This is an optimization exercise on Yosys and OpenROAD, whose aim is small area, not a production implementation. Only simulation tests tie the RTL to the original design; equivalence was not proved. Power is estimated from default activity; no workload was simulated.

===== flow/run.sh =====
#!/bin/bash
# synth_recipe.tcl (not shown) runs the flow's synth.tcl, then flattens the netlist and writes it again
# the make line also repeats each setting of config.mk as NAME=value (left out here)
make -C /OpenROAD-flow-scripts/flow DESIGN_CONFIG=/design/flow/config.mk WORK_HOME=/design/flow/orfs CLKGATE_MAP_FILE= SYNTH_SCRIPT=/design/flow/synth_recipe.tcl finish

===== flow/config.mk =====
export PLATFORM = sky130hd
export DESIGN_NAME = PCI_WB_SYSTEM
export DESIGN_NICKNAME = PCI_WB_SYSTEM
export VERILOG_FILES = /design/flow/design.v
export SDC_FILE = /design/flow/constraint.sdc
export NUM_CORES = 4
export LEC_CHECK = 0
export CAP_MARGIN = 20
export CORE_MARGIN = 2
export CORE_UTILIZATION = 40
export SLEW_MARGIN = 20

===== flow/constraint.sdc =====
create_clock -name core_clock -period 10.0 [get_ports {PHY_CLK33_I}]
set_input_delay 2.0000 -clock core_clock [delete_from_list [all_inputs] [get_ports {PHY_CLK33_I}]]
set_output_delay 2.0000 -clock core_clock [all_outputs]
set_load 0.01 [all_outputs]

===== flow/design.v =====
`timescale 1ns / 1ps
module PCI_IN_DECODER(
	input PHY_CLK33_I,
	input PHY_RSTn_I,
	input IDSEL_I,
	input  FRAMEn_I,
	input  IRDYn_I,
	input [31:0]  AD_I,
	input [3:0] CBEn_I,
	input PAR_I,
	output   reg   ADD_IDSEL_O ,
	output   reg   ADD_FRAMEn_O ,
	output   reg   ADD_IRDYn_O ,
	output   reg   [31:0]  ADD_AD_O ,
	output   reg   [3:0] ADD_CBEn_O ,
	output   reg  CFG_FRAMEn_O,
	output   reg  CFG_IRDYn_O,
	output   reg [31:0]  CFG_AD_O ,
	output   reg [3:0] CFG_CBEn_O ,
	output   reg  MEM_FRAMEn_O,
	output   reg  MEM_IRDYn_O,
	output   reg [31:0]  MEM_AD_O ,
	output   reg [3:0] MEM_CBEn_O ,
	output   reg  HPMEM_FRAMEn_O,
	output   reg  HPMEM_IRDYn_O,
	output   reg [31:0]  HPMEM_AD_O ,
	output   reg [3:0] HPMEM_CBEn_O ,
    output  reg PGEN_PAR_O, 
    output  reg [31:0]  PGEN_AD_O, 
    output  reg [3:0]   PGEN_CBEn_O
    );
	always @(*)
		begin
			ADD_IDSEL_O <= IDSEL_I;
			ADD_FRAMEn_O <= FRAMEn_I;
			ADD_IRDYn_O <= IRDYn_I;
			ADD_AD_O <= AD_I;
			ADD_CBEn_O <= CBEn_I;
			CFG_FRAMEn_O <= FRAMEn_I;
			CFG_IRDYn_O  <= IRDYn_I;
			CFG_AD_O     <= AD_I;
			CFG_CBEn_O   <= CBEn_I;
			MEM_FRAMEn_O <= FRAMEn_I;
			MEM_IRDYn_O  <= IRDYn_I;
			MEM_AD_O     <= AD_I;
			MEM_CBEn_O   <= CBEn_I;
			HPMEM_FRAMEn_O <= FRAMEn_I;
			HPMEM_IRDYn_O  <= IRDYn_I;
			HPMEM_AD_O     <= AD_I;
			HPMEM_CBEn_O   <= CBEn_I;
			PGEN_PAR_O   <= PAR_I;
			PGEN_AD_O    <= AD_I;
			PGEN_CBEn_O  <= CBEn_I;
		end
endmodule
`timescale 1ns / 1ps
module PCI_OUT_ENCODER(
	input PHY_CLK33_I,
	input PHY_RSTn_I,
	output reg   TRDYn_O,
	output reg   TRDYn_DIR_O,
	output reg   DEVSELn_O,
	output reg   DEVSELn_DIR_O,
	output reg   STOPn_O ,
	output reg   STOPn_DIR_O,
	output reg  [31:0]  AD_O,
	output reg  AD_DIR_O,
	output reg INTA_O,
	input   ADD_TRDYn_I,
	input   ADD_TRDYn_DIR_I,
	input   ADD_DEVSELn_I,
	input   ADD_DEVSELn_DIR_I,
	input   ADD_STOPn_I,
	input   ADD_STOPn_DIR_I,
	input   CFG_TRDYn_I,
	input   CFG_TRDYn_DIR_I,
	input   CFG_DEVSELn_I,
	input   CFG_DEVSELn_DIR_I,
	input   CFG_STOPn_I,
	input   CFG_STOPn_DIR_I,
	input               CFG_AD_DIR_I,
	input [31:0]        CFG_AD_I,
    input   MEM_TRDYn_I,
	input   MEM_TRDYn_DIR_I,
	input   MEM_DEVSELn_I,
	input   MEM_DEVSELn_DIR_I,
	input   MEM_STOPn_I,
	input   MEM_STOPn_DIR_I,
	input               MEM_AD_DIR_I,
	input [31:0]        MEM_AD_I,
	input   HPMEM_TRDYn_I,
	input   HPMEM_TRDYn_DIR_I,
	input   HPMEM_DEVSELn_I,
	input   HPMEM_DEVSELn_DIR_I,
	input   HPMEM_STOPn_I,
	input   HPMEM_STOPn_DIR_I,
	input               HPMEM_AD_DIR_I,
	input [31:0]        HPMEM_AD_I,
	input ADD_OUTPUT_EN_I,
	input CFG_OUTPUT_EN_I,
	input MEM_OUTPUT_EN_I,
	input HPMEM_OUTPUT_EN_I
    );
	wire NO_EN = ~(ADD_OUTPUT_EN_I == 1 || CFG_OUTPUT_EN_I == 1 
	|| MEM_OUTPUT_EN_I == 1 || HPMEM_OUTPUT_EN_I == 1);
	always @(*)  
		if (PHY_RSTn_I == 0 || NO_EN == 1)
			begin
				TRDYn_O = 1;
				TRDYn_DIR_O = 0;
				DEVSELn_O = 1;
				DEVSELn_DIR_O = 0;
				STOPn_O = 1 ;
				STOPn_DIR_O = 0;
			    AD_O = 0;
				AD_DIR_O = 0;
				INTA_O = 0;
			end
		else if (ADD_OUTPUT_EN_I == 1)
			begin
				AD_O = 0;
				AD_DIR_O = 0;
				INTA_O = 0;
				TRDYn_O = ADD_TRDYn_I;
				TRDYn_DIR_O = ADD_TRDYn_DIR_I;
				DEVSELn_O = ADD_DEVSELn_I;
				DEVSELn_DIR_O = ADD_DEVSELn_DIR_I;
				STOPn_O = ADD_STOPn_I ;
				STOPn_DIR_O = ADD_STOPn_DIR_I;
			end
		else if (CFG_OUTPUT_EN_I == 1)
			begin
				TRDYn_O = CFG_TRDYn_I;
				TRDYn_DIR_O = CFG_TRDYn_DIR_I;
				DEVSELn_O = CFG_DEVSELn_I;
				DEVSELn_DIR_O = CFG_DEVSELn_DIR_I;
				STOPn_O = CFG_STOPn_I ;
				STOPn_DIR_O = CFG_STOPn_DIR_I;
				AD_O = CFG_AD_I;
				AD_DIR_O = CFG_AD_DIR_I;
				INTA_O = 0;
			end
		else if (MEM_OUTPUT_EN_I == 1)
			begin
				TRDYn_O = MEM_TRDYn_I;
				TRDYn_DIR_O = MEM_TRDYn_DIR_I;
				DEVSELn_O = MEM_DEVSELn_I;
				DEVSELn_DIR_O = MEM_DEVSELn_DIR_I;
				STOPn_O = MEM_STOPn_I ;
				STOPn_DIR_O = MEM_STOPn_DIR_I;
				AD_O = MEM_AD_I;
				AD_DIR_O = MEM_AD_DIR_I;
				INTA_O = 0;
			end
		else  
			begin
				TRDYn_O = HPMEM_TRDYn_I;
				TRDYn_DIR_O = HPMEM_TRDYn_DIR_I;
				DEVSELn_O = HPMEM_DEVSELn_I;
				DEVSELn_DIR_O = HPMEM_DEVSELn_DIR_I;
				STOPn_O = HPMEM_STOPn_I ;
				STOPn_DIR_O = HPMEM_STOPn_DIR_I;
				AD_O = HPMEM_AD_I;
				AD_DIR_O = HPMEM_AD_DIR_I;
				INTA_O = 0;
			end
endmodule
`timescale 1ns / 1ps
module PCI_DEFSM_ADD_DECODER(
	input PHY_CLK33_I,
	input PHY_RSTn_I,
	output reg DEFSM_ADD2CFG_O,
	output reg CFG_WR_O,
	input 	   DEFSM_CFG_END_I,
	output reg DEFSM_ADD2MEM_O,
	output reg MEM_WR_O,
	input 	   DEFSM_MEM_END_I,
	output reg DEFSM_ADD2HPMEM_O,
	output reg HPMEM_WR_O,
	input 	   DEFSM_HPMEM_END_I,
	output reg ADD_OUTPUT_EN_O,
	input [31:0] CFG_REG_0x04_I,
	input [31:0] CFG_REG_0x10_I,
	input [31:0] CFG_REG_0x11_I,
	output reg [23:2] PCI_ADD_O,
	input ADD_IDSEL_I,
	input  ADD_FRAMEn_I,
	input  ADD_IRDYn_I,
	output reg   ADD_TRDYn_O,
	output reg   ADD_TRDYn_DIR_O,
	output reg   ADD_DEVSELn_O,
	output reg   ADD_DEVSELn_DIR_O,
	output reg   ADD_STOPn_O ,
	output reg   ADD_STOPn_DIR_O,
	input [31:0]  ADD_AD_I,
	input [3:0] ADD_CBEn_I
    );
	localparam CFGREAD  = 4'b1010;
	localparam CFGWRITE = 4'b1011;
	localparam MEMREAD  = 4'b0110;
	localparam MEMWRITE = 4'b0111;
	localparam IDLE = 0;
	localparam CFG_ADD_DECODE = 1;
	localparam MEM_ADD_DECODE = 2;
	localparam HPMEM_ADD_DECODE = 3;
	localparam ADD_DECODED = 4;
	localparam ADD_ANALYZE = 5;
	reg [2:0] ADD_STATE;
	reg [3:0] BUS_CMD;
	reg [31:0] BUS_ADD;
	reg BUS_IDSEL;
	reg MEM_ADD_SEL;
	reg HPMEM_ADD_SEL;
	reg  ADD_DEVSELn_DIR_O_n;
	reg  ADD_DEVSELn_O_n;
	reg  ADD_OUTPUT_EN_O_n;
	reg [2:0] ADD_STATE_n;
	reg  ADD_STOPn_DIR_O_n;
	reg  ADD_STOPn_O_n;
	reg  ADD_TRDYn_DIR_O_n;
	reg  ADD_TRDYn_O_n;
	reg [31:0] BUS_ADD_n;
	reg [3:0] BUS_CMD_n;
	reg  BUS_IDSEL_n;
	reg  CFG_WR_O_n;
	reg  DEFSM_ADD2CFG_O_n;
	reg  DEFSM_ADD2HPMEM_O_n;
	reg  DEFSM_ADD2MEM_O_n;
	reg  HPMEM_ADD_SEL_n;
	reg  HPMEM_WR_O_n;
	reg  MEM_ADD_SEL_n;
	reg  MEM_WR_O_n;
	reg [23:2] PCI_ADD_O_n;
	always @(posedge PHY_CLK33_I)
		begin
			ADD_DEVSELn_DIR_O_n = ADD_DEVSELn_DIR_O;
			ADD_DEVSELn_O_n = ADD_DEVSELn_O;
			ADD_OUTPUT_EN_O_n = ADD_OUTPUT_EN_O;
			ADD_STATE_n = ADD_STATE;
			ADD_STOPn_DIR_O_n = ADD_STOPn_DIR_O;
			ADD_STOPn_O_n = ADD_STOPn_O;
			ADD_TRDYn_DIR_O_n = ADD_TRDYn_DIR_O;
			ADD_TRDYn_O_n = ADD_TRDYn_O;
			BUS_ADD_n = BUS_ADD;
			BUS_CMD_n = BUS_CMD;
			BUS_IDSEL_n = BUS_IDSEL;
			CFG_WR_O_n = CFG_WR_O;
			DEFSM_ADD2CFG_O_n = DEFSM_ADD2CFG_O;
			DEFSM_ADD2HPMEM_O_n = DEFSM_ADD2HPMEM_O;
			DEFSM_ADD2MEM_O_n = DEFSM_ADD2MEM_O;
			HPMEM_ADD_SEL_n = HPMEM_ADD_SEL;
			HPMEM_WR_O_n = HPMEM_WR_O;
			MEM_ADD_SEL_n = MEM_ADD_SEL;
			MEM_WR_O_n = MEM_WR_O;
			PCI_ADD_O_n = PCI_ADD_O;
		if ( PHY_RSTn_I == 0)
			begin
				DEFSM_ADD2CFG_O_n = 0;
				CFG_WR_O_n = 0;
				DEFSM_ADD2MEM_O_n = 0;
				MEM_WR_O_n = 0;
				DEFSM_ADD2HPMEM_O_n = 0;
				HPMEM_WR_O_n = 0;
				ADD_OUTPUT_EN_O_n = 0;
				PCI_ADD_O_n = 0;
				ADD_TRDYn_O_n = 1;
				ADD_TRDYn_DIR_O_n = 0;
				ADD_DEVSELn_O_n = 1;
				ADD_DEVSELn_DIR_O_n = 0;
				ADD_STOPn_O_n = 1;
				ADD_STOPn_DIR_O_n = 0;
				ADD_STATE_n = IDLE;
				BUS_CMD_n = 0;
				MEM_ADD_SEL_n = 0;
				HPMEM_ADD_SEL_n = 0;
			end
		else 
			begin
				case (ADD_STATE_n)
					IDLE :
						begin
							ADD_OUTPUT_EN_O_n = 1;
							ADD_TRDYn_O_n = 1;
							ADD_TRDYn_DIR_O_n = 0;
							ADD_DEVSELn_O_n = 1;
							ADD_DEVSELn_DIR_O_n = 0;
							ADD_STOPn_O_n = 1;
							ADD_STOPn_DIR_O_n = 0;	
							if (ADD_FRAMEn_I == 0)
								begin
									BUS_CMD_n = ADD_CBEn_I;
									BUS_ADD_n[31:0] = ADD_AD_I[31:0];
									BUS_IDSEL_n = ADD_IDSEL_I;
									PCI_ADD_O_n[23:2] = ADD_AD_I[23:2];
								    ADD_STATE_n = ADD_ANALYZE;
									if (BUS_IDSEL_n == 1 && BUS_ADD_n[10:8] == 3'b000 
										&& BUS_ADD_n[1:0] == 2'b00)
										ADD_STATE_n = CFG_ADD_DECODE;
									else if (CFG_REG_0x04_I[1] == 1 && BUS_ADD_n[31:20] == CFG_REG_0x11_I[31:20] )
										ADD_STATE_n = MEM_ADD_DECODE;
									else if (CFG_REG_0x04_I[1] == 1 && BUS_ADD_n[31:20] == CFG_REG_0x10_I[31:20])
										ADD_STATE_n = HPMEM_ADD_DECODE;
									else 
										ADD_STATE_n = IDLE;
							end
						end
					CFG_ADD_DECODE :
						begin
							if (BUS_CMD_n == CFGREAD)
								begin
									ADD_DEVSELn_DIR_O_n = 1;
									ADD_DEVSELn_O_n = 0;
									ADD_TRDYn_DIR_O_n = 1;
									ADD_STOPn_DIR_O_n = 1;
									ADD_STATE_n = ADD_DECODED;
									DEFSM_ADD2CFG_O_n = 1;
									CFG_WR_O_n = 0;
								end
							else if (BUS_CMD_n == CFGWRITE)
								begin
									ADD_DEVSELn_DIR_O_n = 1;
									ADD_DEVSELn_O_n = 0;
									ADD_TRDYn_DIR_O_n = 1;
									ADD_STOPn_DIR_O_n = 1;
									DEFSM_ADD2CFG_O_n = 1;
									ADD_STATE_n = ADD_DECODED;
									CFG_WR_O_n = 1;
								end
							else 
								ADD_STATE_n = IDLE;
						end
					MEM_ADD_DECODE :
						begin
							if (BUS_CMD_n == MEMREAD)
								begin
									ADD_DEVSELn_DIR_O_n = 1;
									ADD_DEVSELn_O_n = 0;
									ADD_TRDYn_DIR_O_n = 1;
									ADD_STOPn_DIR_O_n = 1;
									DEFSM_ADD2MEM_O_n = 1;
									ADD_STATE_n = ADD_DECODED;
									MEM_WR_O_n = 0;
								end
							else if (BUS_CMD_n == MEMWRITE)
								begin
									ADD_DEVSELn_DIR_O_n = 1;
									ADD_DEVSELn_O_n = 0;
									ADD_TRDYn_DIR_O_n = 1;
									ADD_STOPn_DIR_O_n = 1;
									DEFSM_ADD2MEM_O_n = 1;
									ADD_STATE_n = ADD_DECODED;
									MEM_WR_O_n = 1;
								end
							else 
								ADD_STATE_n = IDLE;
						end
					HPMEM_ADD_DECODE :
						begin
							if (BUS_CMD_n == MEMREAD)
								begin
									ADD_DEVSELn_DIR_O_n = 1;
									ADD_DEVSELn_O_n = 0;
									ADD_TRDYn_DIR_O_n = 1;
									ADD_STOPn_DIR_O_n = 1;
									DEFSM_ADD2HPMEM_O_n = 1;
									ADD_STATE_n = ADD_DECODED;
									HPMEM_WR_O_n = 0;
								end
							else if (BUS_CMD_n == MEMWRITE)
								begin
									ADD_DEVSELn_DIR_O_n = 1;
									ADD_DEVSELn_O_n = 0;
									ADD_TRDYn_DIR_O_n = 1;
									ADD_STOPn_DIR_O_n = 1;
									DEFSM_ADD2HPMEM_O_n = 1;
									ADD_STATE_n = ADD_DECODED;
									HPMEM_WR_O_n = 1;
								end
							else 
								ADD_STATE_n = IDLE;
						end
					ADD_DECODED :
						begin
							ADD_OUTPUT_EN_O_n = 0;  
							DEFSM_ADD2CFG_O_n = 0;
							DEFSM_ADD2MEM_O_n = 0 ;
							DEFSM_ADD2HPMEM_O_n = 0;
							if (DEFSM_CFG_END_I == 1 || DEFSM_MEM_END_I == 1 || DEFSM_HPMEM_END_I == 1)
								begin
									ADD_STATE_n = IDLE;
									ADD_OUTPUT_EN_O_n = 1;
									ADD_TRDYn_O_n = 1;
									ADD_TRDYn_DIR_O_n = 0;
									ADD_DEVSELn_O_n = 1;
									ADD_DEVSELn_DIR_O_n = 0;
									ADD_STOPn_O_n = 1;
									ADD_STOPn_DIR_O_n = 0;	
								end
						end
				endcase
			end
			ADD_DEVSELn_DIR_O <= ADD_DEVSELn_DIR_O_n;
			ADD_DEVSELn_O <= ADD_DEVSELn_O_n;
			ADD_OUTPUT_EN_O <= ADD_OUTPUT_EN_O_n;
			ADD_STATE <= ADD_STATE_n;
			ADD_STOPn_DIR_O <= ADD_STOPn_DIR_O_n;
			ADD_STOPn_O <= ADD_STOPn_O_n;
			ADD_TRDYn_DIR_O <= ADD_TRDYn_DIR_O_n;
			ADD_TRDYn_O <= ADD_TRDYn_O_n;
			BUS_ADD <= BUS_ADD_n;
			BUS_CMD <= BUS_CMD_n;
			BUS_IDSEL <= BUS_IDSEL_n;
			CFG_WR_O <= CFG_WR_O_n;
			DEFSM_ADD2CFG_O <= DEFSM_ADD2CFG_O_n;
			DEFSM_ADD2HPMEM_O <= DEFSM_ADD2HPMEM_O_n;
			DEFSM_ADD2MEM_O <= DEFSM_ADD2MEM_O_n;
			HPMEM_ADD_SEL <= HPMEM_ADD_SEL_n;
			HPMEM_WR_O <= HPMEM_WR_O_n;
			MEM_ADD_SEL <= MEM_ADD_SEL_n;
			MEM_WR_O <= MEM_WR_O_n;
			PCI_ADD_O <= PCI_ADD_O_n;
		end
endmodule
`timescale 1ns / 1ps
module PCI_DEFSM_CFG_MNG(
	input PHY_CLK33_I,
	input PHY_RSTn_I,
	output reg DEFSM_CFG_END_O,
	input      CFG_WR_I,
	input      DEFSM_ADD2CFG_I,
	output reg CFG_OUTPUT_EN_O,
	input CFG_STATE_ABORT_I,
	input [23:2] PCI_ADD_I,
	output reg [31:0] CFG_REG_0x04_O,
	output reg [31:0] CFG_REG_0x10_O,
	output reg [31:0] CFG_REG_0x11_O,
	output reg [31:0] CFG_REG_0x3C_O,
	input [31:0] CFG_REG_0x00_I,
	input [31:0] CFG_REG_0x08_I,
	input [31:0] CFG_REG_0x2C_I,
	output reg CFG_PAR_REQ_O,
	input  CFG_FRAMEn_I,
	input  CFG_IRDYn_I,
	output reg   CFG_TRDYn_O,
	output reg   CFG_TRDYn_DIR_O,
	output reg   CFG_DEVSELn_O,
	output reg   CFG_DEVSELn_DIR_O,
	output reg   CFG_STOPn_O ,
	output reg   CFG_STOPn_DIR_O,
	output reg  [31:0]  CFG_AD_O,
	output reg          CFG_AD_DIR_O,
	input [31:0]        CFG_AD_I,
	input [3:0]         CFG_CBEn_I
    );
	localparam READY = 0;
	localparam TERMINATE = 2;
	localparam WAITE = 1;
	reg [2:0] CFG_STATE;
	reg  CFG_AD_DIR_O_n;
	reg [31:0] CFG_AD_O_n;
	reg  CFG_DEVSELn_DIR_O_n;
	reg  CFG_DEVSELn_O_n;
	reg  CFG_OUTPUT_EN_O_n;
	reg  CFG_PAR_REQ_O_n;
	reg [31:0] CFG_REG_0x04_O_n;
	reg [31:0] CFG_REG_0x10_O_n;
	reg [31:0] CFG_REG_0x11_O_n;
	reg [31:0] CFG_REG_0x3C_O_n;
	reg [2:0] CFG_STATE_n;
	reg  CFG_STOPn_DIR_O_n;
	reg  CFG_STOPn_O_n;
	reg  CFG_TRDYn_DIR_O_n;
	reg  CFG_TRDYn_O_n;
	reg  DEFSM_CFG_END_O_n;
	always @(posedge PHY_CLK33_I)
		begin
			CFG_AD_DIR_O_n = CFG_AD_DIR_O;
			CFG_AD_O_n = CFG_AD_O;
			CFG_DEVSELn_DIR_O_n = CFG_DEVSELn_DIR_O;
			CFG_DEVSELn_O_n = CFG_DEVSELn_O;
			CFG_OUTPUT_EN_O_n = CFG_OUTPUT_EN_O;
			CFG_PAR_REQ_O_n = CFG_PAR_REQ_O;
			CFG_REG_0x04_O_n = CFG_REG_0x04_O;
			CFG_REG_0x10_O_n = CFG_REG_0x10_O;
			CFG_REG_0x11_O_n = CFG_REG_0x11_O;
			CFG_REG_0x3C_O_n = CFG_REG_0x3C_O;
			CFG_STATE_n = CFG_STATE;
			CFG_STOPn_DIR_O_n = CFG_STOPn_DIR_O;
			CFG_STOPn_O_n = CFG_STOPn_O;
			CFG_TRDYn_DIR_O_n = CFG_TRDYn_DIR_O;
			CFG_TRDYn_O_n = CFG_TRDYn_O;
			DEFSM_CFG_END_O_n = DEFSM_CFG_END_O;
		if (PHY_RSTn_I == 0)
			begin
				CFG_TRDYn_O_n = 1;
				CFG_TRDYn_DIR_O_n = 1;
				CFG_DEVSELn_O_n = 0;
				CFG_DEVSELn_DIR_O_n = 1;
				CFG_STOPn_O_n = 1;
				CFG_STOPn_DIR_O_n = 1;
				CFG_AD_O_n = 0;
				CFG_AD_DIR_O_n = 0;
				CFG_REG_0x04_O_n = 0;
				CFG_REG_0x04_O_n[21] = 1;
				CFG_REG_0x10_O_n = 0;
				CFG_REG_0x11_O_n = 0;
				CFG_REG_0x3C_O_n = 0;
				CFG_REG_0x3C_O_n[8] = 1;
				CFG_STATE_n = READY;
				CFG_PAR_REQ_O_n = 0;
				CFG_OUTPUT_EN_O_n = 0;
				DEFSM_CFG_END_O_n = 0;
			end
		else 
			begin
				if (CFG_STATE_ABORT_I == 1)
					CFG_REG_0x04_O_n[27] = 1;
				case (CFG_STATE_n)
					READY : 
						begin
							if (DEFSM_ADD2CFG_I == 1 || CFG_OUTPUT_EN_O_n == 1)
								begin
									CFG_OUTPUT_EN_O_n = 1;
									CFG_DEVSELn_O_n = 0;
									CFG_TRDYn_DIR_O_n = 1;
									CFG_DEVSELn_DIR_O_n = 1;
									CFG_STOPn_DIR_O_n = 1;
									if (CFG_WR_I == 0)  
										begin
											if (CFG_IRDYn_I == 0)
												begin
													CFG_AD_DIR_O_n = 1;
													case (PCI_ADD_I[7:2])
														6'b000000 :
															begin
																CFG_AD_O_n[31:24] = CFG_CBEn_I[3] == 0 ? CFG_REG_0x00_I[31:24] : 8'h00;
																CFG_AD_O_n[23:16] = CFG_CBEn_I[2] == 0 ? CFG_REG_0x00_I[23:16] : 8'h00;
																CFG_AD_O_n[15:8]  = CFG_CBEn_I[1] == 0 ? CFG_REG_0x00_I[15:8]  : 8'h00;
																CFG_AD_O_n[7:0]   = CFG_CBEn_I[0] == 0 ? CFG_REG_0x00_I[7:0]   : 8'h00;
															end
														6'b000001 : 
															begin
																CFG_AD_O_n[31:24] = CFG_CBEn_I[3] == 0 ? CFG_REG_0x04_O_n[31:24] : 8'h00;
																CFG_AD_O_n[23:16] = CFG_CBEn_I[2] == 0 ? CFG_REG_0x04_O_n[23:16] : 8'h00;
																CFG_AD_O_n[15:8]  = CFG_CBEn_I[1] == 0 ? CFG_REG_0x04_O_n[15:8]  : 8'h00;
																CFG_AD_O_n[7:0]   = CFG_CBEn_I[0] == 0 ? CFG_REG_0x04_O_n[7:0]   : 8'h00;
															end
														6'b000010 :
															begin
																CFG_AD_O_n[31:24] = CFG_CBEn_I[3] == 0 ? CFG_REG_0x08_I[31:24] : 8'h00;
																CFG_AD_O_n[23:16] = CFG_CBEn_I[2] == 0 ? CFG_REG_0x08_I[23:16] : 8'h00;
																CFG_AD_O_n[15:8]  = CFG_CBEn_I[1] == 0 ? CFG_REG_0x08_I[15:8]  : 8'h00;
																CFG_AD_O_n[7:0]   = CFG_CBEn_I[0] == 0 ? CFG_REG_0x08_I[7:0]   : 8'h00;
															end
														6'b000101 :
															begin
																CFG_AD_O_n[31:24] = CFG_CBEn_I[3] == 0 ? CFG_REG_0x11_O_n[31:24] : 8'h00;
																CFG_AD_O_n[23:20] = CFG_CBEn_I[2] == 0 ? CFG_REG_0x11_O_n[23:20] : 4'h00;
																CFG_AD_O_n[19:0] = 0;
															end
														6'b000100 :
															begin
																CFG_AD_O_n[31:24] = CFG_CBEn_I[3] == 0 ? CFG_REG_0x10_O_n[31:24] : 8'h00;
																CFG_AD_O_n[23:20] = CFG_CBEn_I[2] == 0 ? CFG_REG_0x10_O_n[23:20] : 4'h00;
																CFG_AD_O_n[19:4] = 0;
																CFG_AD_O_n[3:0] = 0;
															end
														6'b001011 : 
															begin
																CFG_AD_O_n[31:24] = CFG_CBEn_I[3] == 0 ? CFG_REG_0x2C_I[31:24] : 8'h00;
																CFG_AD_O_n[23:16] = CFG_CBEn_I[2] == 0 ? CFG_REG_0x2C_I[23:16] : 8'h00;
																CFG_AD_O_n[15:8]  = CFG_CBEn_I[1] == 0 ? CFG_REG_0x2C_I[15:8]  : 8'h00;
																CFG_AD_O_n[7:0]   = CFG_CBEn_I[0] == 0 ? CFG_REG_0x2C_I[7:0]   : 8'h00;
															end
														6'b001111 : 
															begin
																CFG_AD_O_n[31:24] = CFG_CBEn_I[3] == 0 ? CFG_REG_0x3C_O_n[31:24] : 8'h00;
																CFG_AD_O_n[23:16] = CFG_CBEn_I[2] == 0 ? CFG_REG_0x3C_O_n[23:16] : 8'h00;
																CFG_AD_O_n[15:8]  = CFG_CBEn_I[1] == 0 ? CFG_REG_0x3C_O_n[15:8]  : 8'h00;
																CFG_AD_O_n[7:0]   = CFG_CBEn_I[0] == 0 ? CFG_REG_0x3C_O_n[7:0]   : 8'h00;
															end
														default :
															CFG_AD_O_n = 0;
													endcase	
													CFG_TRDYn_O_n = 0;
													CFG_STOPn_O_n = 0;
													CFG_PAR_REQ_O_n = 1;
													CFG_STATE_n = WAITE;
												end
											end
										else	
											begin
												if (CFG_IRDYn_I == 0)
													begin
														case (PCI_ADD_I[7:2])
															6'b000001 :
																begin
																	if (CFG_CBEn_I[3] == 0 && CFG_AD_I[27] == 1)
																		CFG_REG_0x04_O_n[27] = 0;
																	if (CFG_CBEn_I[0] == 0)
																		begin
																			CFG_REG_0x04_O_n[1] = CFG_AD_I[1];
																			CFG_REG_0x04_O_n[10] = CFG_AD_I[10];
																		end
																end
															6'b000101 :
																begin
																	if (CFG_CBEn_I[3] == 0)
																		CFG_REG_0x11_O_n[31:24] = CFG_AD_I[31:24];
																	if (CFG_CBEn_I[2] == 0)
																		CFG_REG_0x11_O_n[23:20] = CFG_AD_I[23:20];
																end
															6'b000100 :
																begin
																	if (CFG_CBEn_I[3] == 0)
																		CFG_REG_0x10_O_n[31:24] = CFG_AD_I[31:24];
																	if (CFG_CBEn_I[2] == 0)
																		CFG_REG_0x10_O_n[23:20] = CFG_AD_I[23:20];
																end
															6'b001111 :
																begin
																	if (CFG_CBEn_I[0] == 0)
																		CFG_REG_0x3C_O_n[7:0] = CFG_AD_I[7:0];
																end
														endcase
														CFG_TRDYn_O_n = 0;
														CFG_STOPn_O_n = 0;
														CFG_STATE_n = WAITE;
													end
											end
									end
						end
						WAITE :
							begin
								CFG_STATE_n = TERMINATE;
								DEFSM_CFG_END_O_n = 1;
								CFG_PAR_REQ_O_n = 0;
								CFG_AD_DIR_O_n = 0;
								CFG_DEVSELn_O_n = 1;
								CFG_TRDYn_O_n = 1;
								CFG_STOPn_O_n = 1;
							end
						TERMINATE :
							begin
								CFG_OUTPUT_EN_O_n = 0;
								DEFSM_CFG_END_O_n = 0;
								CFG_STATE_n = READY;
							end
				endcase
			end
			CFG_AD_DIR_O <= CFG_AD_DIR_O_n;
			CFG_AD_O <= CFG_AD_O_n;
			CFG_DEVSELn_DIR_O <= CFG_DEVSELn_DIR_O_n;
			CFG_DEVSELn_O <= CFG_DEVSELn_O_n;
			CFG_OUTPUT_EN_O <= CFG_OUTPUT_EN_O_n;
			CFG_PAR_REQ_O <= CFG_PAR_REQ_O_n;
			CFG_REG_0x04_O <= CFG_REG_0x04_O_n;
			CFG_REG_0x10_O <= CFG_REG_0x10_O_n;
			CFG_REG_0x11_O <= CFG_REG_0x11_O_n;
			CFG_REG_0x3C_O <= CFG_REG_0x3C_O_n;
			CFG_STATE <= CFG_STATE_n;
			CFG_STOPn_DIR_O <= CFG_STOPn_DIR_O_n;
			CFG_STOPn_O <= CFG_STOPn_O_n;
			CFG_TRDYn_DIR_O <= CFG_TRDYn_DIR_O_n;
			CFG_TRDYn_O <= CFG_TRDYn_O_n;
			DEFSM_CFG_END_O <= DEFSM_CFG_END_O_n;
		end
endmodule
`timescale 1ns / 1ps
module PCI_DEFSM_MEM_MNG(
	input PHY_CLK33_I,
	input PHY_RSTn_I,
	output reg DEFSM_MEM_END_O,
	input      MEM_WR_I,
	input      DEFSM_ADD2MEM_I,
	output reg MEM_OUTPUT_EN_O,
	input [23:2] PCI_ADD_I,
	input [31:0] CFG_REG_0x04_I,
	output reg CFG_STATE_MEM_ABORT_O,
	output reg MEM_PAR_REQ_O,
	input  MEM_FRAMEn_I,
	input  MEM_IRDYn_I,
	output reg   MEM_TRDYn_O,
	output reg   MEM_TRDYn_DIR_O,
	output reg   MEM_DEVSELn_O,
	output reg   MEM_DEVSELn_DIR_O,
	output reg   MEM_STOPn_O ,
	output reg   MEM_STOPn_DIR_O,
	output reg  [31:0]  MEM_AD_O,
	output reg          MEM_AD_DIR_O,
	input [31:0]        MEM_AD_I,
	input [3:0]         MEM_CBEn_I,
	output reg [31:0] WB_DATA_O,
	input [31:0] WB_DATA_I,
	input WB_ACK_I,
	input WB_VALID_I,
	output reg [31:0] WB_ADD_O,
	output reg WB_STB_O,
	output reg WB_WE_O
    );
	localparam WB_MAX_LAT          = 4'd13;
	localparam READY       = 0;
	localparam MEM_READ_1  = 1;
	localparam MEM_READ_2  = 2;
	localparam MEM_WRITE_1 = 3;
	localparam TERMINATE   = 4;
	reg [2:0] MEM_STATE;
	reg [3:0] WISHBONE_WAIT;
	reg  CFG_STATE_MEM_ABORT_O_n;
	reg  DEFSM_MEM_END_O_n;
	reg  MEM_AD_DIR_O_n;
	reg [31:0] MEM_AD_O_n;
	reg  MEM_DEVSELn_DIR_O_n;
	reg  MEM_DEVSELn_O_n;
	reg  MEM_OUTPUT_EN_O_n;
	reg  MEM_PAR_REQ_O_n;
	reg [2:0] MEM_STATE_n;
	reg  MEM_STOPn_DIR_O_n;
	reg  MEM_STOPn_O_n;
	reg  MEM_TRDYn_DIR_O_n;
	reg  MEM_TRDYn_O_n;
	reg [31:0] WB_ADD_O_n;
	reg [31:0] WB_DATA_O_n;
	reg  WB_STB_O_n;
	reg  WB_WE_O_n;
	reg [3:0] WISHBONE_WAIT_n;
	always @(posedge PHY_CLK33_I)
		begin
			CFG_STATE_MEM_ABORT_O_n = CFG_STATE_MEM_ABORT_O;
			DEFSM_MEM_END_O_n = DEFSM_MEM_END_O;
			MEM_AD_DIR_O_n = MEM_AD_DIR_O;
			MEM_AD_O_n = MEM_AD_O;
			MEM_DEVSELn_DIR_O_n = MEM_DEVSELn_DIR_O;
			MEM_DEVSELn_O_n = MEM_DEVSELn_O;
			MEM_OUTPUT_EN_O_n = MEM_OUTPUT_EN_O;
			MEM_PAR_REQ_O_n = MEM_PAR_REQ_O;
			MEM_STATE_n = MEM_STATE;
			MEM_STOPn_DIR_O_n = MEM_STOPn_DIR_O;
			MEM_STOPn_O_n = MEM_STOPn_O;
			MEM_TRDYn_DIR_O_n = MEM_TRDYn_DIR_O;
			MEM_TRDYn_O_n = MEM_TRDYn_O;
			WB_ADD_O_n = WB_ADD_O;
			WB_DATA_O_n = WB_DATA_O;
			WB_STB_O_n = WB_STB_O;
			WB_WE_O_n = WB_WE_O;
			WISHBONE_WAIT_n = WISHBONE_WAIT;
		if (PHY_RSTn_I == 0)
			begin
				MEM_TRDYn_O_n = 1;
				MEM_TRDYn_DIR_O_n = 0;
				MEM_DEVSELn_O_n = 1;
				MEM_DEVSELn_DIR_O_n = 0;
				MEM_STOPn_O_n = 1;
				MEM_STOPn_DIR_O_n = 0;
				MEM_AD_O_n = 0;
				MEM_AD_DIR_O_n = 0;
				DEFSM_MEM_END_O_n = 0;
				MEM_OUTPUT_EN_O_n = 0;
				CFG_STATE_MEM_ABORT_O_n = 0;
				MEM_PAR_REQ_O_n = 0;	
				MEM_STATE_n = READY;	
				WISHBONE_WAIT_n = 0;
				WB_DATA_O_n = 0;
				WB_ADD_O_n = 0;
				WB_STB_O_n = 0;
				WB_WE_O_n = 0;
			end
		else
			begin
				case (MEM_STATE_n)
					READY :
						begin
							if (DEFSM_ADD2MEM_I == 1 || MEM_OUTPUT_EN_O_n == 1)
								begin
									MEM_OUTPUT_EN_O_n = 1;
									MEM_DEVSELn_O_n = 0;
									MEM_TRDYn_DIR_O_n = 1;
									MEM_DEVSELn_DIR_O_n = 1;
									MEM_STOPn_DIR_O_n = 1;
									if (MEM_WR_I == 0)  
										begin
											if (MEM_IRDYn_I == 0)
												MEM_AD_DIR_O_n = 1;  
												WB_ADD_O_n [19:2] = PCI_ADD_I[19:2];
												WB_ADD_O_n[1:0] = 0;
												WB_ADD_O_n[31:20] = 0;
												WB_STB_O_n = 1;
												WB_WE_O_n = 0;
												MEM_STATE_n = MEM_READ_1;
												WISHBONE_WAIT_n = 0;
										end
									else	 
										begin
												WB_ADD_O_n [19:2] = PCI_ADD_I[19:2];
												WB_ADD_O_n[1:0] = 0;
												WB_ADD_O_n[31:20] = 0;
												WB_DATA_O_n = MEM_AD_I;
												WB_STB_O_n = 1;
												WB_WE_O_n = 1;
												WISHBONE_WAIT_n = 0;
												MEM_STATE_n = MEM_WRITE_1;
										end
								end
						end
					MEM_WRITE_1 :
						begin
							if(WB_ACK_I == 1)
								begin
									WB_ADD_O_n = 0;
									WB_STB_O_n = 0;
									WB_WE_O_n = 0;
									WB_DATA_O_n = 0;
									MEM_TRDYn_O_n = 0;
									MEM_STOPn_O_n = 0;
									DEFSM_MEM_END_O_n = 1;
									MEM_STATE_n = TERMINATE;
								end
							else if (WISHBONE_WAIT_n == WB_MAX_LAT)
								begin
									WB_ADD_O_n = 0;
									WB_STB_O_n = 0;
									WB_WE_O_n  = 0;
									MEM_DEVSELn_O_n = 1;
									MEM_STOPn_O_n = 0;
									CFG_STATE_MEM_ABORT_O_n = 1;
									DEFSM_MEM_END_O_n = 1;
									MEM_STATE_n = TERMINATE;
								end
							else 
									WISHBONE_WAIT_n = WISHBONE_WAIT_n + 1;
						end
					MEM_READ_1 :
						begin
							if (WB_VALID_I == 1)
								begin
									WB_ADD_O_n = 0; 
									WB_STB_O_n = 0;
									WB_WE_O_n  = 0;
									MEM_TRDYn_O_n = 0;
									MEM_STOPn_O_n = 0;
									MEM_AD_O_n = WB_DATA_I;
									MEM_PAR_REQ_O_n = 1;
									DEFSM_MEM_END_O_n = 1;
									MEM_STATE_n = TERMINATE;
								end
							else if(WISHBONE_WAIT_n == WB_MAX_LAT)  
								begin
									WB_ADD_O_n = 0;
									WB_STB_O_n = 0;
									WB_WE_O_n  = 0;
									MEM_DEVSELn_O_n = 1;
									MEM_STOPn_O_n = 0;
									CFG_STATE_MEM_ABORT_O_n = 1;
									DEFSM_MEM_END_O_n = 1;
									MEM_STATE_n = TERMINATE;
								end
							else
								WISHBONE_WAIT_n = WISHBONE_WAIT_n + 1;
						end
					TERMINATE :
						begin
							WISHBONE_WAIT_n = 0;
							MEM_OUTPUT_EN_O_n = 0;
							CFG_STATE_MEM_ABORT_O_n = 0;
							MEM_STATE_n = READY;
							MEM_DEVSELn_O_n = 1;
							MEM_DEVSELn_DIR_O_n = 0;
							MEM_TRDYn_O_n = 1;
							MEM_AD_DIR_O_n = 0;
							MEM_STOPn_O_n = 1;
							MEM_STOPn_DIR_O_n = 0;
							MEM_PAR_REQ_O_n = 0;
							DEFSM_MEM_END_O_n = 0;
						end
				endcase			
			end
			CFG_STATE_MEM_ABORT_O <= CFG_STATE_MEM_ABORT_O_n;
			DEFSM_MEM_END_O <= DEFSM_MEM_END_O_n;
			MEM_AD_DIR_O <= MEM_AD_DIR_O_n;
			MEM_AD_O <= MEM_AD_O_n;
			MEM_DEVSELn_DIR_O <= MEM_DEVSELn_DIR_O_n;
			MEM_DEVSELn_O <= MEM_DEVSELn_O_n;
			MEM_OUTPUT_EN_O <= MEM_OUTPUT_EN_O_n;
			MEM_PAR_REQ_O <= MEM_PAR_REQ_O_n;
			MEM_STATE <= MEM_STATE_n;
			MEM_STOPn_DIR_O <= MEM_STOPn_DIR_O_n;
			MEM_STOPn_O <= MEM_STOPn_O_n;
			MEM_TRDYn_DIR_O <= MEM_TRDYn_DIR_O_n;
			MEM_TRDYn_O <= MEM_TRDYn_O_n;
			WB_ADD_O <= WB_ADD_O_n;
			WB_DATA_O <= WB_DATA_O_n;
			WB_STB_O <= WB_STB_O_n;
			WB_WE_O <= WB_WE_O_n;
			WISHBONE_WAIT <= WISHBONE_WAIT_n;
		end
endmodule
`timescale 1ns / 1ps
module PCI_DEFSM_HPMEM_MNG(
	input PHY_CLK33_I,
	input PHY_RSTn_I,
	output reg DEFSM_HPMEM_END_O,
	input      HPMEM_WR_I,
	input      DEFSM_ADD2HPMEM_I,
	output reg HPMEM_OUTPUT_EN_O,
	input [23:2] PCI_ADD_I,
	input [31:0] CFG_REG_0x04_I,
	output reg CFG_STATE_HPMEM_ABORT_O,
	output reg HPMEM_PAR_REQ_O,
	input  HPMEM_FRAMEn_I,
	input  HPMEM_IRDYn_I,
	output reg   HPMEM_TRDYn_O,
	output reg   HPMEM_TRDYn_DIR_O,
	output reg   HPMEM_DEVSELn_O,
	output reg   HPMEM_DEVSELn_DIR_O,
	output reg   HPMEM_STOPn_O ,
	output reg   HPMEM_STOPn_DIR_O,
	output reg  [31:0]  HPMEM_AD_O,
	output reg          HPMEM_AD_DIR_O,
	input [31:0]        HPMEM_AD_I,
	input [3:0]         HPMEM_CBEn_I,
	output HP_MEM_IDLE_O,
	input [31:0] HPRAM_DATA_I,
	output reg [31:0] HPRAM_DATA_O,
	output reg [11:0] HPRAM_ADD_O,
	output reg [3:0]  HPRAM_WEN_O
    );
	localparam READY       = 0;
	localparam WRITE       = 1;
	localparam READ        = 2;
	localparam TERMINATE   = 3;
	localparam WAITE_WRITE = 4;
	localparam WAITE_READ  = 5;
	reg [2:0] HPMEM_STATE;
	reg [31:0] prv_data;
	reg FIRST;
	assign HP_MEM_IDLE_O = (HPMEM_STATE == READY) ? 1'b1 : 1'b0;
	reg  CFG_STATE_HPMEM_ABORT_O_n;
	reg  DEFSM_HPMEM_END_O_n;
	reg  FIRST_n;
	reg  HPMEM_AD_DIR_O_n;
	reg [31:0] HPMEM_AD_O_n;
	reg  HPMEM_DEVSELn_DIR_O_n;
	reg  HPMEM_DEVSELn_O_n;
	reg  HPMEM_OUTPUT_EN_O_n;
	reg  HPMEM_PAR_REQ_O_n;
	reg [2:0] HPMEM_STATE_n;
	reg  HPMEM_STOPn_DIR_O_n;
	reg  HPMEM_STOPn_O_n;
	reg  HPMEM_TRDYn_DIR_O_n;
	reg  HPMEM_TRDYn_O_n;
	reg [11:0] HPRAM_ADD_O_n;
	reg [31:0] HPRAM_DATA_O_n;
	reg [3:0] HPRAM_WEN_O_n;
	always @(posedge PHY_CLK33_I)
		begin
			CFG_STATE_HPMEM_ABORT_O_n = CFG_STATE_HPMEM_ABORT_O;
			DEFSM_HPMEM_END_O_n = DEFSM_HPMEM_END_O;
			FIRST_n = FIRST;
			HPMEM_AD_DIR_O_n = HPMEM_AD_DIR_O;
			HPMEM_AD_O_n = HPMEM_AD_O;
			HPMEM_DEVSELn_DIR_O_n = HPMEM_DEVSELn_DIR_O;
			HPMEM_DEVSELn_O_n = HPMEM_DEVSELn_O;
			HPMEM_OUTPUT_EN_O_n = HPMEM_OUTPUT_EN_O;
			HPMEM_PAR_REQ_O_n = HPMEM_PAR_REQ_O;
			HPMEM_STATE_n = HPMEM_STATE;
			HPMEM_STOPn_DIR_O_n = HPMEM_STOPn_DIR_O;
			HPMEM_STOPn_O_n = HPMEM_STOPn_O;
			HPMEM_TRDYn_DIR_O_n = HPMEM_TRDYn_DIR_O;
			HPMEM_TRDYn_O_n = HPMEM_TRDYn_O;
			HPRAM_ADD_O_n = HPRAM_ADD_O;
			HPRAM_DATA_O_n = HPRAM_DATA_O;
			HPRAM_WEN_O_n = HPRAM_WEN_O;
		if (PHY_RSTn_I == 0)
			begin
				HPMEM_TRDYn_O_n = 1;
				HPMEM_TRDYn_DIR_O_n = 0;
				HPMEM_DEVSELn_O_n = 1;
				HPMEM_DEVSELn_DIR_O_n = 0;
				HPMEM_STOPn_O_n = 1;
				HPMEM_STOPn_DIR_O_n = 0;
				HPMEM_AD_O_n = 0;
				HPMEM_AD_DIR_O_n = 0;
				DEFSM_HPMEM_END_O_n = 0;
				HPMEM_OUTPUT_EN_O_n = 0;
				CFG_STATE_HPMEM_ABORT_O_n = 0;
				HPMEM_PAR_REQ_O_n = 0;
				HPRAM_WEN_O_n = 0;
				HPRAM_ADD_O_n = 0;				
				HPRAM_DATA_O_n = 0;	
				HPMEM_STATE_n = READY;				
			end
		else
			begin
				case (HPMEM_STATE_n)
					READY :
						begin
						DEFSM_HPMEM_END_O_n = 0;
							if (DEFSM_ADD2HPMEM_I == 1)
								begin
									HPMEM_OUTPUT_EN_O_n = 1;
									HPMEM_DEVSELn_O_n = 0;
									HPMEM_TRDYn_DIR_O_n = 1;
									HPMEM_DEVSELn_DIR_O_n = 1;
									HPMEM_STOPn_DIR_O_n = 1;
									HPMEM_STOPn_O_n = 1;
									HPMEM_TRDYn_O_n = 1;		
									HPRAM_ADD_O_n[11:0] = PCI_ADD_I[13:2];
									FIRST_n = 1;
									if (HPMEM_WR_I == 0)  
										begin
											HPMEM_AD_DIR_O_n = 1;  
											HPMEM_STATE_n = WAITE_READ;
										end
									else	 
										begin
										HPMEM_STATE_n = WRITE;
										end
								end
						end
					WAITE_READ :
					if (HPMEM_IRDYn_I == 0)
						begin
							HPMEM_STATE_n = READ;
							HPRAM_ADD_O_n = HPRAM_ADD_O_n + 1;
							HPMEM_AD_O_n[31:24] = HPMEM_CBEn_I[3] == 0 ? HPRAM_DATA_I[31:24] : 8'h00;
							HPMEM_AD_O_n[23:16] = HPMEM_CBEn_I[2] == 0 ? HPRAM_DATA_I[23:16] : 8'h00;
							HPMEM_AD_O_n[15:8]  = HPMEM_CBEn_I[1] == 0 ? HPRAM_DATA_I[15:8]  : 8'h00;
							HPMEM_AD_O_n[7:0]   = HPMEM_CBEn_I[0] == 0 ? HPRAM_DATA_I[7:0]   : 8'h00;
						end
					WAITE_WRITE :
						if (HPMEM_IRDYn_I == 0)
							begin
								HPMEM_STATE_n = WRITE;	
							end
					READ :
						begin
							if (HPMEM_IRDYn_I == 0)
								begin
									HPRAM_ADD_O_n = HPRAM_ADD_O_n + 1;
									HPMEM_AD_O_n[31:24] = HPMEM_CBEn_I[3] == 0 ? HPRAM_DATA_I[31:24] : 8'h00;
									HPMEM_AD_O_n[23:16] = HPMEM_CBEn_I[2] == 0 ? HPRAM_DATA_I[23:16] : 8'h00;
									HPMEM_AD_O_n[15:8]  = HPMEM_CBEn_I[1] == 0 ? HPRAM_DATA_I[15:8]  : 8'h00;
									HPMEM_AD_O_n[7:0]   = HPMEM_CBEn_I[0] == 0 ? HPRAM_DATA_I[7:0]   : 8'h00;
									HPMEM_TRDYn_O_n = 0;
									HPMEM_PAR_REQ_O_n = 1;
									FIRST_n = 0;
								end
							else if (FIRST_n == 0 && HPMEM_FRAMEn_I == 1)
									begin
										HPMEM_AD_DIR_O_n = 0;
										HPMEM_PAR_REQ_O_n = 0;
										HPMEM_TRDYn_O_n = 1;	
										DEFSM_HPMEM_END_O_n = 1;
										HPMEM_OUTPUT_EN_O_n = 0;
										CFG_STATE_HPMEM_ABORT_O_n = 0;
										HPMEM_STATE_n = READY;
										HPMEM_DEVSELn_O_n = 1;
										HPMEM_DEVSELn_DIR_O_n = 0;
										HPMEM_STOPn_O_n = 1;
										HPMEM_STOPn_DIR_O_n = 0;		
									end
							else 
							begin
								HPMEM_TRDYn_O_n = 1;
								HPMEM_PAR_REQ_O_n = 1;
							end
						end
					WRITE :
						begin
								HPRAM_DATA_O_n = HPMEM_AD_I;
							if (HPMEM_IRDYn_I == 0)
								begin
									if (HPMEM_CBEn_I[3] == 0)
										begin
											HPRAM_WEN_O_n[3] = 1;
										end
									else
										HPRAM_WEN_O_n[3] = 0;
									if (HPMEM_CBEn_I[2] == 0)
										begin
											HPRAM_WEN_O_n[2] = 1;
										end
									else
										HPRAM_WEN_O_n[2] = 0;
									if (HPMEM_CBEn_I[1] == 0)
										begin
											HPRAM_WEN_O_n[1] = 1;
										end
									else	
										HPRAM_WEN_O_n[1] = 0;
									if (HPMEM_CBEn_I[0] == 0)
										begin 
											HPRAM_WEN_O_n[0] = 1;
										end
									else
										HPRAM_WEN_O_n[0] = 0;
									HPMEM_TRDYn_O_n = 0;
									if (HPMEM_FRAMEn_I == 0 && FIRST_n == 0)
										begin
											HPRAM_ADD_O_n = HPRAM_ADD_O_n + 1;
										end
									FIRST_n = 0;
								end	
							else if (FIRST_n == 0 && HPMEM_FRAMEn_I == 1)
								begin
									HPMEM_STATE_n = TERMINATE;
									HPMEM_TRDYn_O_n = 1;
									DEFSM_HPMEM_END_O_n = 1;
									HPRAM_WEN_O_n = 0;
								end
							else
								HPRAM_WEN_O_n = 0;
						end
					TERMINATE :
						begin
							HPMEM_OUTPUT_EN_O_n = 0;
							CFG_STATE_HPMEM_ABORT_O_n = 0;
							HPRAM_WEN_O_n = 0;
							HPMEM_STATE_n = READY;
							HPMEM_DEVSELn_O_n = 1;
							HPMEM_DEVSELn_DIR_O_n = 0;
							HPMEM_TRDYn_O_n = 1;
							HPMEM_AD_DIR_O_n = 0;
							HPMEM_STOPn_O_n = 1;
							HPMEM_STOPn_DIR_O_n = 0;
							HPMEM_PAR_REQ_O_n = 0;
							DEFSM_HPMEM_END_O_n = 0;
						end	
				endcase			
			end
			CFG_STATE_HPMEM_ABORT_O <= CFG_STATE_HPMEM_ABORT_O_n;
			DEFSM_HPMEM_END_O <= DEFSM_HPMEM_END_O_n;
			FIRST <= FIRST_n;
			HPMEM_AD_DIR_O <= HPMEM_AD_DIR_O_n;
			HPMEM_AD_O <= HPMEM_AD_O_n;
			HPMEM_DEVSELn_DIR_O <= HPMEM_DEVSELn_DIR_O_n;
			HPMEM_DEVSELn_O <= HPMEM_DEVSELn_O_n;
			HPMEM_OUTPUT_EN_O <= HPMEM_OUTPUT_EN_O_n;
			HPMEM_PAR_REQ_O <= HPMEM_PAR_REQ_O_n;
			HPMEM_STATE <= HPMEM_STATE_n;
			HPMEM_STOPn_DIR_O <= HPMEM_STOPn_DIR_O_n;
			HPMEM_STOPn_O <= HPMEM_STOPn_O_n;
			HPMEM_TRDYn_DIR_O <= HPMEM_TRDYn_DIR_O_n;
			HPMEM_TRDYn_O <= HPMEM_TRDYn_O_n;
			HPRAM_ADD_O <= HPRAM_ADD_O_n;
			HPRAM_DATA_O <= HPRAM_DATA_O_n;
			HPRAM_WEN_O <= HPRAM_WEN_O_n;
		end
endmodule
`timescale 1ns / 1ps
module PCI_DEFSM_PAR(
	input PHY_CLK33_I,
	input PHY_RSTn_I,
	input  	     PGEN_PAR_I,
	output reg   PGEN_PAR_O,
	output reg   PGEN_PAR_DIR_O,
	input [31:0] PGEN_AD_I,
	input [3:0]  PGEN_CBEn_I,
	input MEM_PAR_REQ_I,
	input HPMEM_PAR_REQ_I,
	input CFG_PAR_REQ_I
    );
	wire PAR_REQ = (MEM_PAR_REQ_I == 1 || HPMEM_PAR_REQ_I == 1 || CFG_PAR_REQ_I == 1);
	always @(negedge PHY_CLK33_I)
		if (PHY_RSTn_I == 0)
			begin
				PGEN_PAR_DIR_O = 0;
				PGEN_PAR_O = 0;
			end
		else
			begin
				if (PAR_REQ == 1)
					begin
						PGEN_PAR_DIR_O = 1;
						PGEN_PAR_O =
						  ((  PGEN_AD_I[31] ^ PGEN_AD_I[30] ^ PGEN_AD_I[29] ^ PGEN_AD_I[28] ) ^
							( PGEN_AD_I[27] ^ PGEN_AD_I[26] ^ PGEN_AD_I[25] ^ PGEN_AD_I[24] ) ^
							( PGEN_AD_I[23] ^ PGEN_AD_I[22] ^ PGEN_AD_I[21] ^ PGEN_AD_I[20] ) ^
							( PGEN_AD_I[19] ^ PGEN_AD_I[18] ^ PGEN_AD_I[17] ^ PGEN_AD_I[16] ) ^
							( PGEN_AD_I[15] ^ PGEN_AD_I[14] ^ PGEN_AD_I[13] ^ PGEN_AD_I[12] ) ^
							( PGEN_AD_I[11] ^ PGEN_AD_I[10] ^ PGEN_AD_I[9]  ^ PGEN_AD_I[8]  ) ^
							( PGEN_AD_I[7]  ^ PGEN_AD_I[6]  ^ PGEN_AD_I[5]  ^ PGEN_AD_I[4]  ) ^
							( PGEN_AD_I[3]  ^ PGEN_AD_I[2]  ^ PGEN_AD_I[1]  ^ PGEN_AD_I[0]  ) ^
							( PGEN_CBEn_I[3] ^ PGEN_CBEn_I[2] ^ PGEN_CBEn_I[1] ^ PGEN_CBEn_I[0] ));
					end
				else
					begin
						PGEN_PAR_DIR_O = 0;
						PGEN_PAR_O  = 0;
					end
			end		
endmodule
`timescale 1ns / 1ps
module PCI_WB_DeFSM(
	input  PHY_CLK33_I,
	input  PHY_RSTn_I,
	input  IDSEL_I,
	input  FRAMEn_I,
	input  IRDYn_I,
	output    TRDYn_O ,
	output    TRDYn_DIR_O,
	output    DEVSELn_O ,
	output    DEVSELn_DIR_O ,
	output    STOPn_O ,
	output    STOPn_DIR_O ,
	input  	     PAR_I,
	output    PAR_O ,
	output    PAR_DIR_O ,
	output    PERRn_O,
	output    PERRn_DIR_O,
	output    SERRn_O,
	output    SERRn_DIR_O ,
	output   [31:0]  AD_O ,
	output   AD_DIR_O ,
	input [31:0]  AD_I,
	input [3:0] CBEn_I,
	output  INTA_O,
	output[31:0] WB_DATA_O ,
	input [31:0] WB_DATA_I,
	input WB_ACK_I,
	input WB_VALID_I,
	output  [31:0] WB_ADD_O ,
	output  WB_STB_O ,
	output  WB_WE_O ,
	output HP_MEM_IDLE_O,
	input  [31:0] HPRAM_DATA_I,
	output [31:0] HPRAM_DATA_O,
	output [11:0] HPRAM_ADD_O, 
	output [3:0] HPRAM_WEN_O
    );
	assign PERRn_O = 1'b1;
	assign PERRn_DIR_O = 1'b0;
	assign SERRn_O = 1'b1;
	assign SERRn_DIR_O = 1'b0;
	wire [31:0] ADD_AD_O;
	wire [3:0]  ADD_CBEn;
	wire [31:0] CFG_AD_O;
	wire [3:0]  CFG_CBEn; 
	wire [31:0] MEM_AD_O;
	wire [3:0]  MEM_CBEn; 
	wire [31:0] HPMEM_AD_O;
	wire [3:0]  HPMEM_CBEn; 
	wire [31:0] PGEN_AD_O;
	wire [3:0]  PGEN_CBEn; 
PCI_IN_DECODER PCI_IN_DECODER0 (
    .PHY_CLK33_I(PHY_CLK33_I), 
    .PHY_RSTn_I(PHY_RSTn_I), 
    .IDSEL_I(IDSEL_I), 
    .FRAMEn_I(FRAMEn_I), 
    .IRDYn_I(IRDYn_I), 
    .AD_I(AD_I), 
    .CBEn_I(CBEn_I), 
    .ADD_IDSEL_O(ADD_IDSEL), 
    .ADD_FRAMEn_O(ADD_FRAMEn), 
    .ADD_IRDYn_O(ADD_IRDYn), 
    .ADD_AD_O(ADD_AD_O), 
    .ADD_CBEn_O(ADD_CBEn), 
    .CFG_FRAMEn_O(CFG_FRAMEn), 
    .CFG_IRDYn_O(CFG_IRDYn), 
    .CFG_AD_O(CFG_AD_O), 
    .CFG_CBEn_O(CFG_CBEn),
	.MEM_FRAMEn_O(MEM_FRAMEn), 
    .MEM_IRDYn_O(MEM_IRDYn), 
    .MEM_AD_O(MEM_AD_O), 
    .MEM_CBEn_O(MEM_CBEn), 
	.HPMEM_FRAMEn_O(HPMEM_FRAMEn), 
    .HPMEM_IRDYn_O(HPMEM_IRDYn), 
    .HPMEM_AD_O(HPMEM_AD_O), 
    .HPMEM_CBEn_O(HPMEM_CBEn), 
    .PGEN_PAR_O(PGEN_PAR_O), 
    .PGEN_AD_O(PGEN_AD_O), 
    .PGEN_CBEn_O(PGEN_CBEn)
    );
	wire [31:0] CFG_AD_I;
	wire [31:0] MEM_AD_I;
	wire [31:0] HPMEM_AD_I;
PCI_OUT_ENCODER PCI_OUT_ENCODER0 (
    .PHY_CLK33_I(PHY_CLK33_I), 
    .PHY_RSTn_I(PHY_RSTn_I), 
    .TRDYn_O(TRDYn_O), 
    .TRDYn_DIR_O(TRDYn_DIR_O), 
    .DEVSELn_O(DEVSELn_O), 
    .DEVSELn_DIR_O(DEVSELn_DIR_O), 
    .STOPn_O(STOPn_O), 
    .STOPn_DIR_O(STOPn_DIR_O), 
    .AD_O(AD_O), 
    .AD_DIR_O(AD_DIR_O), 
    .INTA_O(INTA_O), 
    .ADD_TRDYn_I(ADD_TRDYn), 
    .ADD_TRDYn_DIR_I(ADD_TRDYn_DIR), 
    .ADD_DEVSELn_I(ADD_DEVSELn), 
    .ADD_DEVSELn_DIR_I(ADD_DEVSELn_DIR), 
    .ADD_STOPn_I(ADD_STOPn), 
    .ADD_STOPn_DIR_I(ADD_STOPn_DIR), 
    .CFG_TRDYn_I(CFG_TRDYn), 
    .CFG_TRDYn_DIR_I(CFG_TRDYn_DIR), 
    .CFG_DEVSELn_I(CFG_DEVSELn), 
    .CFG_DEVSELn_DIR_I(CFG_DEVSELn_DIR), 
    .CFG_STOPn_I(CFG_STOPn), 
    .CFG_STOPn_DIR_I(CFG_STOPn_DIR), 
    .CFG_AD_DIR_I(CFG_AD_DIR), 
    .CFG_AD_I(CFG_AD_I), 
	.MEM_TRDYn_I(MEM_TRDYn), 
    .MEM_TRDYn_DIR_I(MEM_TRDYn_DIR), 
    .MEM_DEVSELn_I(MEM_DEVSELn), 
    .MEM_DEVSELn_DIR_I(MEM_DEVSELn_DIR), 
    .MEM_STOPn_I(MEM_STOPn), 
    .MEM_STOPn_DIR_I(MEM_STOPn_DIR), 
    .MEM_AD_DIR_I(MEM_AD_DIR), 
    .MEM_AD_I(MEM_AD_I), 
	.HPMEM_TRDYn_I(HPMEM_TRDYn), 
    .HPMEM_TRDYn_DIR_I(HPMEM_TRDYn_DIR), 
    .HPMEM_DEVSELn_I(HPMEM_DEVSELn), 
    .HPMEM_DEVSELn_DIR_I(HPMEM_DEVSELn_DIR), 
    .HPMEM_STOPn_I(HPMEM_STOPn), 
    .HPMEM_STOPn_DIR_I(HPMEM_STOPn_DIR), 
    .HPMEM_AD_DIR_I(HPMEM_AD_DIR), 
    .HPMEM_AD_I(HPMEM_AD_I), 
    .ADD_OUTPUT_EN_I(ADD_OUTPUT_EN), 
    .CFG_OUTPUT_EN_I(CFG_OUTPUT_EN),
	.MEM_OUTPUT_EN_I(MEM_OUTPUT_EN),
	.HPMEM_OUTPUT_EN_I(HPMEM_OUTPUT_EN)
    );
	wire [23:2] PCI_ADD;
	parameter DEVICE_ID 		  = 16'hBBCC;
	parameter VENDOR_ID 		  = 16'h00AA;
	parameter DEVICE_CLASS 		  = 24'h118000;
	parameter DEVICE_REV  		  = 8'hF8;
	parameter SUBSYSTEM_ID 		  = 16'h0001;
	parameter SUBSYSTEM_VENDOR_ID = 16'h9876;
	wire [31:0] CFG_REG_0x00 = {DEVICE_ID,VENDOR_ID};
	wire [31:0] CFG_REG_0x08 = {DEVICE_CLASS ,DEVICE_REV};
	wire [31:0] CFG_REG_0x2C = {SUBSYSTEM_ID ,SUBSYSTEM_VENDOR_ID};
	wire [31:0] CFG_REG_0x04;
	wire [31:0] CFG_REG_0x10;
	wire [31:0] CFG_REG_0x11;
PCI_DEFSM_ADD_DECODER PCI_DEFSM_ADD_DECODER0 (
    .PHY_CLK33_I(PHY_CLK33_I), 
    .PHY_RSTn_I(PHY_RSTn_I), 
    .DEFSM_ADD2CFG_O(DEFSM_ADD2CFG), 
    .CFG_WR_O(CFG_WR), 
    .DEFSM_CFG_END_I(DEFSM_CFG_END), 
    .DEFSM_ADD2MEM_O(DEFSM_ADD2MEM), 
    .MEM_WR_O(MEM_WR), 
    .DEFSM_MEM_END_I(DEFSM_MEM_END), 
	.DEFSM_ADD2HPMEM_O(DEFSM_ADD2HPMEM), 
    .HPMEM_WR_O(HPMEM_WR), 
    .DEFSM_HPMEM_END_I(DEFSM_HPMEM_END),
    .ADD_OUTPUT_EN_O(ADD_OUTPUT_EN), 
    .CFG_REG_0x04_I(CFG_REG_0x04), 
    .CFG_REG_0x10_I(CFG_REG_0x10), 
	.CFG_REG_0x11_I(CFG_REG_0x11), 
    .PCI_ADD_O(PCI_ADD), 
    .ADD_IDSEL_I(ADD_IDSEL), 
    .ADD_FRAMEn_I(ADD_FRAMEn), 
    .ADD_IRDYn_I(ADD_IRDYn), 
    .ADD_TRDYn_O(ADD_TRDYn), 
    .ADD_TRDYn_DIR_O(ADD_TRDYn_DIR), 
    .ADD_DEVSELn_O(ADD_DEVSELn), 
    .ADD_DEVSELn_DIR_O(ADD_DEVSELn_DIR), 
    .ADD_STOPn_O(ADD_STOPn), 
    .ADD_STOPn_DIR_O(ADD_STOPn_DIR), 
    .ADD_AD_I(ADD_AD_O), 
    .ADD_CBEn_I(ADD_CBEn)
    );
PCI_DEFSM_CFG_MNG PCI_DEFSM_CFG_MNG0 (
    .PHY_CLK33_I(PHY_CLK33_I), 
    .PHY_RSTn_I(PHY_RSTn_I), 
    .DEFSM_CFG_END_O(DEFSM_CFG_END), 
    .CFG_WR_I(CFG_WR),
    .DEFSM_ADD2CFG_I(DEFSM_ADD2CFG), 
    .CFG_OUTPUT_EN_O(CFG_OUTPUT_EN), 
	.CFG_STATE_ABORT_I(CFG_STATE_MEM_ABORT || CFG_STATE_HPMEM_ABORT),
    .PCI_ADD_I(PCI_ADD), 
    .CFG_REG_0x04_O(CFG_REG_0x04), 
    .CFG_REG_0x10_O(CFG_REG_0x10), 
	.CFG_REG_0x11_O(CFG_REG_0x11),
    .CFG_REG_0x00_I(CFG_REG_0x00), 
    .CFG_REG_0x08_I(CFG_REG_0x08), 
    .CFG_REG_0x2C_I(CFG_REG_0x2C), 
    .CFG_PAR_REQ_O(CFG_PAR_REQ), 
    .CFG_FRAMEn_I(CFG_FRAMEn), 
    .CFG_IRDYn_I(CFG_IRDYn), 
    .CFG_TRDYn_O(CFG_TRDYn), 
    .CFG_TRDYn_DIR_O(CFG_TRDYn_DIR), 
    .CFG_DEVSELn_O(CFG_DEVSELn), 
    .CFG_DEVSELn_DIR_O(CFG_DEVSELn_DIR), 
    .CFG_STOPn_O(CFG_STOPn), 
    .CFG_STOPn_DIR_O(CFG_STOPn_DIR), 
    .CFG_AD_O(CFG_AD_I), 
    .CFG_AD_DIR_O(CFG_AD_DIR), 
    .CFG_AD_I(CFG_AD_O), 
    .CFG_CBEn_I(CFG_CBEn)
    );
PCI_DEFSM_MEM_MNG PCI_DEFSM_MEM_MNG0 (
    .PHY_CLK33_I(PHY_CLK33_I), 
    .PHY_RSTn_I(PHY_RSTn_I), 
    .DEFSM_MEM_END_O(DEFSM_MEM_END), 
    .MEM_WR_I(MEM_WR), 
    .DEFSM_ADD2MEM_I(DEFSM_ADD2MEM), 
    .MEM_OUTPUT_EN_O(MEM_OUTPUT_EN), 
    .PCI_ADD_I(PCI_ADD), 
    .CFG_REG_0x04_I(CFG_REG_0x04), 
    .CFG_STATE_MEM_ABORT_O(CFG_STATE_MEM_ABORT), 
    .MEM_PAR_REQ_O(MEM_PAR_REQ), 
    .MEM_FRAMEn_I(MEM_FRAMEn), 
    .MEM_IRDYn_I(MEM_IRDYn), 
    .MEM_TRDYn_O(MEM_TRDYn), 
    .MEM_TRDYn_DIR_O(MEM_TRDYn_DIR), 
    .MEM_DEVSELn_O(MEM_DEVSELn), 
    .MEM_DEVSELn_DIR_O(MEM_DEVSELn_DIR), 
    .MEM_STOPn_O(MEM_STOPn), 
    .MEM_STOPn_DIR_O(MEM_STOPn_DIR), 
    .MEM_AD_O(MEM_AD_I), 
    .MEM_AD_DIR_O(MEM_AD_DIR), 
    .MEM_AD_I(MEM_AD_O), 
    .MEM_CBEn_I(MEM_CBEn), 
    .WB_DATA_O(WB_DATA_O), 
    .WB_DATA_I(WB_DATA_I), 
    .WB_ACK_I(WB_ACK_I), 
    .WB_VALID_I(WB_VALID_I), 
    .WB_ADD_O(WB_ADD_O), 
    .WB_STB_O(WB_STB_O), 
    .WB_WE_O(WB_WE_O)
    );
PCI_DEFSM_HPMEM_MNG PCI_DEFSM_HPMEM_MNG0 (
    .PHY_CLK33_I(PHY_CLK33_I), 
    .PHY_RSTn_I(PHY_RSTn_I), 
    .DEFSM_HPMEM_END_O(DEFSM_HPMEM_END), 
    .HPMEM_WR_I(HPMEM_WR), 
    .DEFSM_ADD2HPMEM_I(DEFSM_ADD2HPMEM), 
    .HPMEM_OUTPUT_EN_O(HPMEM_OUTPUT_EN), 
    .PCI_ADD_I(PCI_ADD), 
    .CFG_REG_0x04_I(CFG_REG_0x04), 
    .CFG_STATE_HPMEM_ABORT_O(CFG_STATE_HPMEM_ABORT), 
    .HPMEM_PAR_REQ_O(HPMEM_PAR_REQ), 
    .HPMEM_FRAMEn_I(HPMEM_FRAMEn), 
    .HPMEM_IRDYn_I(HPMEM_IRDYn), 
    .HPMEM_TRDYn_O(HPMEM_TRDYn), 
    .HPMEM_TRDYn_DIR_O(HPMEM_TRDYn_DIR), 
    .HPMEM_DEVSELn_O(HPMEM_DEVSELn), 
    .HPMEM_DEVSELn_DIR_O(HPMEM_DEVSELn_DIR), 
    .HPMEM_STOPn_O(HPMEM_STOPn), 
    .HPMEM_STOPn_DIR_O(HPMEM_STOPn_DIR), 
    .HPMEM_AD_O(HPMEM_AD_I), 
    .HPMEM_AD_DIR_O(HPMEM_AD_DIR), 
    .HPMEM_AD_I(HPMEM_AD_O), 
    .HPMEM_CBEn_I(HPMEM_CBEn),
	.HP_MEM_IDLE_O(HP_MEM_IDLE_O),
	.HPRAM_DATA_I(HPRAM_DATA_I),
	.HPRAM_DATA_O(HPRAM_DATA_O),
	.HPRAM_ADD_O(HPRAM_ADD_O),
	.HPRAM_WEN_O(HPRAM_WEN_O)
    );
PCI_DEFSM_PAR PCI_DEFSM_PAR0 (
    .PHY_CLK33_I(PHY_CLK33_I), 
    .PHY_RSTn_I(PHY_RSTn_I), 
    .PGEN_PAR_I(PGEN_PAR_O), 
    .PGEN_PAR_O(PAR_O), 
    .PGEN_PAR_DIR_O(PAR_DIR_O), 
    .PGEN_AD_I(PGEN_AD_O), 
    .PGEN_CBEn_I(PGEN_CBEn), 
    .MEM_PAR_REQ_I(MEM_PAR_REQ),
    .HPMEM_PAR_REQ_I(HPMEM_PAR_REQ), 	
    .CFG_PAR_REQ_I(CFG_PAR_REQ)
    );
endmodule
`timescale 1ns / 1ps
module WB_INTERN(
	input PHY_CLK33_I,
	input PHY_RSTn_I,
	input      [31:0]  M0_WB_ADD_I,
	output reg [31:0]  M0_WB_DATA_O,
	input      [31:0]  M0_WB_DATA_I,
	output reg M0_WB_ACK_O,
	output reg M0_WB_VALID_O,
	input M0_WB_STB_I,
	input M0_WB_WE_I,
	output reg [31:0]  S0_WB_ADD_O,
	output reg [31:0]  S0_WB_DATA_O,
	input      [31:0]  S0_WB_DATA_I,
	input S0_WB_ACK_I,
	input S0_WB_VALID_I,
	output reg S0_WB_STB_O,
	output reg S0_WB_WE_O,
	output reg [31:0]  S1_WB_ADD_O,
	output reg [31:0]  S1_WB_DATA_O,
	input      [31:0]  S1_WB_DATA_I,
	input S1_WB_ACK_I,
	input S1_WB_VALID_I,
	output reg S1_WB_STB_O,
	output reg S1_WB_WE_O,
	output reg [31:0]  S2_WB_ADD_O,
	output reg [31:0]  S2_WB_DATA_O,
	input      [31:0]  S2_WB_DATA_I,
	input S2_WB_ACK_I,
	input S2_WB_VALID_I,
	output reg S2_WB_STB_O,
	output reg S2_WB_WE_O,
	output reg [31:0]  S3_WB_ADD_O,
	output reg [31:0]  S3_WB_DATA_O,
	input      [31:0]  S3_WB_DATA_I,
	input S3_WB_ACK_I,
	input S3_WB_VALID_I,
	output reg S3_WB_STB_O,
	output reg S3_WB_WE_O,
	output reg [31:0]  S4_WB_ADD_O,
	output reg [31:0]  S4_WB_DATA_O,
	input      [31:0]  S4_WB_DATA_I,
	input S4_WB_ACK_I,
	input S4_WB_VALID_I,
	output reg S4_WB_STB_O,
	output reg S4_WB_WE_O
    );
	parameter S0_ADD = 4'b0000;
	parameter S1_ADD = 4'b0001;
	parameter S2_ADD = 4'b0010;
	parameter S3_ADD = 4'b0100;
	parameter S4_ADD = 4'b1000;
	reg  M0_WB_ACK_O_n;
	reg [31:0] M0_WB_DATA_O_n;
	reg  M0_WB_VALID_O_n;
	reg [31:0] S0_WB_ADD_O_n;
	reg [31:0] S0_WB_DATA_O_n;
	reg  S0_WB_STB_O_n;
	reg  S0_WB_WE_O_n;
	reg [31:0] S1_WB_ADD_O_n;
	reg [31:0] S1_WB_DATA_O_n;
	reg  S1_WB_STB_O_n;
	reg  S1_WB_WE_O_n;
	reg [31:0] S2_WB_ADD_O_n;
	reg [31:0] S2_WB_DATA_O_n;
	reg  S2_WB_STB_O_n;
	reg  S2_WB_WE_O_n;
	reg [31:0] S3_WB_ADD_O_n;
	reg [31:0] S3_WB_DATA_O_n;
	reg  S3_WB_STB_O_n;
	reg  S3_WB_WE_O_n;
	reg [31:0] S4_WB_ADD_O_n;
	reg [31:0] S4_WB_DATA_O_n;
	reg  S4_WB_STB_O_n;
	reg  S4_WB_WE_O_n;
	always @(posedge PHY_CLK33_I)
		begin
			M0_WB_ACK_O_n = M0_WB_ACK_O;
			M0_WB_DATA_O_n = M0_WB_DATA_O;
			M0_WB_VALID_O_n = M0_WB_VALID_O;
			S0_WB_ADD_O_n = S0_WB_ADD_O;
			S0_WB_DATA_O_n = S0_WB_DATA_O;
			S0_WB_STB_O_n = S0_WB_STB_O;
			S0_WB_WE_O_n = S0_WB_WE_O;
			S1_WB_ADD_O_n = S1_WB_ADD_O;
			S1_WB_DATA_O_n = S1_WB_DATA_O;
			S1_WB_STB_O_n = S1_WB_STB_O;
			S1_WB_WE_O_n = S1_WB_WE_O;
			S2_WB_ADD_O_n = S2_WB_ADD_O;
			S2_WB_DATA_O_n = S2_WB_DATA_O;
			S2_WB_STB_O_n = S2_WB_STB_O;
			S2_WB_WE_O_n = S2_WB_WE_O;
			S3_WB_ADD_O_n = S3_WB_ADD_O;
			S3_WB_DATA_O_n = S3_WB_DATA_O;
			S3_WB_STB_O_n = S3_WB_STB_O;
			S3_WB_WE_O_n = S3_WB_WE_O;
			S4_WB_ADD_O_n = S4_WB_ADD_O;
			S4_WB_DATA_O_n = S4_WB_DATA_O;
			S4_WB_STB_O_n = S4_WB_STB_O;
			S4_WB_WE_O_n = S4_WB_WE_O;
		if(PHY_RSTn_I == 0)
			begin
				M0_WB_DATA_O_n = 0;
				M0_WB_ACK_O_n = 0;
				M0_WB_VALID_O_n = 0;
				S0_WB_ADD_O_n = 0;
				S0_WB_DATA_O_n = 0;
				S0_WB_STB_O_n = 0;
				S0_WB_WE_O_n = 0;
				S1_WB_ADD_O_n = 0;
				S1_WB_DATA_O_n = 0;
				S1_WB_STB_O_n = 0;
				S1_WB_WE_O_n = 0;
				S2_WB_ADD_O_n = 0;
				S2_WB_DATA_O_n = 0;
				S2_WB_STB_O_n = 0;
				S2_WB_WE_O_n = 0;
				S3_WB_ADD_O_n = 0;
				S3_WB_DATA_O_n = 0;
				S3_WB_STB_O_n = 0;
				S3_WB_WE_O_n = 0;
				S4_WB_ADD_O_n = 0;
				S4_WB_DATA_O_n = 0;
				S4_WB_STB_O_n = 0;
				S4_WB_WE_O_n = 0;
			end
		else if (M0_WB_STB_I == 0)
			begin
				M0_WB_ACK_O_n = 0;
				M0_WB_VALID_O_n = 0;
				S0_WB_STB_O_n = 0;
				S1_WB_STB_O_n = 0;
				S2_WB_STB_O_n = 0;
				S3_WB_STB_O_n = 0;
				S4_WB_STB_O_n = 0;
			end
		else
			begin
				 case ( M0_WB_ADD_I[15:12])
					S0_ADD : 
						begin
							S0_WB_ADD_O_n = M0_WB_ADD_I;
							S0_WB_DATA_O_n = M0_WB_DATA_I;
							M0_WB_DATA_O_n = S0_WB_DATA_I;
							M0_WB_ACK_O_n = S0_WB_ACK_I;
							M0_WB_VALID_O_n = S0_WB_VALID_I;
							S0_WB_WE_O_n = M0_WB_WE_I;
							S0_WB_STB_O_n = 1;
						end
					S1_ADD : 
						begin
							S1_WB_ADD_O_n = M0_WB_ADD_I;
							S1_WB_DATA_O_n = M0_WB_DATA_I;
							M0_WB_DATA_O_n = S1_WB_DATA_I;
							M0_WB_ACK_O_n = S1_WB_ACK_I;
							M0_WB_VALID_O_n = S1_WB_VALID_I;
							S1_WB_WE_O_n = M0_WB_WE_I;
							S1_WB_STB_O_n = 1;
						end
					S2_ADD : 
						begin
							S2_WB_ADD_O_n = M0_WB_ADD_I;
							S2_WB_DATA_O_n = M0_WB_DATA_I;
							M0_WB_DATA_O_n = S2_WB_DATA_I;
							M0_WB_ACK_O_n = S2_WB_ACK_I;
							M0_WB_VALID_O_n = S2_WB_VALID_I;
							S2_WB_WE_O_n = M0_WB_WE_I;
							S2_WB_STB_O_n = 1;
						end
					S3_ADD : 
						begin
							S3_WB_ADD_O_n = M0_WB_ADD_I;
							S3_WB_DATA_O_n = M0_WB_DATA_I;
							M0_WB_DATA_O_n = S3_WB_DATA_I;
							M0_WB_ACK_O_n = S3_WB_ACK_I;
							M0_WB_VALID_O_n = S3_WB_VALID_I;
							S3_WB_WE_O_n = M0_WB_WE_I;
							S3_WB_STB_O_n = 1;
						end			
					S4_ADD : 
						begin
							S4_WB_ADD_O_n = M0_WB_ADD_I;
							S4_WB_DATA_O_n = M0_WB_DATA_I;
							M0_WB_DATA_O_n = S4_WB_DATA_I;
							M0_WB_ACK_O_n = S4_WB_ACK_I;
							M0_WB_VALID_O_n = S4_WB_VALID_I;
							S4_WB_WE_O_n = M0_WB_WE_I;
							S4_WB_STB_O_n = 1;
						end
					default :
						begin
							M0_WB_ACK_O_n = 0;
							M0_WB_VALID_O_n = 0;
							S0_WB_STB_O_n = 0;
							S1_WB_STB_O_n = 0;
							S2_WB_STB_O_n = 0;
							S3_WB_STB_O_n = 0;
							S4_WB_STB_O_n = 0;
						end
				endcase
			end
			M0_WB_ACK_O <= M0_WB_ACK_O_n;
			M0_WB_DATA_O <= M0_WB_DATA_O_n;
			M0_WB_VALID_O <= M0_WB_VALID_O_n;
			S0_WB_ADD_O <= S0_WB_ADD_O_n;
			S0_WB_DATA_O <= S0_WB_DATA_O_n;
			S0_WB_STB_O <= S0_WB_STB_O_n;
			S0_WB_WE_O <= S0_WB_WE_O_n;
			S1_WB_ADD_O <= S1_WB_ADD_O_n;
			S1_WB_DATA_O <= S1_WB_DATA_O_n;
			S1_WB_STB_O <= S1_WB_STB_O_n;
			S1_WB_WE_O <= S1_WB_WE_O_n;
			S2_WB_ADD_O <= S2_WB_ADD_O_n;
			S2_WB_DATA_O <= S2_WB_DATA_O_n;
			S2_WB_STB_O <= S2_WB_STB_O_n;
			S2_WB_WE_O <= S2_WB_WE_O_n;
			S3_WB_ADD_O <= S3_WB_ADD_O_n;
			S3_WB_DATA_O <= S3_WB_DATA_O_n;
			S3_WB_STB_O <= S3_WB_STB_O_n;
			S3_WB_WE_O <= S3_WB_WE_O_n;
			S4_WB_ADD_O <= S4_WB_ADD_O_n;
			S4_WB_DATA_O <= S4_WB_DATA_O_n;
			S4_WB_STB_O <= S4_WB_STB_O_n;
			S4_WB_WE_O <= S4_WB_WE_O_n;
		end
endmodule
`timescale 1ns / 1ps
module WB_LED_SLAVE(
	input PHY_CLK33_I,
	input PHY_RSTn_I,
	input      [31:0]  WB_ADD_I,
	output reg [31:0]  WB_DATA_O,
	input      [31:0]  WB_DATA_I,
	output reg WB_ACK_O,
	output reg WB_VALID_O,
	input WB_STB_I,
	input WB_WE_I,
	output  [1:0] wb_led
    );
	reg [31:0] counter;
	reg [31:0] dreg;
	reg WB_LED_SLAVE_STATE;
	assign wb_led = counter[25:24];
	reg  WB_ACK_O_n;
	reg  WB_DATA_O_n;
	reg  WB_LED_SLAVE_STATE_n;
	reg  WB_VALID_O_n;
	reg [31:0] counter_n;
	reg [31:0] dreg_n;
	always @(posedge PHY_CLK33_I)
		begin
			WB_ACK_O_n = WB_ACK_O;
			WB_DATA_O_n = WB_DATA_O;
			WB_LED_SLAVE_STATE_n = WB_LED_SLAVE_STATE;
			WB_VALID_O_n = WB_VALID_O;
			counter_n = counter;
			dreg_n = dreg;
		if(PHY_RSTn_I == 0)
			begin
				counter_n = 0;
				WB_DATA_O_n = 0;
				WB_ACK_O_n = 0;
				WB_VALID_O_n = 0;
				dreg_n = 0;
				WB_LED_SLAVE_STATE_n = 0;
			end
		else begin
		counter_n = counter_n + 1;
		if (WB_STB_I == 0)
			begin
				WB_DATA_O_n = 0;
				WB_ACK_O_n = 0;
				WB_VALID_O_n = 0;
			end
		else
			case(WB_LED_SLAVE_STATE_n)
				0 :
					begin
						if(WB_WE_I == 0)
							begin
								case (WB_ADD_I[11:2])
									0 : 
										begin	  
											WB_DATA_O_n = counter_n;
										end
									1 :
										begin
											WB_DATA_O_n = dreg_n;
										end
								endcase
								WB_VALID_O_n = 1;
							end
						else
							begin
								case (WB_ADD_I[11:2])
									0 :
										begin
											counter_n = WB_DATA_I;
										end
									1:
										begin
											dreg_n = WB_DATA_I;
										end
								endcase
								WB_ACK_O_n = 1;
							end
					end
				1 : ;
			endcase
		end
			WB_ACK_O <= WB_ACK_O_n;
			WB_DATA_O <= WB_DATA_O_n;
			WB_LED_SLAVE_STATE <= WB_LED_SLAVE_STATE_n;
			WB_VALID_O <= WB_VALID_O_n;
			counter <= counter_n;
			dreg <= dreg_n;
		end
endmodule
`timescale 1ns / 1ps
module WB_DEBUG_SLAVE(
	input PHY_CLK33_I,
	input PHY_RSTn_I,
	input      [31:0]  WB_ADD_I,
	output reg [31:0]  WB_DATA_O,
	input      [31:0]  WB_DATA_I,
	output reg WB_ACK_O,
	output reg WB_VALID_O,
	input WB_STB_I,
	input WB_WE_I,
	input DBG_PCI_FRAMEn_I,
	input DBG_PCI_IRDYn_I,
	input DBG_PCI_TRDYn_I,
	input DBG_PCI_DEVSELn_I,
	input DBG_PCI_STOPn_I,
	input DBG_PCI_PAR_I,
	input DBG_PCI_PERRn_I,
	input DBG_PCI_SERRn_I,
	input DBG_PCI_REQn_I,
	input DBG_PCI_GNTn_I,
	input DBG_PCI_IDSEL_I
    );
	reg [9:0] dbg_ctr;
	reg [15:0] framen_cnt;
	reg [15:0] irdyn_cnt;
	reg [15:0] trdyn_cnt;
	reg [15:0] devseln_cnt;
	reg [15:0] stopn_cnt;
	reg [15:0] par_cnt;
	reg [15:0] perrn_cnt;
	reg [15:0] reqn_cnt;
	reg [15:0] gntn_cnt;
	reg [15:0] idsel_cnt;
	reg WB_DBG_SLAVE_STATE;
	reg  WB_ACK_O_n;
	reg [31:0] WB_DATA_O_n;
	reg  WB_DBG_SLAVE_STATE_n;
	reg  WB_VALID_O_n;
	reg [9:0] dbg_ctr_n;
	always @(posedge PHY_CLK33_I)
		begin
			WB_ACK_O_n = WB_ACK_O;
			WB_DATA_O_n = WB_DATA_O;
			WB_DBG_SLAVE_STATE_n = WB_DBG_SLAVE_STATE;
			WB_VALID_O_n = WB_VALID_O;
			dbg_ctr_n = dbg_ctr;
		if(PHY_RSTn_I == 0)
			begin
				WB_DATA_O_n = 0;
				WB_ACK_O_n = 0;
				WB_VALID_O_n = 0;
				WB_DBG_SLAVE_STATE_n = 0;
				dbg_ctr_n = 0;
			end
		else if (WB_STB_I == 0)
			begin
				WB_DATA_O_n = 0;
				WB_ACK_O_n = 0;
				WB_VALID_O_n = 0;
				dbg_ctr_n = 0;
			end
		else
			case(WB_DBG_SLAVE_STATE_n)
				0 :
					begin
						if(WB_WE_I == 0)
							begin
								case (WB_ADD_I[11:2])
									1 :
										begin
											WB_DATA_O_n = {framen_cnt,devseln_cnt};
										end
									2 : 
										begin
											WB_DATA_O_n = {irdyn_cnt,trdyn_cnt};
										end
									3 : 
										begin
											WB_DATA_O_n = {stopn_cnt,idsel_cnt};
										end
									4 : 
										begin
											WB_DATA_O_n = {gntn_cnt,reqn_cnt};
										end
									5 : 
										begin
											WB_DATA_O_n = {par_cnt,perrn_cnt};
										end
								endcase
								WB_VALID_O_n = 1;
							end
						else
							begin
								case (WB_ADD_I[11:2])
									0 :  
										begin
											dbg_ctr_n = WB_DATA_I;
										end
								endcase
								WB_ACK_O_n = 1;
							end
					end
				1 : ;
			endcase
			WB_ACK_O <= WB_ACK_O_n;
			WB_DATA_O <= WB_DATA_O_n;
			WB_DBG_SLAVE_STATE <= WB_DBG_SLAVE_STATE_n;
			WB_VALID_O <= WB_VALID_O_n;
			dbg_ctr <= dbg_ctr_n;
		end
		reg framen_cnt_stat;
	reg [15:0] framen_cnt_n;
	reg  framen_cnt_stat_n;
	always @(posedge PHY_CLK33_I)
		begin
			framen_cnt_n = framen_cnt;
			framen_cnt_stat_n = framen_cnt_stat;
			if(PHY_RSTn_I == 0)
				begin
					framen_cnt_stat_n = 0;
					framen_cnt_n = 0;
				end
			else if (dbg_ctr[0] == 1)
					framen_cnt_n = 0;
			else if (framen_cnt_stat_n == 0)
				begin
					if (DBG_PCI_FRAMEn_I == 1)
						begin
							framen_cnt_stat_n = 1;
						end
				end
			else if (framen_cnt_stat_n == 1)
				begin
					if (DBG_PCI_FRAMEn_I == 0)
						begin
							framen_cnt_stat_n = 0;
							framen_cnt_n = framen_cnt_n + 1;
						end
				end
			framen_cnt <= framen_cnt_n;
			framen_cnt_stat <= framen_cnt_stat_n;
		end
		reg devseln_cnt_stat;
	reg [15:0] devseln_cnt_n;
	reg  devseln_cnt_stat_n;
	always @(posedge PHY_CLK33_I)
		begin
			devseln_cnt_n = devseln_cnt;
			devseln_cnt_stat_n = devseln_cnt_stat;
			if(PHY_RSTn_I == 0)
				begin
					devseln_cnt_stat_n = 0;
					devseln_cnt_n = 0;
				end
			else if (dbg_ctr[1] == 1)
					devseln_cnt_n = 0;
			else if (devseln_cnt_stat_n == 0)
				begin
					if (DBG_PCI_DEVSELn_I == 1)
						begin
							devseln_cnt_stat_n = 1;
						end
				end
			else if (devseln_cnt_stat_n == 1)
				begin
					if (DBG_PCI_DEVSELn_I == 0)
						begin
							devseln_cnt_stat_n = 0;
							devseln_cnt_n = devseln_cnt_n + 1;
						end
				end
			devseln_cnt <= devseln_cnt_n;
			devseln_cnt_stat <= devseln_cnt_stat_n;
		end
		reg irdyn_cnt_stat;
	reg [15:0] irdyn_cnt_n;
	reg  irdyn_cnt_stat_n;
	always @(posedge PHY_CLK33_I)
		begin
			irdyn_cnt_n = irdyn_cnt;
			irdyn_cnt_stat_n = irdyn_cnt_stat;
			if(PHY_RSTn_I == 0)
				begin
					irdyn_cnt_stat_n = 0;
					irdyn_cnt_n = 0;
				end
			else if (dbg_ctr[2] == 1)
					irdyn_cnt_n = 0;
			else if (irdyn_cnt_stat_n == 0)
				begin
					if (DBG_PCI_IRDYn_I == 1)
						begin
							irdyn_cnt_stat_n = 1;
						end
				end
			else if (irdyn_cnt_stat_n == 1)
				begin
					if (DBG_PCI_IRDYn_I == 0)
						begin
							irdyn_cnt_stat_n = 0;
							irdyn_cnt_n = irdyn_cnt_n + 1;
						end
				end
			irdyn_cnt <= irdyn_cnt_n;
			irdyn_cnt_stat <= irdyn_cnt_stat_n;
		end
		reg trdyn_cnt_stat;
	reg [15:0] trdyn_cnt_n;
	reg  trdyn_cnt_stat_n;
	always @(posedge PHY_CLK33_I)
		begin
			trdyn_cnt_n = trdyn_cnt;
			trdyn_cnt_stat_n = trdyn_cnt_stat;
			if(PHY_RSTn_I == 0)
				begin
					trdyn_cnt_stat_n = 0;
					trdyn_cnt_n = 0;
				end
			else if (dbg_ctr[3] == 1)
					trdyn_cnt_n = 0;
			else if (trdyn_cnt_stat_n == 0)
				begin
					if (DBG_PCI_TRDYn_I == 1)
						begin
							trdyn_cnt_stat_n = 1;
						end
				end
			else if (trdyn_cnt_stat_n == 1)
				begin
					if (DBG_PCI_TRDYn_I == 0)
						begin
							trdyn_cnt_stat_n = 0;
							trdyn_cnt_n = trdyn_cnt_n + 1;
						end
				end
			trdyn_cnt <= trdyn_cnt_n;
			trdyn_cnt_stat <= trdyn_cnt_stat_n;
		end
		reg stopn_cnt_stat;
	reg [15:0] stopn_cnt_n;
	reg  stopn_cnt_stat_n;
	always @(posedge PHY_CLK33_I)
		begin
			stopn_cnt_n = stopn_cnt;
			stopn_cnt_stat_n = stopn_cnt_stat;
			if(PHY_RSTn_I == 0)
				begin
					stopn_cnt_stat_n = 0;
					stopn_cnt_n = 0;
				end
			else if (dbg_ctr[4] == 1)
					stopn_cnt_n = 0;
			else if (stopn_cnt_stat_n == 0)
				begin
					if (DBG_PCI_STOPn_I == 1)
						begin
							stopn_cnt_stat_n = 1;
						end
				end
			else if (stopn_cnt_stat_n == 1)
				begin
					if (DBG_PCI_STOPn_I == 0)
						begin
							stopn_cnt_stat_n = 0;
							stopn_cnt_n = stopn_cnt_n + 1;
						end
				end
			stopn_cnt <= stopn_cnt_n;
			stopn_cnt_stat <= stopn_cnt_stat_n;
		end
		reg idsel_cnt_stat;
	reg [15:0] idsel_cnt_n;
	reg  idsel_cnt_stat_n;
	always @(posedge PHY_CLK33_I)
		begin
			idsel_cnt_n = idsel_cnt;
			idsel_cnt_stat_n = idsel_cnt_stat;
			if(PHY_RSTn_I == 0)
				begin
					idsel_cnt_stat_n = 0;
					idsel_cnt_n = 0;
				end
			else if (dbg_ctr[5] == 1)
					idsel_cnt_n = 0;
			else if (idsel_cnt_stat_n == 0)
				begin
					if (DBG_PCI_IDSEL_I == 1)
						begin
							idsel_cnt_stat_n = 1;
						end
				end
			else if (idsel_cnt_stat_n == 1)
				begin
					if (DBG_PCI_IDSEL_I == 0)
						begin
							idsel_cnt_stat_n = 0;
							idsel_cnt_n = idsel_cnt_n + 1;
						end
				end
			idsel_cnt <= idsel_cnt_n;
			idsel_cnt_stat <= idsel_cnt_stat_n;
		end
		reg gntn_cnt_stat;
	reg [15:0] gntn_cnt_n;
	reg  gntn_cnt_stat_n;
	always @(posedge PHY_CLK33_I)
		begin
			gntn_cnt_n = gntn_cnt;
			gntn_cnt_stat_n = gntn_cnt_stat;
			if(PHY_RSTn_I == 0)
				begin
					gntn_cnt_stat_n = 0;
					gntn_cnt_n = 0;
				end
			else if (dbg_ctr[6] == 1)
					gntn_cnt_n = 0;
			else if (gntn_cnt_stat_n == 0)
				begin
					if (DBG_PCI_GNTn_I == 1)
						begin
							gntn_cnt_stat_n = 1;
						end
				end
			else if (gntn_cnt_stat_n == 1)
				begin
					if (DBG_PCI_GNTn_I == 0)
						begin
							gntn_cnt_stat_n = 0;
							gntn_cnt_n = gntn_cnt_n + 1;
						end
				end
			gntn_cnt <= gntn_cnt_n;
			gntn_cnt_stat <= gntn_cnt_stat_n;
		end
		reg reqn_cnt_stat;
	reg [15:0] reqn_cnt_n;
	reg  reqn_cnt_stat_n;
	always @(posedge PHY_CLK33_I)
		begin
			reqn_cnt_n = reqn_cnt;
			reqn_cnt_stat_n = reqn_cnt_stat;
			if(PHY_RSTn_I == 0)
				begin
					reqn_cnt_stat_n = 0;
					reqn_cnt_n = 0;
				end
			else if (dbg_ctr[7] == 1)
					reqn_cnt_n = 0;
			else if (gntn_cnt_stat == 0)
				begin
					if (DBG_PCI_REQn_I == 1)
						begin
							reqn_cnt_stat_n = 1;
						end
				end
			else if (reqn_cnt_stat_n == 1)
				begin
					if (DBG_PCI_REQn_I == 0)
						begin
							reqn_cnt_stat_n = 0;
							reqn_cnt_n = reqn_cnt_n + 1;
						end
				end
			reqn_cnt <= reqn_cnt_n;
			reqn_cnt_stat <= reqn_cnt_stat_n;
		end
		reg par_cnt_stat;
	reg [15:0] par_cnt_n;
	reg  par_cnt_stat_n;
	always @(posedge PHY_CLK33_I)
		begin
			par_cnt_n = par_cnt;
			par_cnt_stat_n = par_cnt_stat;
			if(PHY_RSTn_I == 0)
				begin
					par_cnt_stat_n = 0;
					par_cnt_n = 0;
				end
			else if (dbg_ctr[8] == 1)
					par_cnt_n = 0;
			else if (par_cnt_stat_n == 0)
				begin
					if (DBG_PCI_PAR_I == 1)
						begin
							par_cnt_stat_n = 1;
						end
				end
			else if (par_cnt_stat_n == 1)
				begin
					if (DBG_PCI_PAR_I == 0)
						begin
							par_cnt_stat_n = 0;
							par_cnt_n = par_cnt_n + 1;
						end
				end
			par_cnt <= par_cnt_n;
			par_cnt_stat <= par_cnt_stat_n;
		end
		reg perrn_cnt_stat;
	reg [15:0] perrn_cnt_n;
	reg  perrn_cnt_stat_n;
	always @(posedge PHY_CLK33_I)
		begin
			perrn_cnt_n = perrn_cnt;
			perrn_cnt_stat_n = perrn_cnt_stat;
			if(PHY_RSTn_I == 0)
				begin
					perrn_cnt_stat_n = 0;
					perrn_cnt_n = 0;
				end
			else if (dbg_ctr[9] == 1)
					perrn_cnt_n = 0;
			else if (perrn_cnt_stat_n == 0)
				begin
					if (DBG_PCI_PERRn_I == 1)
						begin
							perrn_cnt_stat_n = 1;
						end
				end
			else if (perrn_cnt_stat_n == 1)
				begin
					if (DBG_PCI_PERRn_I == 0)
						begin
							perrn_cnt_stat_n = 0;
							perrn_cnt_n = perrn_cnt_n + 1;
						end
				end
			perrn_cnt <= perrn_cnt_n;
			perrn_cnt_stat <= perrn_cnt_stat_n;
		end
endmodule
`timescale 1ns / 1ps
module MEM_BANK_MNG(
	input PHY_CLK33_I,
	input PHY_RSTn_I,
	input      [31:0]  WB_ADD_I,
	output reg [31:0]  WB_DATA_O,
	input      [31:0]  WB_DATA_I,
	output reg WB_ACK_O,
	output reg WB_VALID_O,
	input WB_STB_I,
	input WB_WE_I,
	input HP_MEM_IDLE_I,
	output reg FL56_BRAM_ENABLE_O,
	input  [31:0] HPRAM_DATA_I,
	output reg [31:0] HPRAM_DATA_O,
	input  [11:0] HPRAM_ADD_I,
	input  [3:0]  HPRAM_WEN_I,
	input  [31:0] F56RAM_DATA_I,
	output reg [31:0] F56RAM_DATA_O,
	input  [11:0] F56RAM_ADD_I,
	input  [3:0]  F56RAM_WEN_I,
	output [3:0]  B0_WEN_O,
	output [11:0] B0_ADD_O,
	output [31:0] B0_DATA_O,
	input  [31:0] B0_DATA_I,
	output [3:0]  B1_WEN_O,
	output [11:0] B1_ADD_O,
	output [31:0] B1_DATA_O,
	input  [31:0] B1_DATA_I
    );
reg [3:0]  B0HPRAM_WEN;
reg [31:0] B0HPRAM_ADD;
reg [31:0] B0HPRAM_DATA_O;
wire [31:0] B0HPRAM_DATA_I;
reg [3:0]  B1HPRAM_WEN;
reg [31:0] B1HPRAM_ADD;
reg [31:0] B1HPRAM_DATA_O;
wire [31:0] B1HPRAM_DATA_I;
	assign B0_WEN_O = B0HPRAM_WEN;
	assign B0_ADD_O = B0HPRAM_ADD[11:0];
	assign B0_DATA_O = B0HPRAM_DATA_O;
	assign B0HPRAM_DATA_I = B0_DATA_I;
	assign B1_WEN_O = B1HPRAM_WEN;
	assign B1_ADD_O = B1HPRAM_ADD[11:0];
	assign B1_DATA_O = B1HPRAM_DATA_O;
	assign B1HPRAM_DATA_I = B1_DATA_I;
	reg  [31:0] BANK_REG;
	reg  [31:0] SWITCHTIMER;
    reg BANK_REG_WRITE_FLAG;
	reg BANK_STATE;
		reg MemorySel;
	reg [2:0] MemorySwitcherState;
	reg [31:0] MilSecCounter;
	reg [31:0] BANK_REG_n;
	reg  BANK_REG_WRITE_FLAG_n;
	reg  BANK_STATE_n;
	reg [31:0] SWITCHTIMER_n;
	reg  WB_ACK_O_n;
	reg [31:0] WB_DATA_O_n;
	reg  WB_VALID_O_n;
	always @(posedge PHY_CLK33_I)
		begin
			BANK_REG_n = BANK_REG;
			BANK_REG_WRITE_FLAG_n = BANK_REG_WRITE_FLAG;
			BANK_STATE_n = BANK_STATE;
			SWITCHTIMER_n = SWITCHTIMER;
			WB_ACK_O_n = WB_ACK_O;
			WB_DATA_O_n = WB_DATA_O;
			WB_VALID_O_n = WB_VALID_O;
		if(PHY_RSTn_I == 0)
			begin
				BANK_REG_n = 32'h0000_0002;
				SWITCHTIMER_n = 33333;
				BANK_STATE_n = 0;
				WB_DATA_O_n = 0;
				WB_ACK_O_n = 0;
				WB_VALID_O_n = 0;
				BANK_REG_WRITE_FLAG_n =  0;
			end
		else if (WB_STB_I == 0)
			begin
				WB_DATA_O_n = 0;
				WB_ACK_O_n = 0;
				WB_VALID_O_n = 0;
				BANK_STATE_n = 0;
				BANK_REG_WRITE_FLAG_n =  0;
			end
		else
			begin
				BANK_REG_WRITE_FLAG_n =  0;
				case (BANK_STATE_n)
					0: 
						begin
							if(WB_WE_I == 0)
								begin
									case (WB_ADD_I[11:2])
										0 :
											begin
												WB_DATA_O_n = BANK_REG_n;
											end
										1 : 
											begin
												WB_DATA_O_n = SWITCHTIMER_n;
											end
										2 : 
											begin
												WB_DATA_O_n[0] = MemorySel;
												WB_DATA_O_n[31:1] = 0;
											end
										3 : 
											begin
												WB_DATA_O_n[2:0] = MemorySwitcherState;
												WB_DATA_O_n[31:3] = 0;
											end
										4 : 
											begin
												WB_DATA_O_n = MilSecCounter;
											end
										default :
											WB_DATA_O_n = 32'h0000_0000;
									endcase
									WB_VALID_O_n = 1;
								end
							else
								begin
									case (WB_ADD_I[11:2])
										0: 
											begin
												BANK_REG_n  = WB_DATA_I;
												BANK_REG_WRITE_FLAG_n =  1;
											end
										1 :
											begin
												SWITCHTIMER_n = WB_DATA_I;
												BANK_REG_WRITE_FLAG_n =  1;
											end
									endcase
									WB_ACK_O_n = 1;
								end				
						end
					1 : ;
				endcase
			end
			BANK_REG <= BANK_REG_n;
			BANK_REG_WRITE_FLAG <= BANK_REG_WRITE_FLAG_n;
			BANK_STATE <= BANK_STATE_n;
			SWITCHTIMER <= SWITCHTIMER_n;
			WB_ACK_O <= WB_ACK_O_n;
			WB_DATA_O <= WB_DATA_O_n;
			WB_VALID_O <= WB_VALID_O_n;
		end
	reg  FL56_BRAM_ENABLE_O_n;
	reg  MemorySel_n;
	reg [2:0] MemorySwitcherState_n;
	reg [31:0] MilSecCounter_n;
	always @(posedge PHY_CLK33_I)
		begin
			FL56_BRAM_ENABLE_O_n = FL56_BRAM_ENABLE_O;
			MemorySel_n = MemorySel;
			MemorySwitcherState_n = MemorySwitcherState;
			MilSecCounter_n = MilSecCounter;
		if(PHY_RSTn_I == 0)
			begin
				MemorySel_n = 0;
				MemorySwitcherState_n = 0;
				MilSecCounter_n = 0;
				FL56_BRAM_ENABLE_O_n = 1 ;
			end
		else if (BANK_REG_WRITE_FLAG == 1)	
			begin
				MemorySwitcherState_n = 0;
				FL56_BRAM_ENABLE_O_n = 0 ;  
			end
		else 
			begin
				case (MemorySwitcherState_n)
					0 : 
						begin
							if (BANK_REG[1] == 0)
								MemorySwitcherState_n = 1;
							else 
								MemorySwitcherState_n = 3;  
							FL56_BRAM_ENABLE_O_n = 0 ;
						end
					1 : 
						if (HP_MEM_IDLE_I == 1)
							begin
								MemorySel_n = BANK_REG[0];
								MemorySwitcherState_n = 2;
							end
					2 : 
						;
					3 :
						begin
							if(MilSecCounter_n == SWITCHTIMER)
								begin
									MilSecCounter_n = 0;
									MemorySwitcherState_n = 4;
									FL56_BRAM_ENABLE_O_n = 0 ;
								end
							MilSecCounter_n = MilSecCounter_n + 1;
						end
					4 :
						begin
							if (HP_MEM_IDLE_I == 1)
								begin
									MemorySel_n = ~MemorySel_n;
									MemorySwitcherState_n = 3;
								end
						end
					default : 
						MemorySwitcherState_n = 0;
				endcase
			end
			FL56_BRAM_ENABLE_O <= FL56_BRAM_ENABLE_O_n;
			MemorySel <= MemorySel_n;
			MemorySwitcherState <= MemorySwitcherState_n;
			MilSecCounter <= MilSecCounter_n;
		end
	always@(*)
		case (MemorySel)
			0 :
				begin
					B0HPRAM_DATA_O = HPRAM_DATA_I;
				    HPRAM_DATA_O = B0HPRAM_DATA_I;
				    B0HPRAM_ADD = HPRAM_ADD_I;
				    B0HPRAM_WEN = HPRAM_WEN_I;
				    B1HPRAM_DATA_O = F56RAM_DATA_I;
				    F56RAM_DATA_O = B1HPRAM_DATA_I;
				    B1HPRAM_ADD = F56RAM_ADD_I;
				    B1HPRAM_WEN = F56RAM_WEN_I;
				end
			1: 
				begin
					B1HPRAM_DATA_O = HPRAM_DATA_I;
				    HPRAM_DATA_O = B1HPRAM_DATA_I;
				    B1HPRAM_ADD = HPRAM_ADD_I;
				    B1HPRAM_WEN = HPRAM_WEN_I;
				    B0HPRAM_DATA_O = F56RAM_DATA_I;
				    F56RAM_DATA_O = B0HPRAM_DATA_I;
				    B0HPRAM_ADD = F56RAM_ADD_I;
				    B0HPRAM_WEN = F56RAM_WEN_I;
				end
		endcase
	endmodule
`timescale 1ns / 1ps
module PCI_WB_SYSTEM(
	input  PHY_CLK33_I,
	input  PHY_RSTn_I,
	input         IDSEL_I,
	input         FRAMEn_I,
	input         IRDYn_I,
	input  [31:0] AD_I,
	input  [3:0]  CBEn_I,
	input         PAR_I,
	output        TRDYn_O,
	output        TRDYn_DIR_O,
	output        DEVSELn_O,
	output        DEVSELn_DIR_O,
	output        STOPn_O,
	output        STOPn_DIR_O,
	output        PAR_O,
	output        PAR_DIR_O,
	output        PERRn_O,
	output        PERRn_DIR_O,
	output        SERRn_O,
	output        SERRn_DIR_O,
	output [31:0] AD_O,
	output        AD_DIR_O,
	output        INTA_O,
	input         BUS_TRDYn_I,
	input         BUS_DEVSELn_I,
	input         BUS_STOPn_I,
	input         BUS_PERRn_I,
	input         BUS_SERRn_I,
	input         REQn_I,
	input         GNTn_I,
	output [31:0] S2_WB_ADD_O,
	output [31:0] S2_WB_DATA_O,
	input  [31:0] S2_WB_DATA_I,
	input         S2_WB_ACK_I,
	input         S2_WB_VALID_I,
	output        S2_WB_STB_O,
	output        S2_WB_WE_O,
	output [31:0] S3_WB_ADD_O,
	output [31:0] S3_WB_DATA_O,
	input  [31:0] S3_WB_DATA_I,
	input         S3_WB_ACK_I,
	input         S3_WB_VALID_I,
	output        S3_WB_STB_O,
	output        S3_WB_WE_O,
	output        FL56_BRAM_ENABLE_O,
	input  [31:0] F56RAM_DATA_I,
	output [31:0] F56RAM_DATA_O,
	input  [11:0] F56RAM_ADD_I,
	input  [3:0]  F56RAM_WEN_I,
	output [3:0]  B0_WEN_O,
	output [11:0] B0_ADD_O,
	output [31:0] B0_DATA_O,
	input  [31:0] B0_DATA_I,
	output [3:0]  B1_WEN_O,
	output [11:0] B1_ADD_O,
	output [31:0] B1_DATA_O,
	input  [31:0] B1_DATA_I,
	output [1:0]  wb_led
    );
	wire [31:0] M0_WB_DATA_O;
	wire [31:0] M0_WB_DATA_I;
	wire [31:0] M0_WB_ADD;
	wire        M0_WB_ACK, M0_WB_VALID, M0_WB_STB, M0_WB_WE;
	wire        HP_MEM_IDLE;
	wire [11:0] HPRAM_ADD_O;
	wire [31:0] HPRAM_DATA_O;
	wire [31:0] HPRAM_DATA_I;
	wire [3:0]  HPRAM_WEN_O;
PCI_WB_DeFSM #(
  .DEVICE_ID 		      ( 16'hBBCC),
  .VENDOR_ID 		      ( 16'h00AA),
  .DEVICE_CLASS 		  ( 24'h118000),
  .DEVICE_REV  		      ( 8'hF8),
  .SUBSYSTEM_ID 		  ( 16'h0001),
  .SUBSYSTEM_VENDOR_ID    ( 16'h9876)
)
 PCI_WB_DeFSM (
    .PHY_CLK33_I(PHY_CLK33_I),
    .PHY_RSTn_I(PHY_RSTn_I),
    .IDSEL_I(IDSEL_I),
    .FRAMEn_I(FRAMEn_I),
    .IRDYn_I(IRDYn_I),
    .TRDYn_O(TRDYn_O),
    .TRDYn_DIR_O(TRDYn_DIR_O),
    .DEVSELn_O(DEVSELn_O),
    .DEVSELn_DIR_O(DEVSELn_DIR_O),
    .STOPn_O(STOPn_O),
    .STOPn_DIR_O(STOPn_DIR_O),
    .PAR_I(PAR_I),
    .PAR_O(PAR_O),
    .PAR_DIR_O(PAR_DIR_O),
    .PERRn_O(PERRn_O),
    .PERRn_DIR_O(PERRn_DIR_O),
    .SERRn_O(SERRn_O),
    .SERRn_DIR_O(SERRn_DIR_O),
    .AD_O(AD_O),
    .AD_DIR_O(AD_DIR_O),
    .AD_I(AD_I),
    .CBEn_I(CBEn_I),
	.INTA_O(INTA_O),
    .WB_DATA_O(M0_WB_DATA_O),
    .WB_DATA_I(M0_WB_DATA_I),
    .WB_ACK_I(M0_WB_ACK),
    .WB_VALID_I(M0_WB_VALID),
    .WB_ADD_O(M0_WB_ADD),
    .WB_STB_O(M0_WB_STB),
    .WB_WE_O(M0_WB_WE),
	.HP_MEM_IDLE_O(HP_MEM_IDLE),
    .HPRAM_DATA_I(HPRAM_DATA_I),
    .HPRAM_DATA_O(HPRAM_DATA_O),
    .HPRAM_ADD_O(HPRAM_ADD_O),
    .HPRAM_WEN_O(HPRAM_WEN_O)
    );
	wire [31:0] S0_WB_ADD, S0_WB_DATA_O, S0_WB_DATA_I;
	wire        S0_WB_ACK, S0_WB_VALID, S0_WB_STB, S0_WB_WE;
	wire [31:0] S1_WB_ADD, S1_WB_DATA_O, S1_WB_DATA_I;
	wire        S1_WB_ACK, S1_WB_VALID, S1_WB_STB, S1_WB_WE;
	wire [31:0] S4_WB_ADD, S4_WB_DATA_O, S4_WB_DATA_I;
	wire        S4_WB_ACK, S4_WB_VALID, S4_WB_STB, S4_WB_WE;
WB_INTERN WB_INTERN0 (
    .PHY_CLK33_I(PHY_CLK33_I),
    .PHY_RSTn_I(PHY_RSTn_I),
    .M0_WB_ADD_I(M0_WB_ADD),
    .M0_WB_DATA_O(M0_WB_DATA_I),
    .M0_WB_DATA_I(M0_WB_DATA_O),
    .M0_WB_ACK_O(M0_WB_ACK),
    .M0_WB_VALID_O(M0_WB_VALID),
    .M0_WB_STB_I(M0_WB_STB),
    .M0_WB_WE_I(M0_WB_WE),
    .S0_WB_ADD_O(S0_WB_ADD),
    .S0_WB_DATA_O(S0_WB_DATA_O),
    .S0_WB_DATA_I(S0_WB_DATA_I),
    .S0_WB_ACK_I(S0_WB_ACK),
    .S0_WB_VALID_I(S0_WB_VALID),
    .S0_WB_STB_O(S0_WB_STB),
    .S0_WB_WE_O(S0_WB_WE),
	.S1_WB_ADD_O(S1_WB_ADD),
    .S1_WB_DATA_O(S1_WB_DATA_O),
    .S1_WB_DATA_I(S1_WB_DATA_I),
    .S1_WB_ACK_I(S1_WB_ACK),
    .S1_WB_VALID_I(S1_WB_VALID),
    .S1_WB_STB_O(S1_WB_STB),
    .S1_WB_WE_O(S1_WB_WE),
	.S2_WB_ADD_O(S2_WB_ADD_O),
    .S2_WB_DATA_O(S2_WB_DATA_O),
    .S2_WB_DATA_I(S2_WB_DATA_I),
    .S2_WB_ACK_I(S2_WB_ACK_I),
    .S2_WB_VALID_I(S2_WB_VALID_I),
    .S2_WB_STB_O(S2_WB_STB_O),
    .S2_WB_WE_O(S2_WB_WE_O),
	.S3_WB_ADD_O(S3_WB_ADD_O),
    .S3_WB_DATA_O(S3_WB_DATA_O),
    .S3_WB_DATA_I(S3_WB_DATA_I),
    .S3_WB_ACK_I(S3_WB_ACK_I),
    .S3_WB_VALID_I(S3_WB_VALID_I),
    .S3_WB_STB_O(S3_WB_STB_O),
    .S3_WB_WE_O(S3_WB_WE_O),
	.S4_WB_ADD_O(S4_WB_ADD),
    .S4_WB_DATA_O(S4_WB_DATA_O),
    .S4_WB_DATA_I(S4_WB_DATA_I),
    .S4_WB_ACK_I(S4_WB_ACK),
    .S4_WB_VALID_I(S4_WB_VALID),
    .S4_WB_STB_O(S4_WB_STB),
    .S4_WB_WE_O(S4_WB_WE)
    );
WB_LED_SLAVE WB_LED_SLAVE0 (
    .PHY_CLK33_I(PHY_CLK33_I),
    .PHY_RSTn_I(PHY_RSTn_I),
    .WB_ADD_I(S0_WB_ADD),
    .WB_DATA_O(S0_WB_DATA_I),
    .WB_DATA_I(S0_WB_DATA_O),
    .WB_ACK_O(S0_WB_ACK),
    .WB_VALID_O(S0_WB_VALID),
    .WB_STB_I(S0_WB_STB),
    .WB_WE_I(S0_WB_WE),
    .wb_led(wb_led)
    );
WB_DEBUG_SLAVE WB_DEBUG_SLAVE0 (
    .PHY_CLK33_I(PHY_CLK33_I),
    .PHY_RSTn_I(PHY_RSTn_I),
    .WB_ADD_I(S1_WB_ADD),
    .WB_DATA_O(S1_WB_DATA_I),
    .WB_DATA_I(S1_WB_DATA_O),
    .WB_ACK_O(S1_WB_ACK),
    .WB_VALID_O(S1_WB_VALID),
    .WB_STB_I(S1_WB_STB),
    .WB_WE_I(S1_WB_WE),
    .DBG_PCI_FRAMEn_I(FRAMEn_I),
    .DBG_PCI_IRDYn_I(IRDYn_I),
    .DBG_PCI_TRDYn_I(BUS_TRDYn_I),
    .DBG_PCI_DEVSELn_I(BUS_DEVSELn_I),
    .DBG_PCI_STOPn_I(BUS_STOPn_I),
    .DBG_PCI_PAR_I(PAR_I),
    .DBG_PCI_PERRn_I(BUS_PERRn_I),
    .DBG_PCI_SERRn_I(BUS_SERRn_I),
    .DBG_PCI_REQn_I(REQn_I),
    .DBG_PCI_GNTn_I(GNTn_I),
    .DBG_PCI_IDSEL_I(IDSEL_I)
    );
MEM_BANK_MNG MEM_BANK_MNG0 (
    .PHY_CLK33_I(PHY_CLK33_I),
    .PHY_RSTn_I(PHY_RSTn_I),
    .WB_ADD_I(S4_WB_ADD),
    .WB_DATA_O(S4_WB_DATA_I),
    .WB_DATA_I(S4_WB_DATA_O),
    .WB_ACK_O(S4_WB_ACK),
    .WB_VALID_O(S4_WB_VALID),
    .WB_STB_I(S4_WB_STB),
    .WB_WE_I(S4_WB_WE),
    .HP_MEM_IDLE_I(HP_MEM_IDLE),
    .FL56_BRAM_ENABLE_O(FL56_BRAM_ENABLE_O),
    .HPRAM_DATA_I(HPRAM_DATA_O),
    .HPRAM_DATA_O(HPRAM_DATA_I),
    .HPRAM_ADD_I(HPRAM_ADD_O),
    .HPRAM_WEN_I(HPRAM_WEN_O),
    .F56RAM_DATA_I(F56RAM_DATA_I),
    .F56RAM_DATA_O(F56RAM_DATA_O),
    .F56RAM_ADD_I(F56RAM_ADD_I),
    .F56RAM_WEN_I(F56RAM_WEN_I),
    .B0_WEN_O(B0_WEN_O),
    .B0_ADD_O(B0_ADD_O),
    .B0_DATA_O(B0_DATA_O),
    .B0_DATA_I(B0_DATA_I),
    .B1_WEN_O(B1_WEN_O),
    .B1_ADD_O(B1_ADD_O),
    .B1_DATA_O(B1_DATA_O),
    .B1_DATA_I(B1_DATA_I)
    );
endmodule

==> impl_metrics.env <==
export IMPL_synth_seq_cells=958
export IMPL_layout_cells_most_common_list="1029 x sky130_fd_sc_hd__nand2_1, 954 x sky130_fd_sc_hd__dfxtp_1, 589 x sky130_fd_sc_hd__a21oi_1"
export IMPL_postLayoutCoreUtil_pct=49.42
export IMPL_power_ir_vdd_worst_uv=173.8
export IMPL_seq_area_frac_synth_pct=45.45
export IMPL_timing_critical_path_from_type="flip-flop"
export IMPL_fraction_of_synthesis_flops_using_an_asynchronous_set_or_reset_pin_pct=0
export IMPL_whs_ps=447.5
export IMPL_worst_setup_path_type="flip-flop to output port"
export IMPL_antenna_found_initial=4
export IMPL_floorplan_die_width_um=328.9
export IMPL_clk_transition_reported_paths_ps=60
export IMPL_ff2ff_setup_slack_ps=3820
export IMPL_slowest_delay_ps=540
export IMPL_worstMarginPinSlew_ps=1204
export IMPL_setup_worst_path_end_class="output port"
export IMPL_global_route_wire_length_before_repair_um=223800
export IMPL_hold_violations=0
export IMPL_die_area_um2=108200
export IMPL_crit_buf_inv=1
export IMPL_post_syn_instances=5159
export IMPL_cp_data_arrival_time_ps=6540
export IMPL_detailedRoute_firstIterationViolations=3647
export IMPL_worstHoldPathType="flip-flop to flip-flop"
export IMPL_ctsHoldBuffers=0
export IMPL_placementRows=119
export IMPL_dr_total_vias=37800
export IMPL_run_status="finished clean"
export IMPL_detail_route_wl_per_cell_um=21.94
export IMPL_cts_sinks=958
export IMPL_hpwlAfterDp_um=107800
export IMPL_grt_max_degree=211
export IMPL_crit_path_top_delay_cell="sky130_fd_sc_hd__clkdlybuf4s50_1"
export IMPL_min_delay_start="MEM_BANK_MNG0.WB_VALID_O"
export IMPL_drt_drc_violations_left=0
export IMPL_placeableCoreArea_um2=105000
export IMPL_nets=5716
export IMPL_die_h_um=328.9
export IMPL_cellLeakagePower_nw=17.78
export IMPL_gpl_wtd_cong=0.8945
export IMPL_r2r_start="PCI_WB_DeFSM.PCI_DEFSM_CFG_MNG0.CFG_PAR_REQ_O"
export IMPL_ys_warnings_count=66
export IMPL_slew_limit_headroom_pct=19.72
export IMPL_netlist_area_um2=42220
export IMPL_initial_core_util_pct=40.22
export IMPL_worstPathMaxFanout=1
[flip-flops by register name (all words and copies together) (netlist names), 25 cells and up]
name,flops
MEM_BANK_MNG0.BANK_REG,32
MEM_BANK_MNG0.MilSecCounter,32
MEM_BANK_MNG0.SWITCHTIMER,32
MEM_BANK_MNG0.WB_DATA_O,32
PCI_WB_DeFSM.PCI_DEFSM_HPMEM_MNG0.HPMEM_AD_O,32
PCI_WB_DeFSM.PCI_DEFSM_HPMEM_MNG0.HPRAM_DATA_O,32
PCI_WB_DeFSM.PCI_DEFSM_MEM_MNG0.MEM_AD_O,32
PCI_WB_DeFSM.PCI_DEFSM_MEM_MNG0.WB_ADD_O,32
PCI_WB_DeFSM.PCI_DEFSM_MEM_MNG0.WB_DATA_O,32
WB_DEBUG_SLAVE0.WB_DATA_O,32
WB_INTERN0.M0_WB_DATA_O,32
WB_INTERN0.S2_WB_ADD_O,32
WB_INTERN0.S2_WB_DATA_O,32
WB_INTERN0.S3_WB_ADD_O,32
WB_INTERN0.S3_WB_DATA_O,32
WB_INTERN0.S4_WB_DATA_O,32
WB_INTERN0.S0_WB_DATA_O,26
WB_LED_SLAVE0.counter,26
PCI_WB_DeFSM.PCI_DEFSM_CFG_MNG0.CFG_AD_O,25
[power breakdown]
part	switching [mW]	internal (mW)	total, mW	leakage, nW
registers	0.0209	3.83	3.85	7.73
logic	0.217	0.187	0.405	8.31
clock network	1.62	2.34	3.96	1.75
total	1.86	6.36	8.22	17.8
[metal layers]
| metal | wire, µm | track usage, % |
|---|---|---|
| met1 | 66150 | 36.88 |
| met2 | 67950 | 42.35 |
| met3 | 12060 | 5.614 |
| met4 | 6131 | 10.05 |
| met5 | 8 | 0 |
[cells in the mapped netlist, drive strengths merged, types with 88 or more instances]
cell type  instances  area (µm²)
a21oi            589        2948
a22oi            111       833.3
clkbuf           356        1336
dfxtp            957       19160
mux2             163        1836
mux2i            164        1642
nand2           1033        3877
nand3             88       445.4
nor2             542        2034
nor3              98       511.7
o21ai            173       865.8
xnor2            132        1156
xor2             125        1095
[cells by family after synthesis]
kind of cell	after synthesis	share of synthesized area [%]
AND/OR/NAND/NOR	2077	21.39
AO/OA/AOI/OAI	1084	15.03
flip-flops	958	45.45
buffers and inverters	434	3.959
multiplexers	327	8.235
XOR/XNOR	257	5.331
adder cells (fa/ha/maj)	20	0.5868
other	2	0.01779
[area by class of cell]
type	count	area share, %
Timing Repair Buffer	591	11.14
Clock inverter	37	0.8972
Inverter	41	0.3111
Tap cell	1391	3.355
Sequential cell	958	37.00
Multi-Input combinational cell	3770	41.40
Antenna cell	3	0.01447
Clock buffer	151	5.882
[final timing paths]
| kind | cells after the start | endpoint |
|---|---|---|
| hold reg to reg | 2 | MEM_BANK_MNG0.WB_VALID_O |
| setup / recovery | 1 | PAR_O |
| hold / removal | 2 | MEM_BANK_MNG0.WB_VALID_O |
| setup reg to reg | 2 | PCI_WB_DeFSM.PCI_DEFSM_PAR0.PGEN_PAR_O |
[through the flow]
stage	instance area (µm²)	setup WS, ps	power [mW]	std cells
after floorplan	42230	1599	4.128	5162
after global placement	48350	950.4	4.338	6752
after detailed placement	48350	952.0	4.341	6752
after CTS	51860	1436	8.276	6939
after global routing	51870	1420	8.461	6939
final	51880	1464	8.223	6942
==> images/ir_drop.png <==
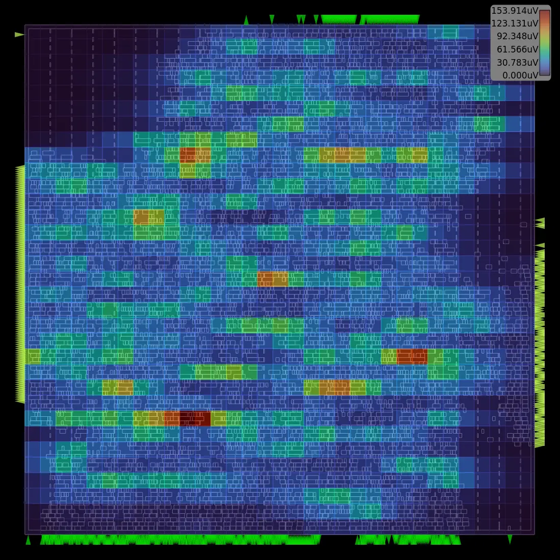
switching power of the nets: 1.859 mW
internal power of the cells: 6.365 mW
power density over the cells: 158.5 nW/µm²

==> images/layer_met3.png <==
Drawn at 1.5 px/µm.
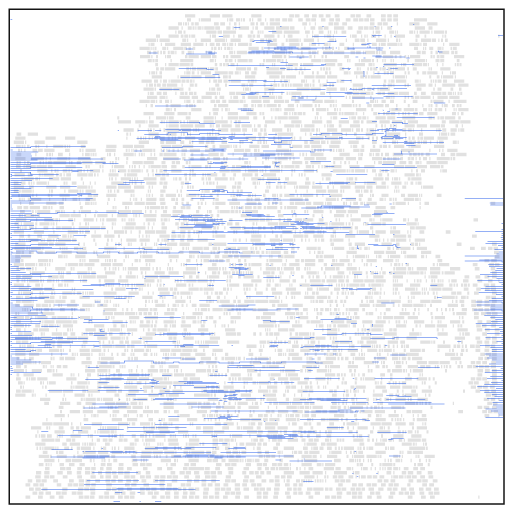
nets with wire on the layer: 538
wire length on this layer: 12100 µm
main direction: horizontal

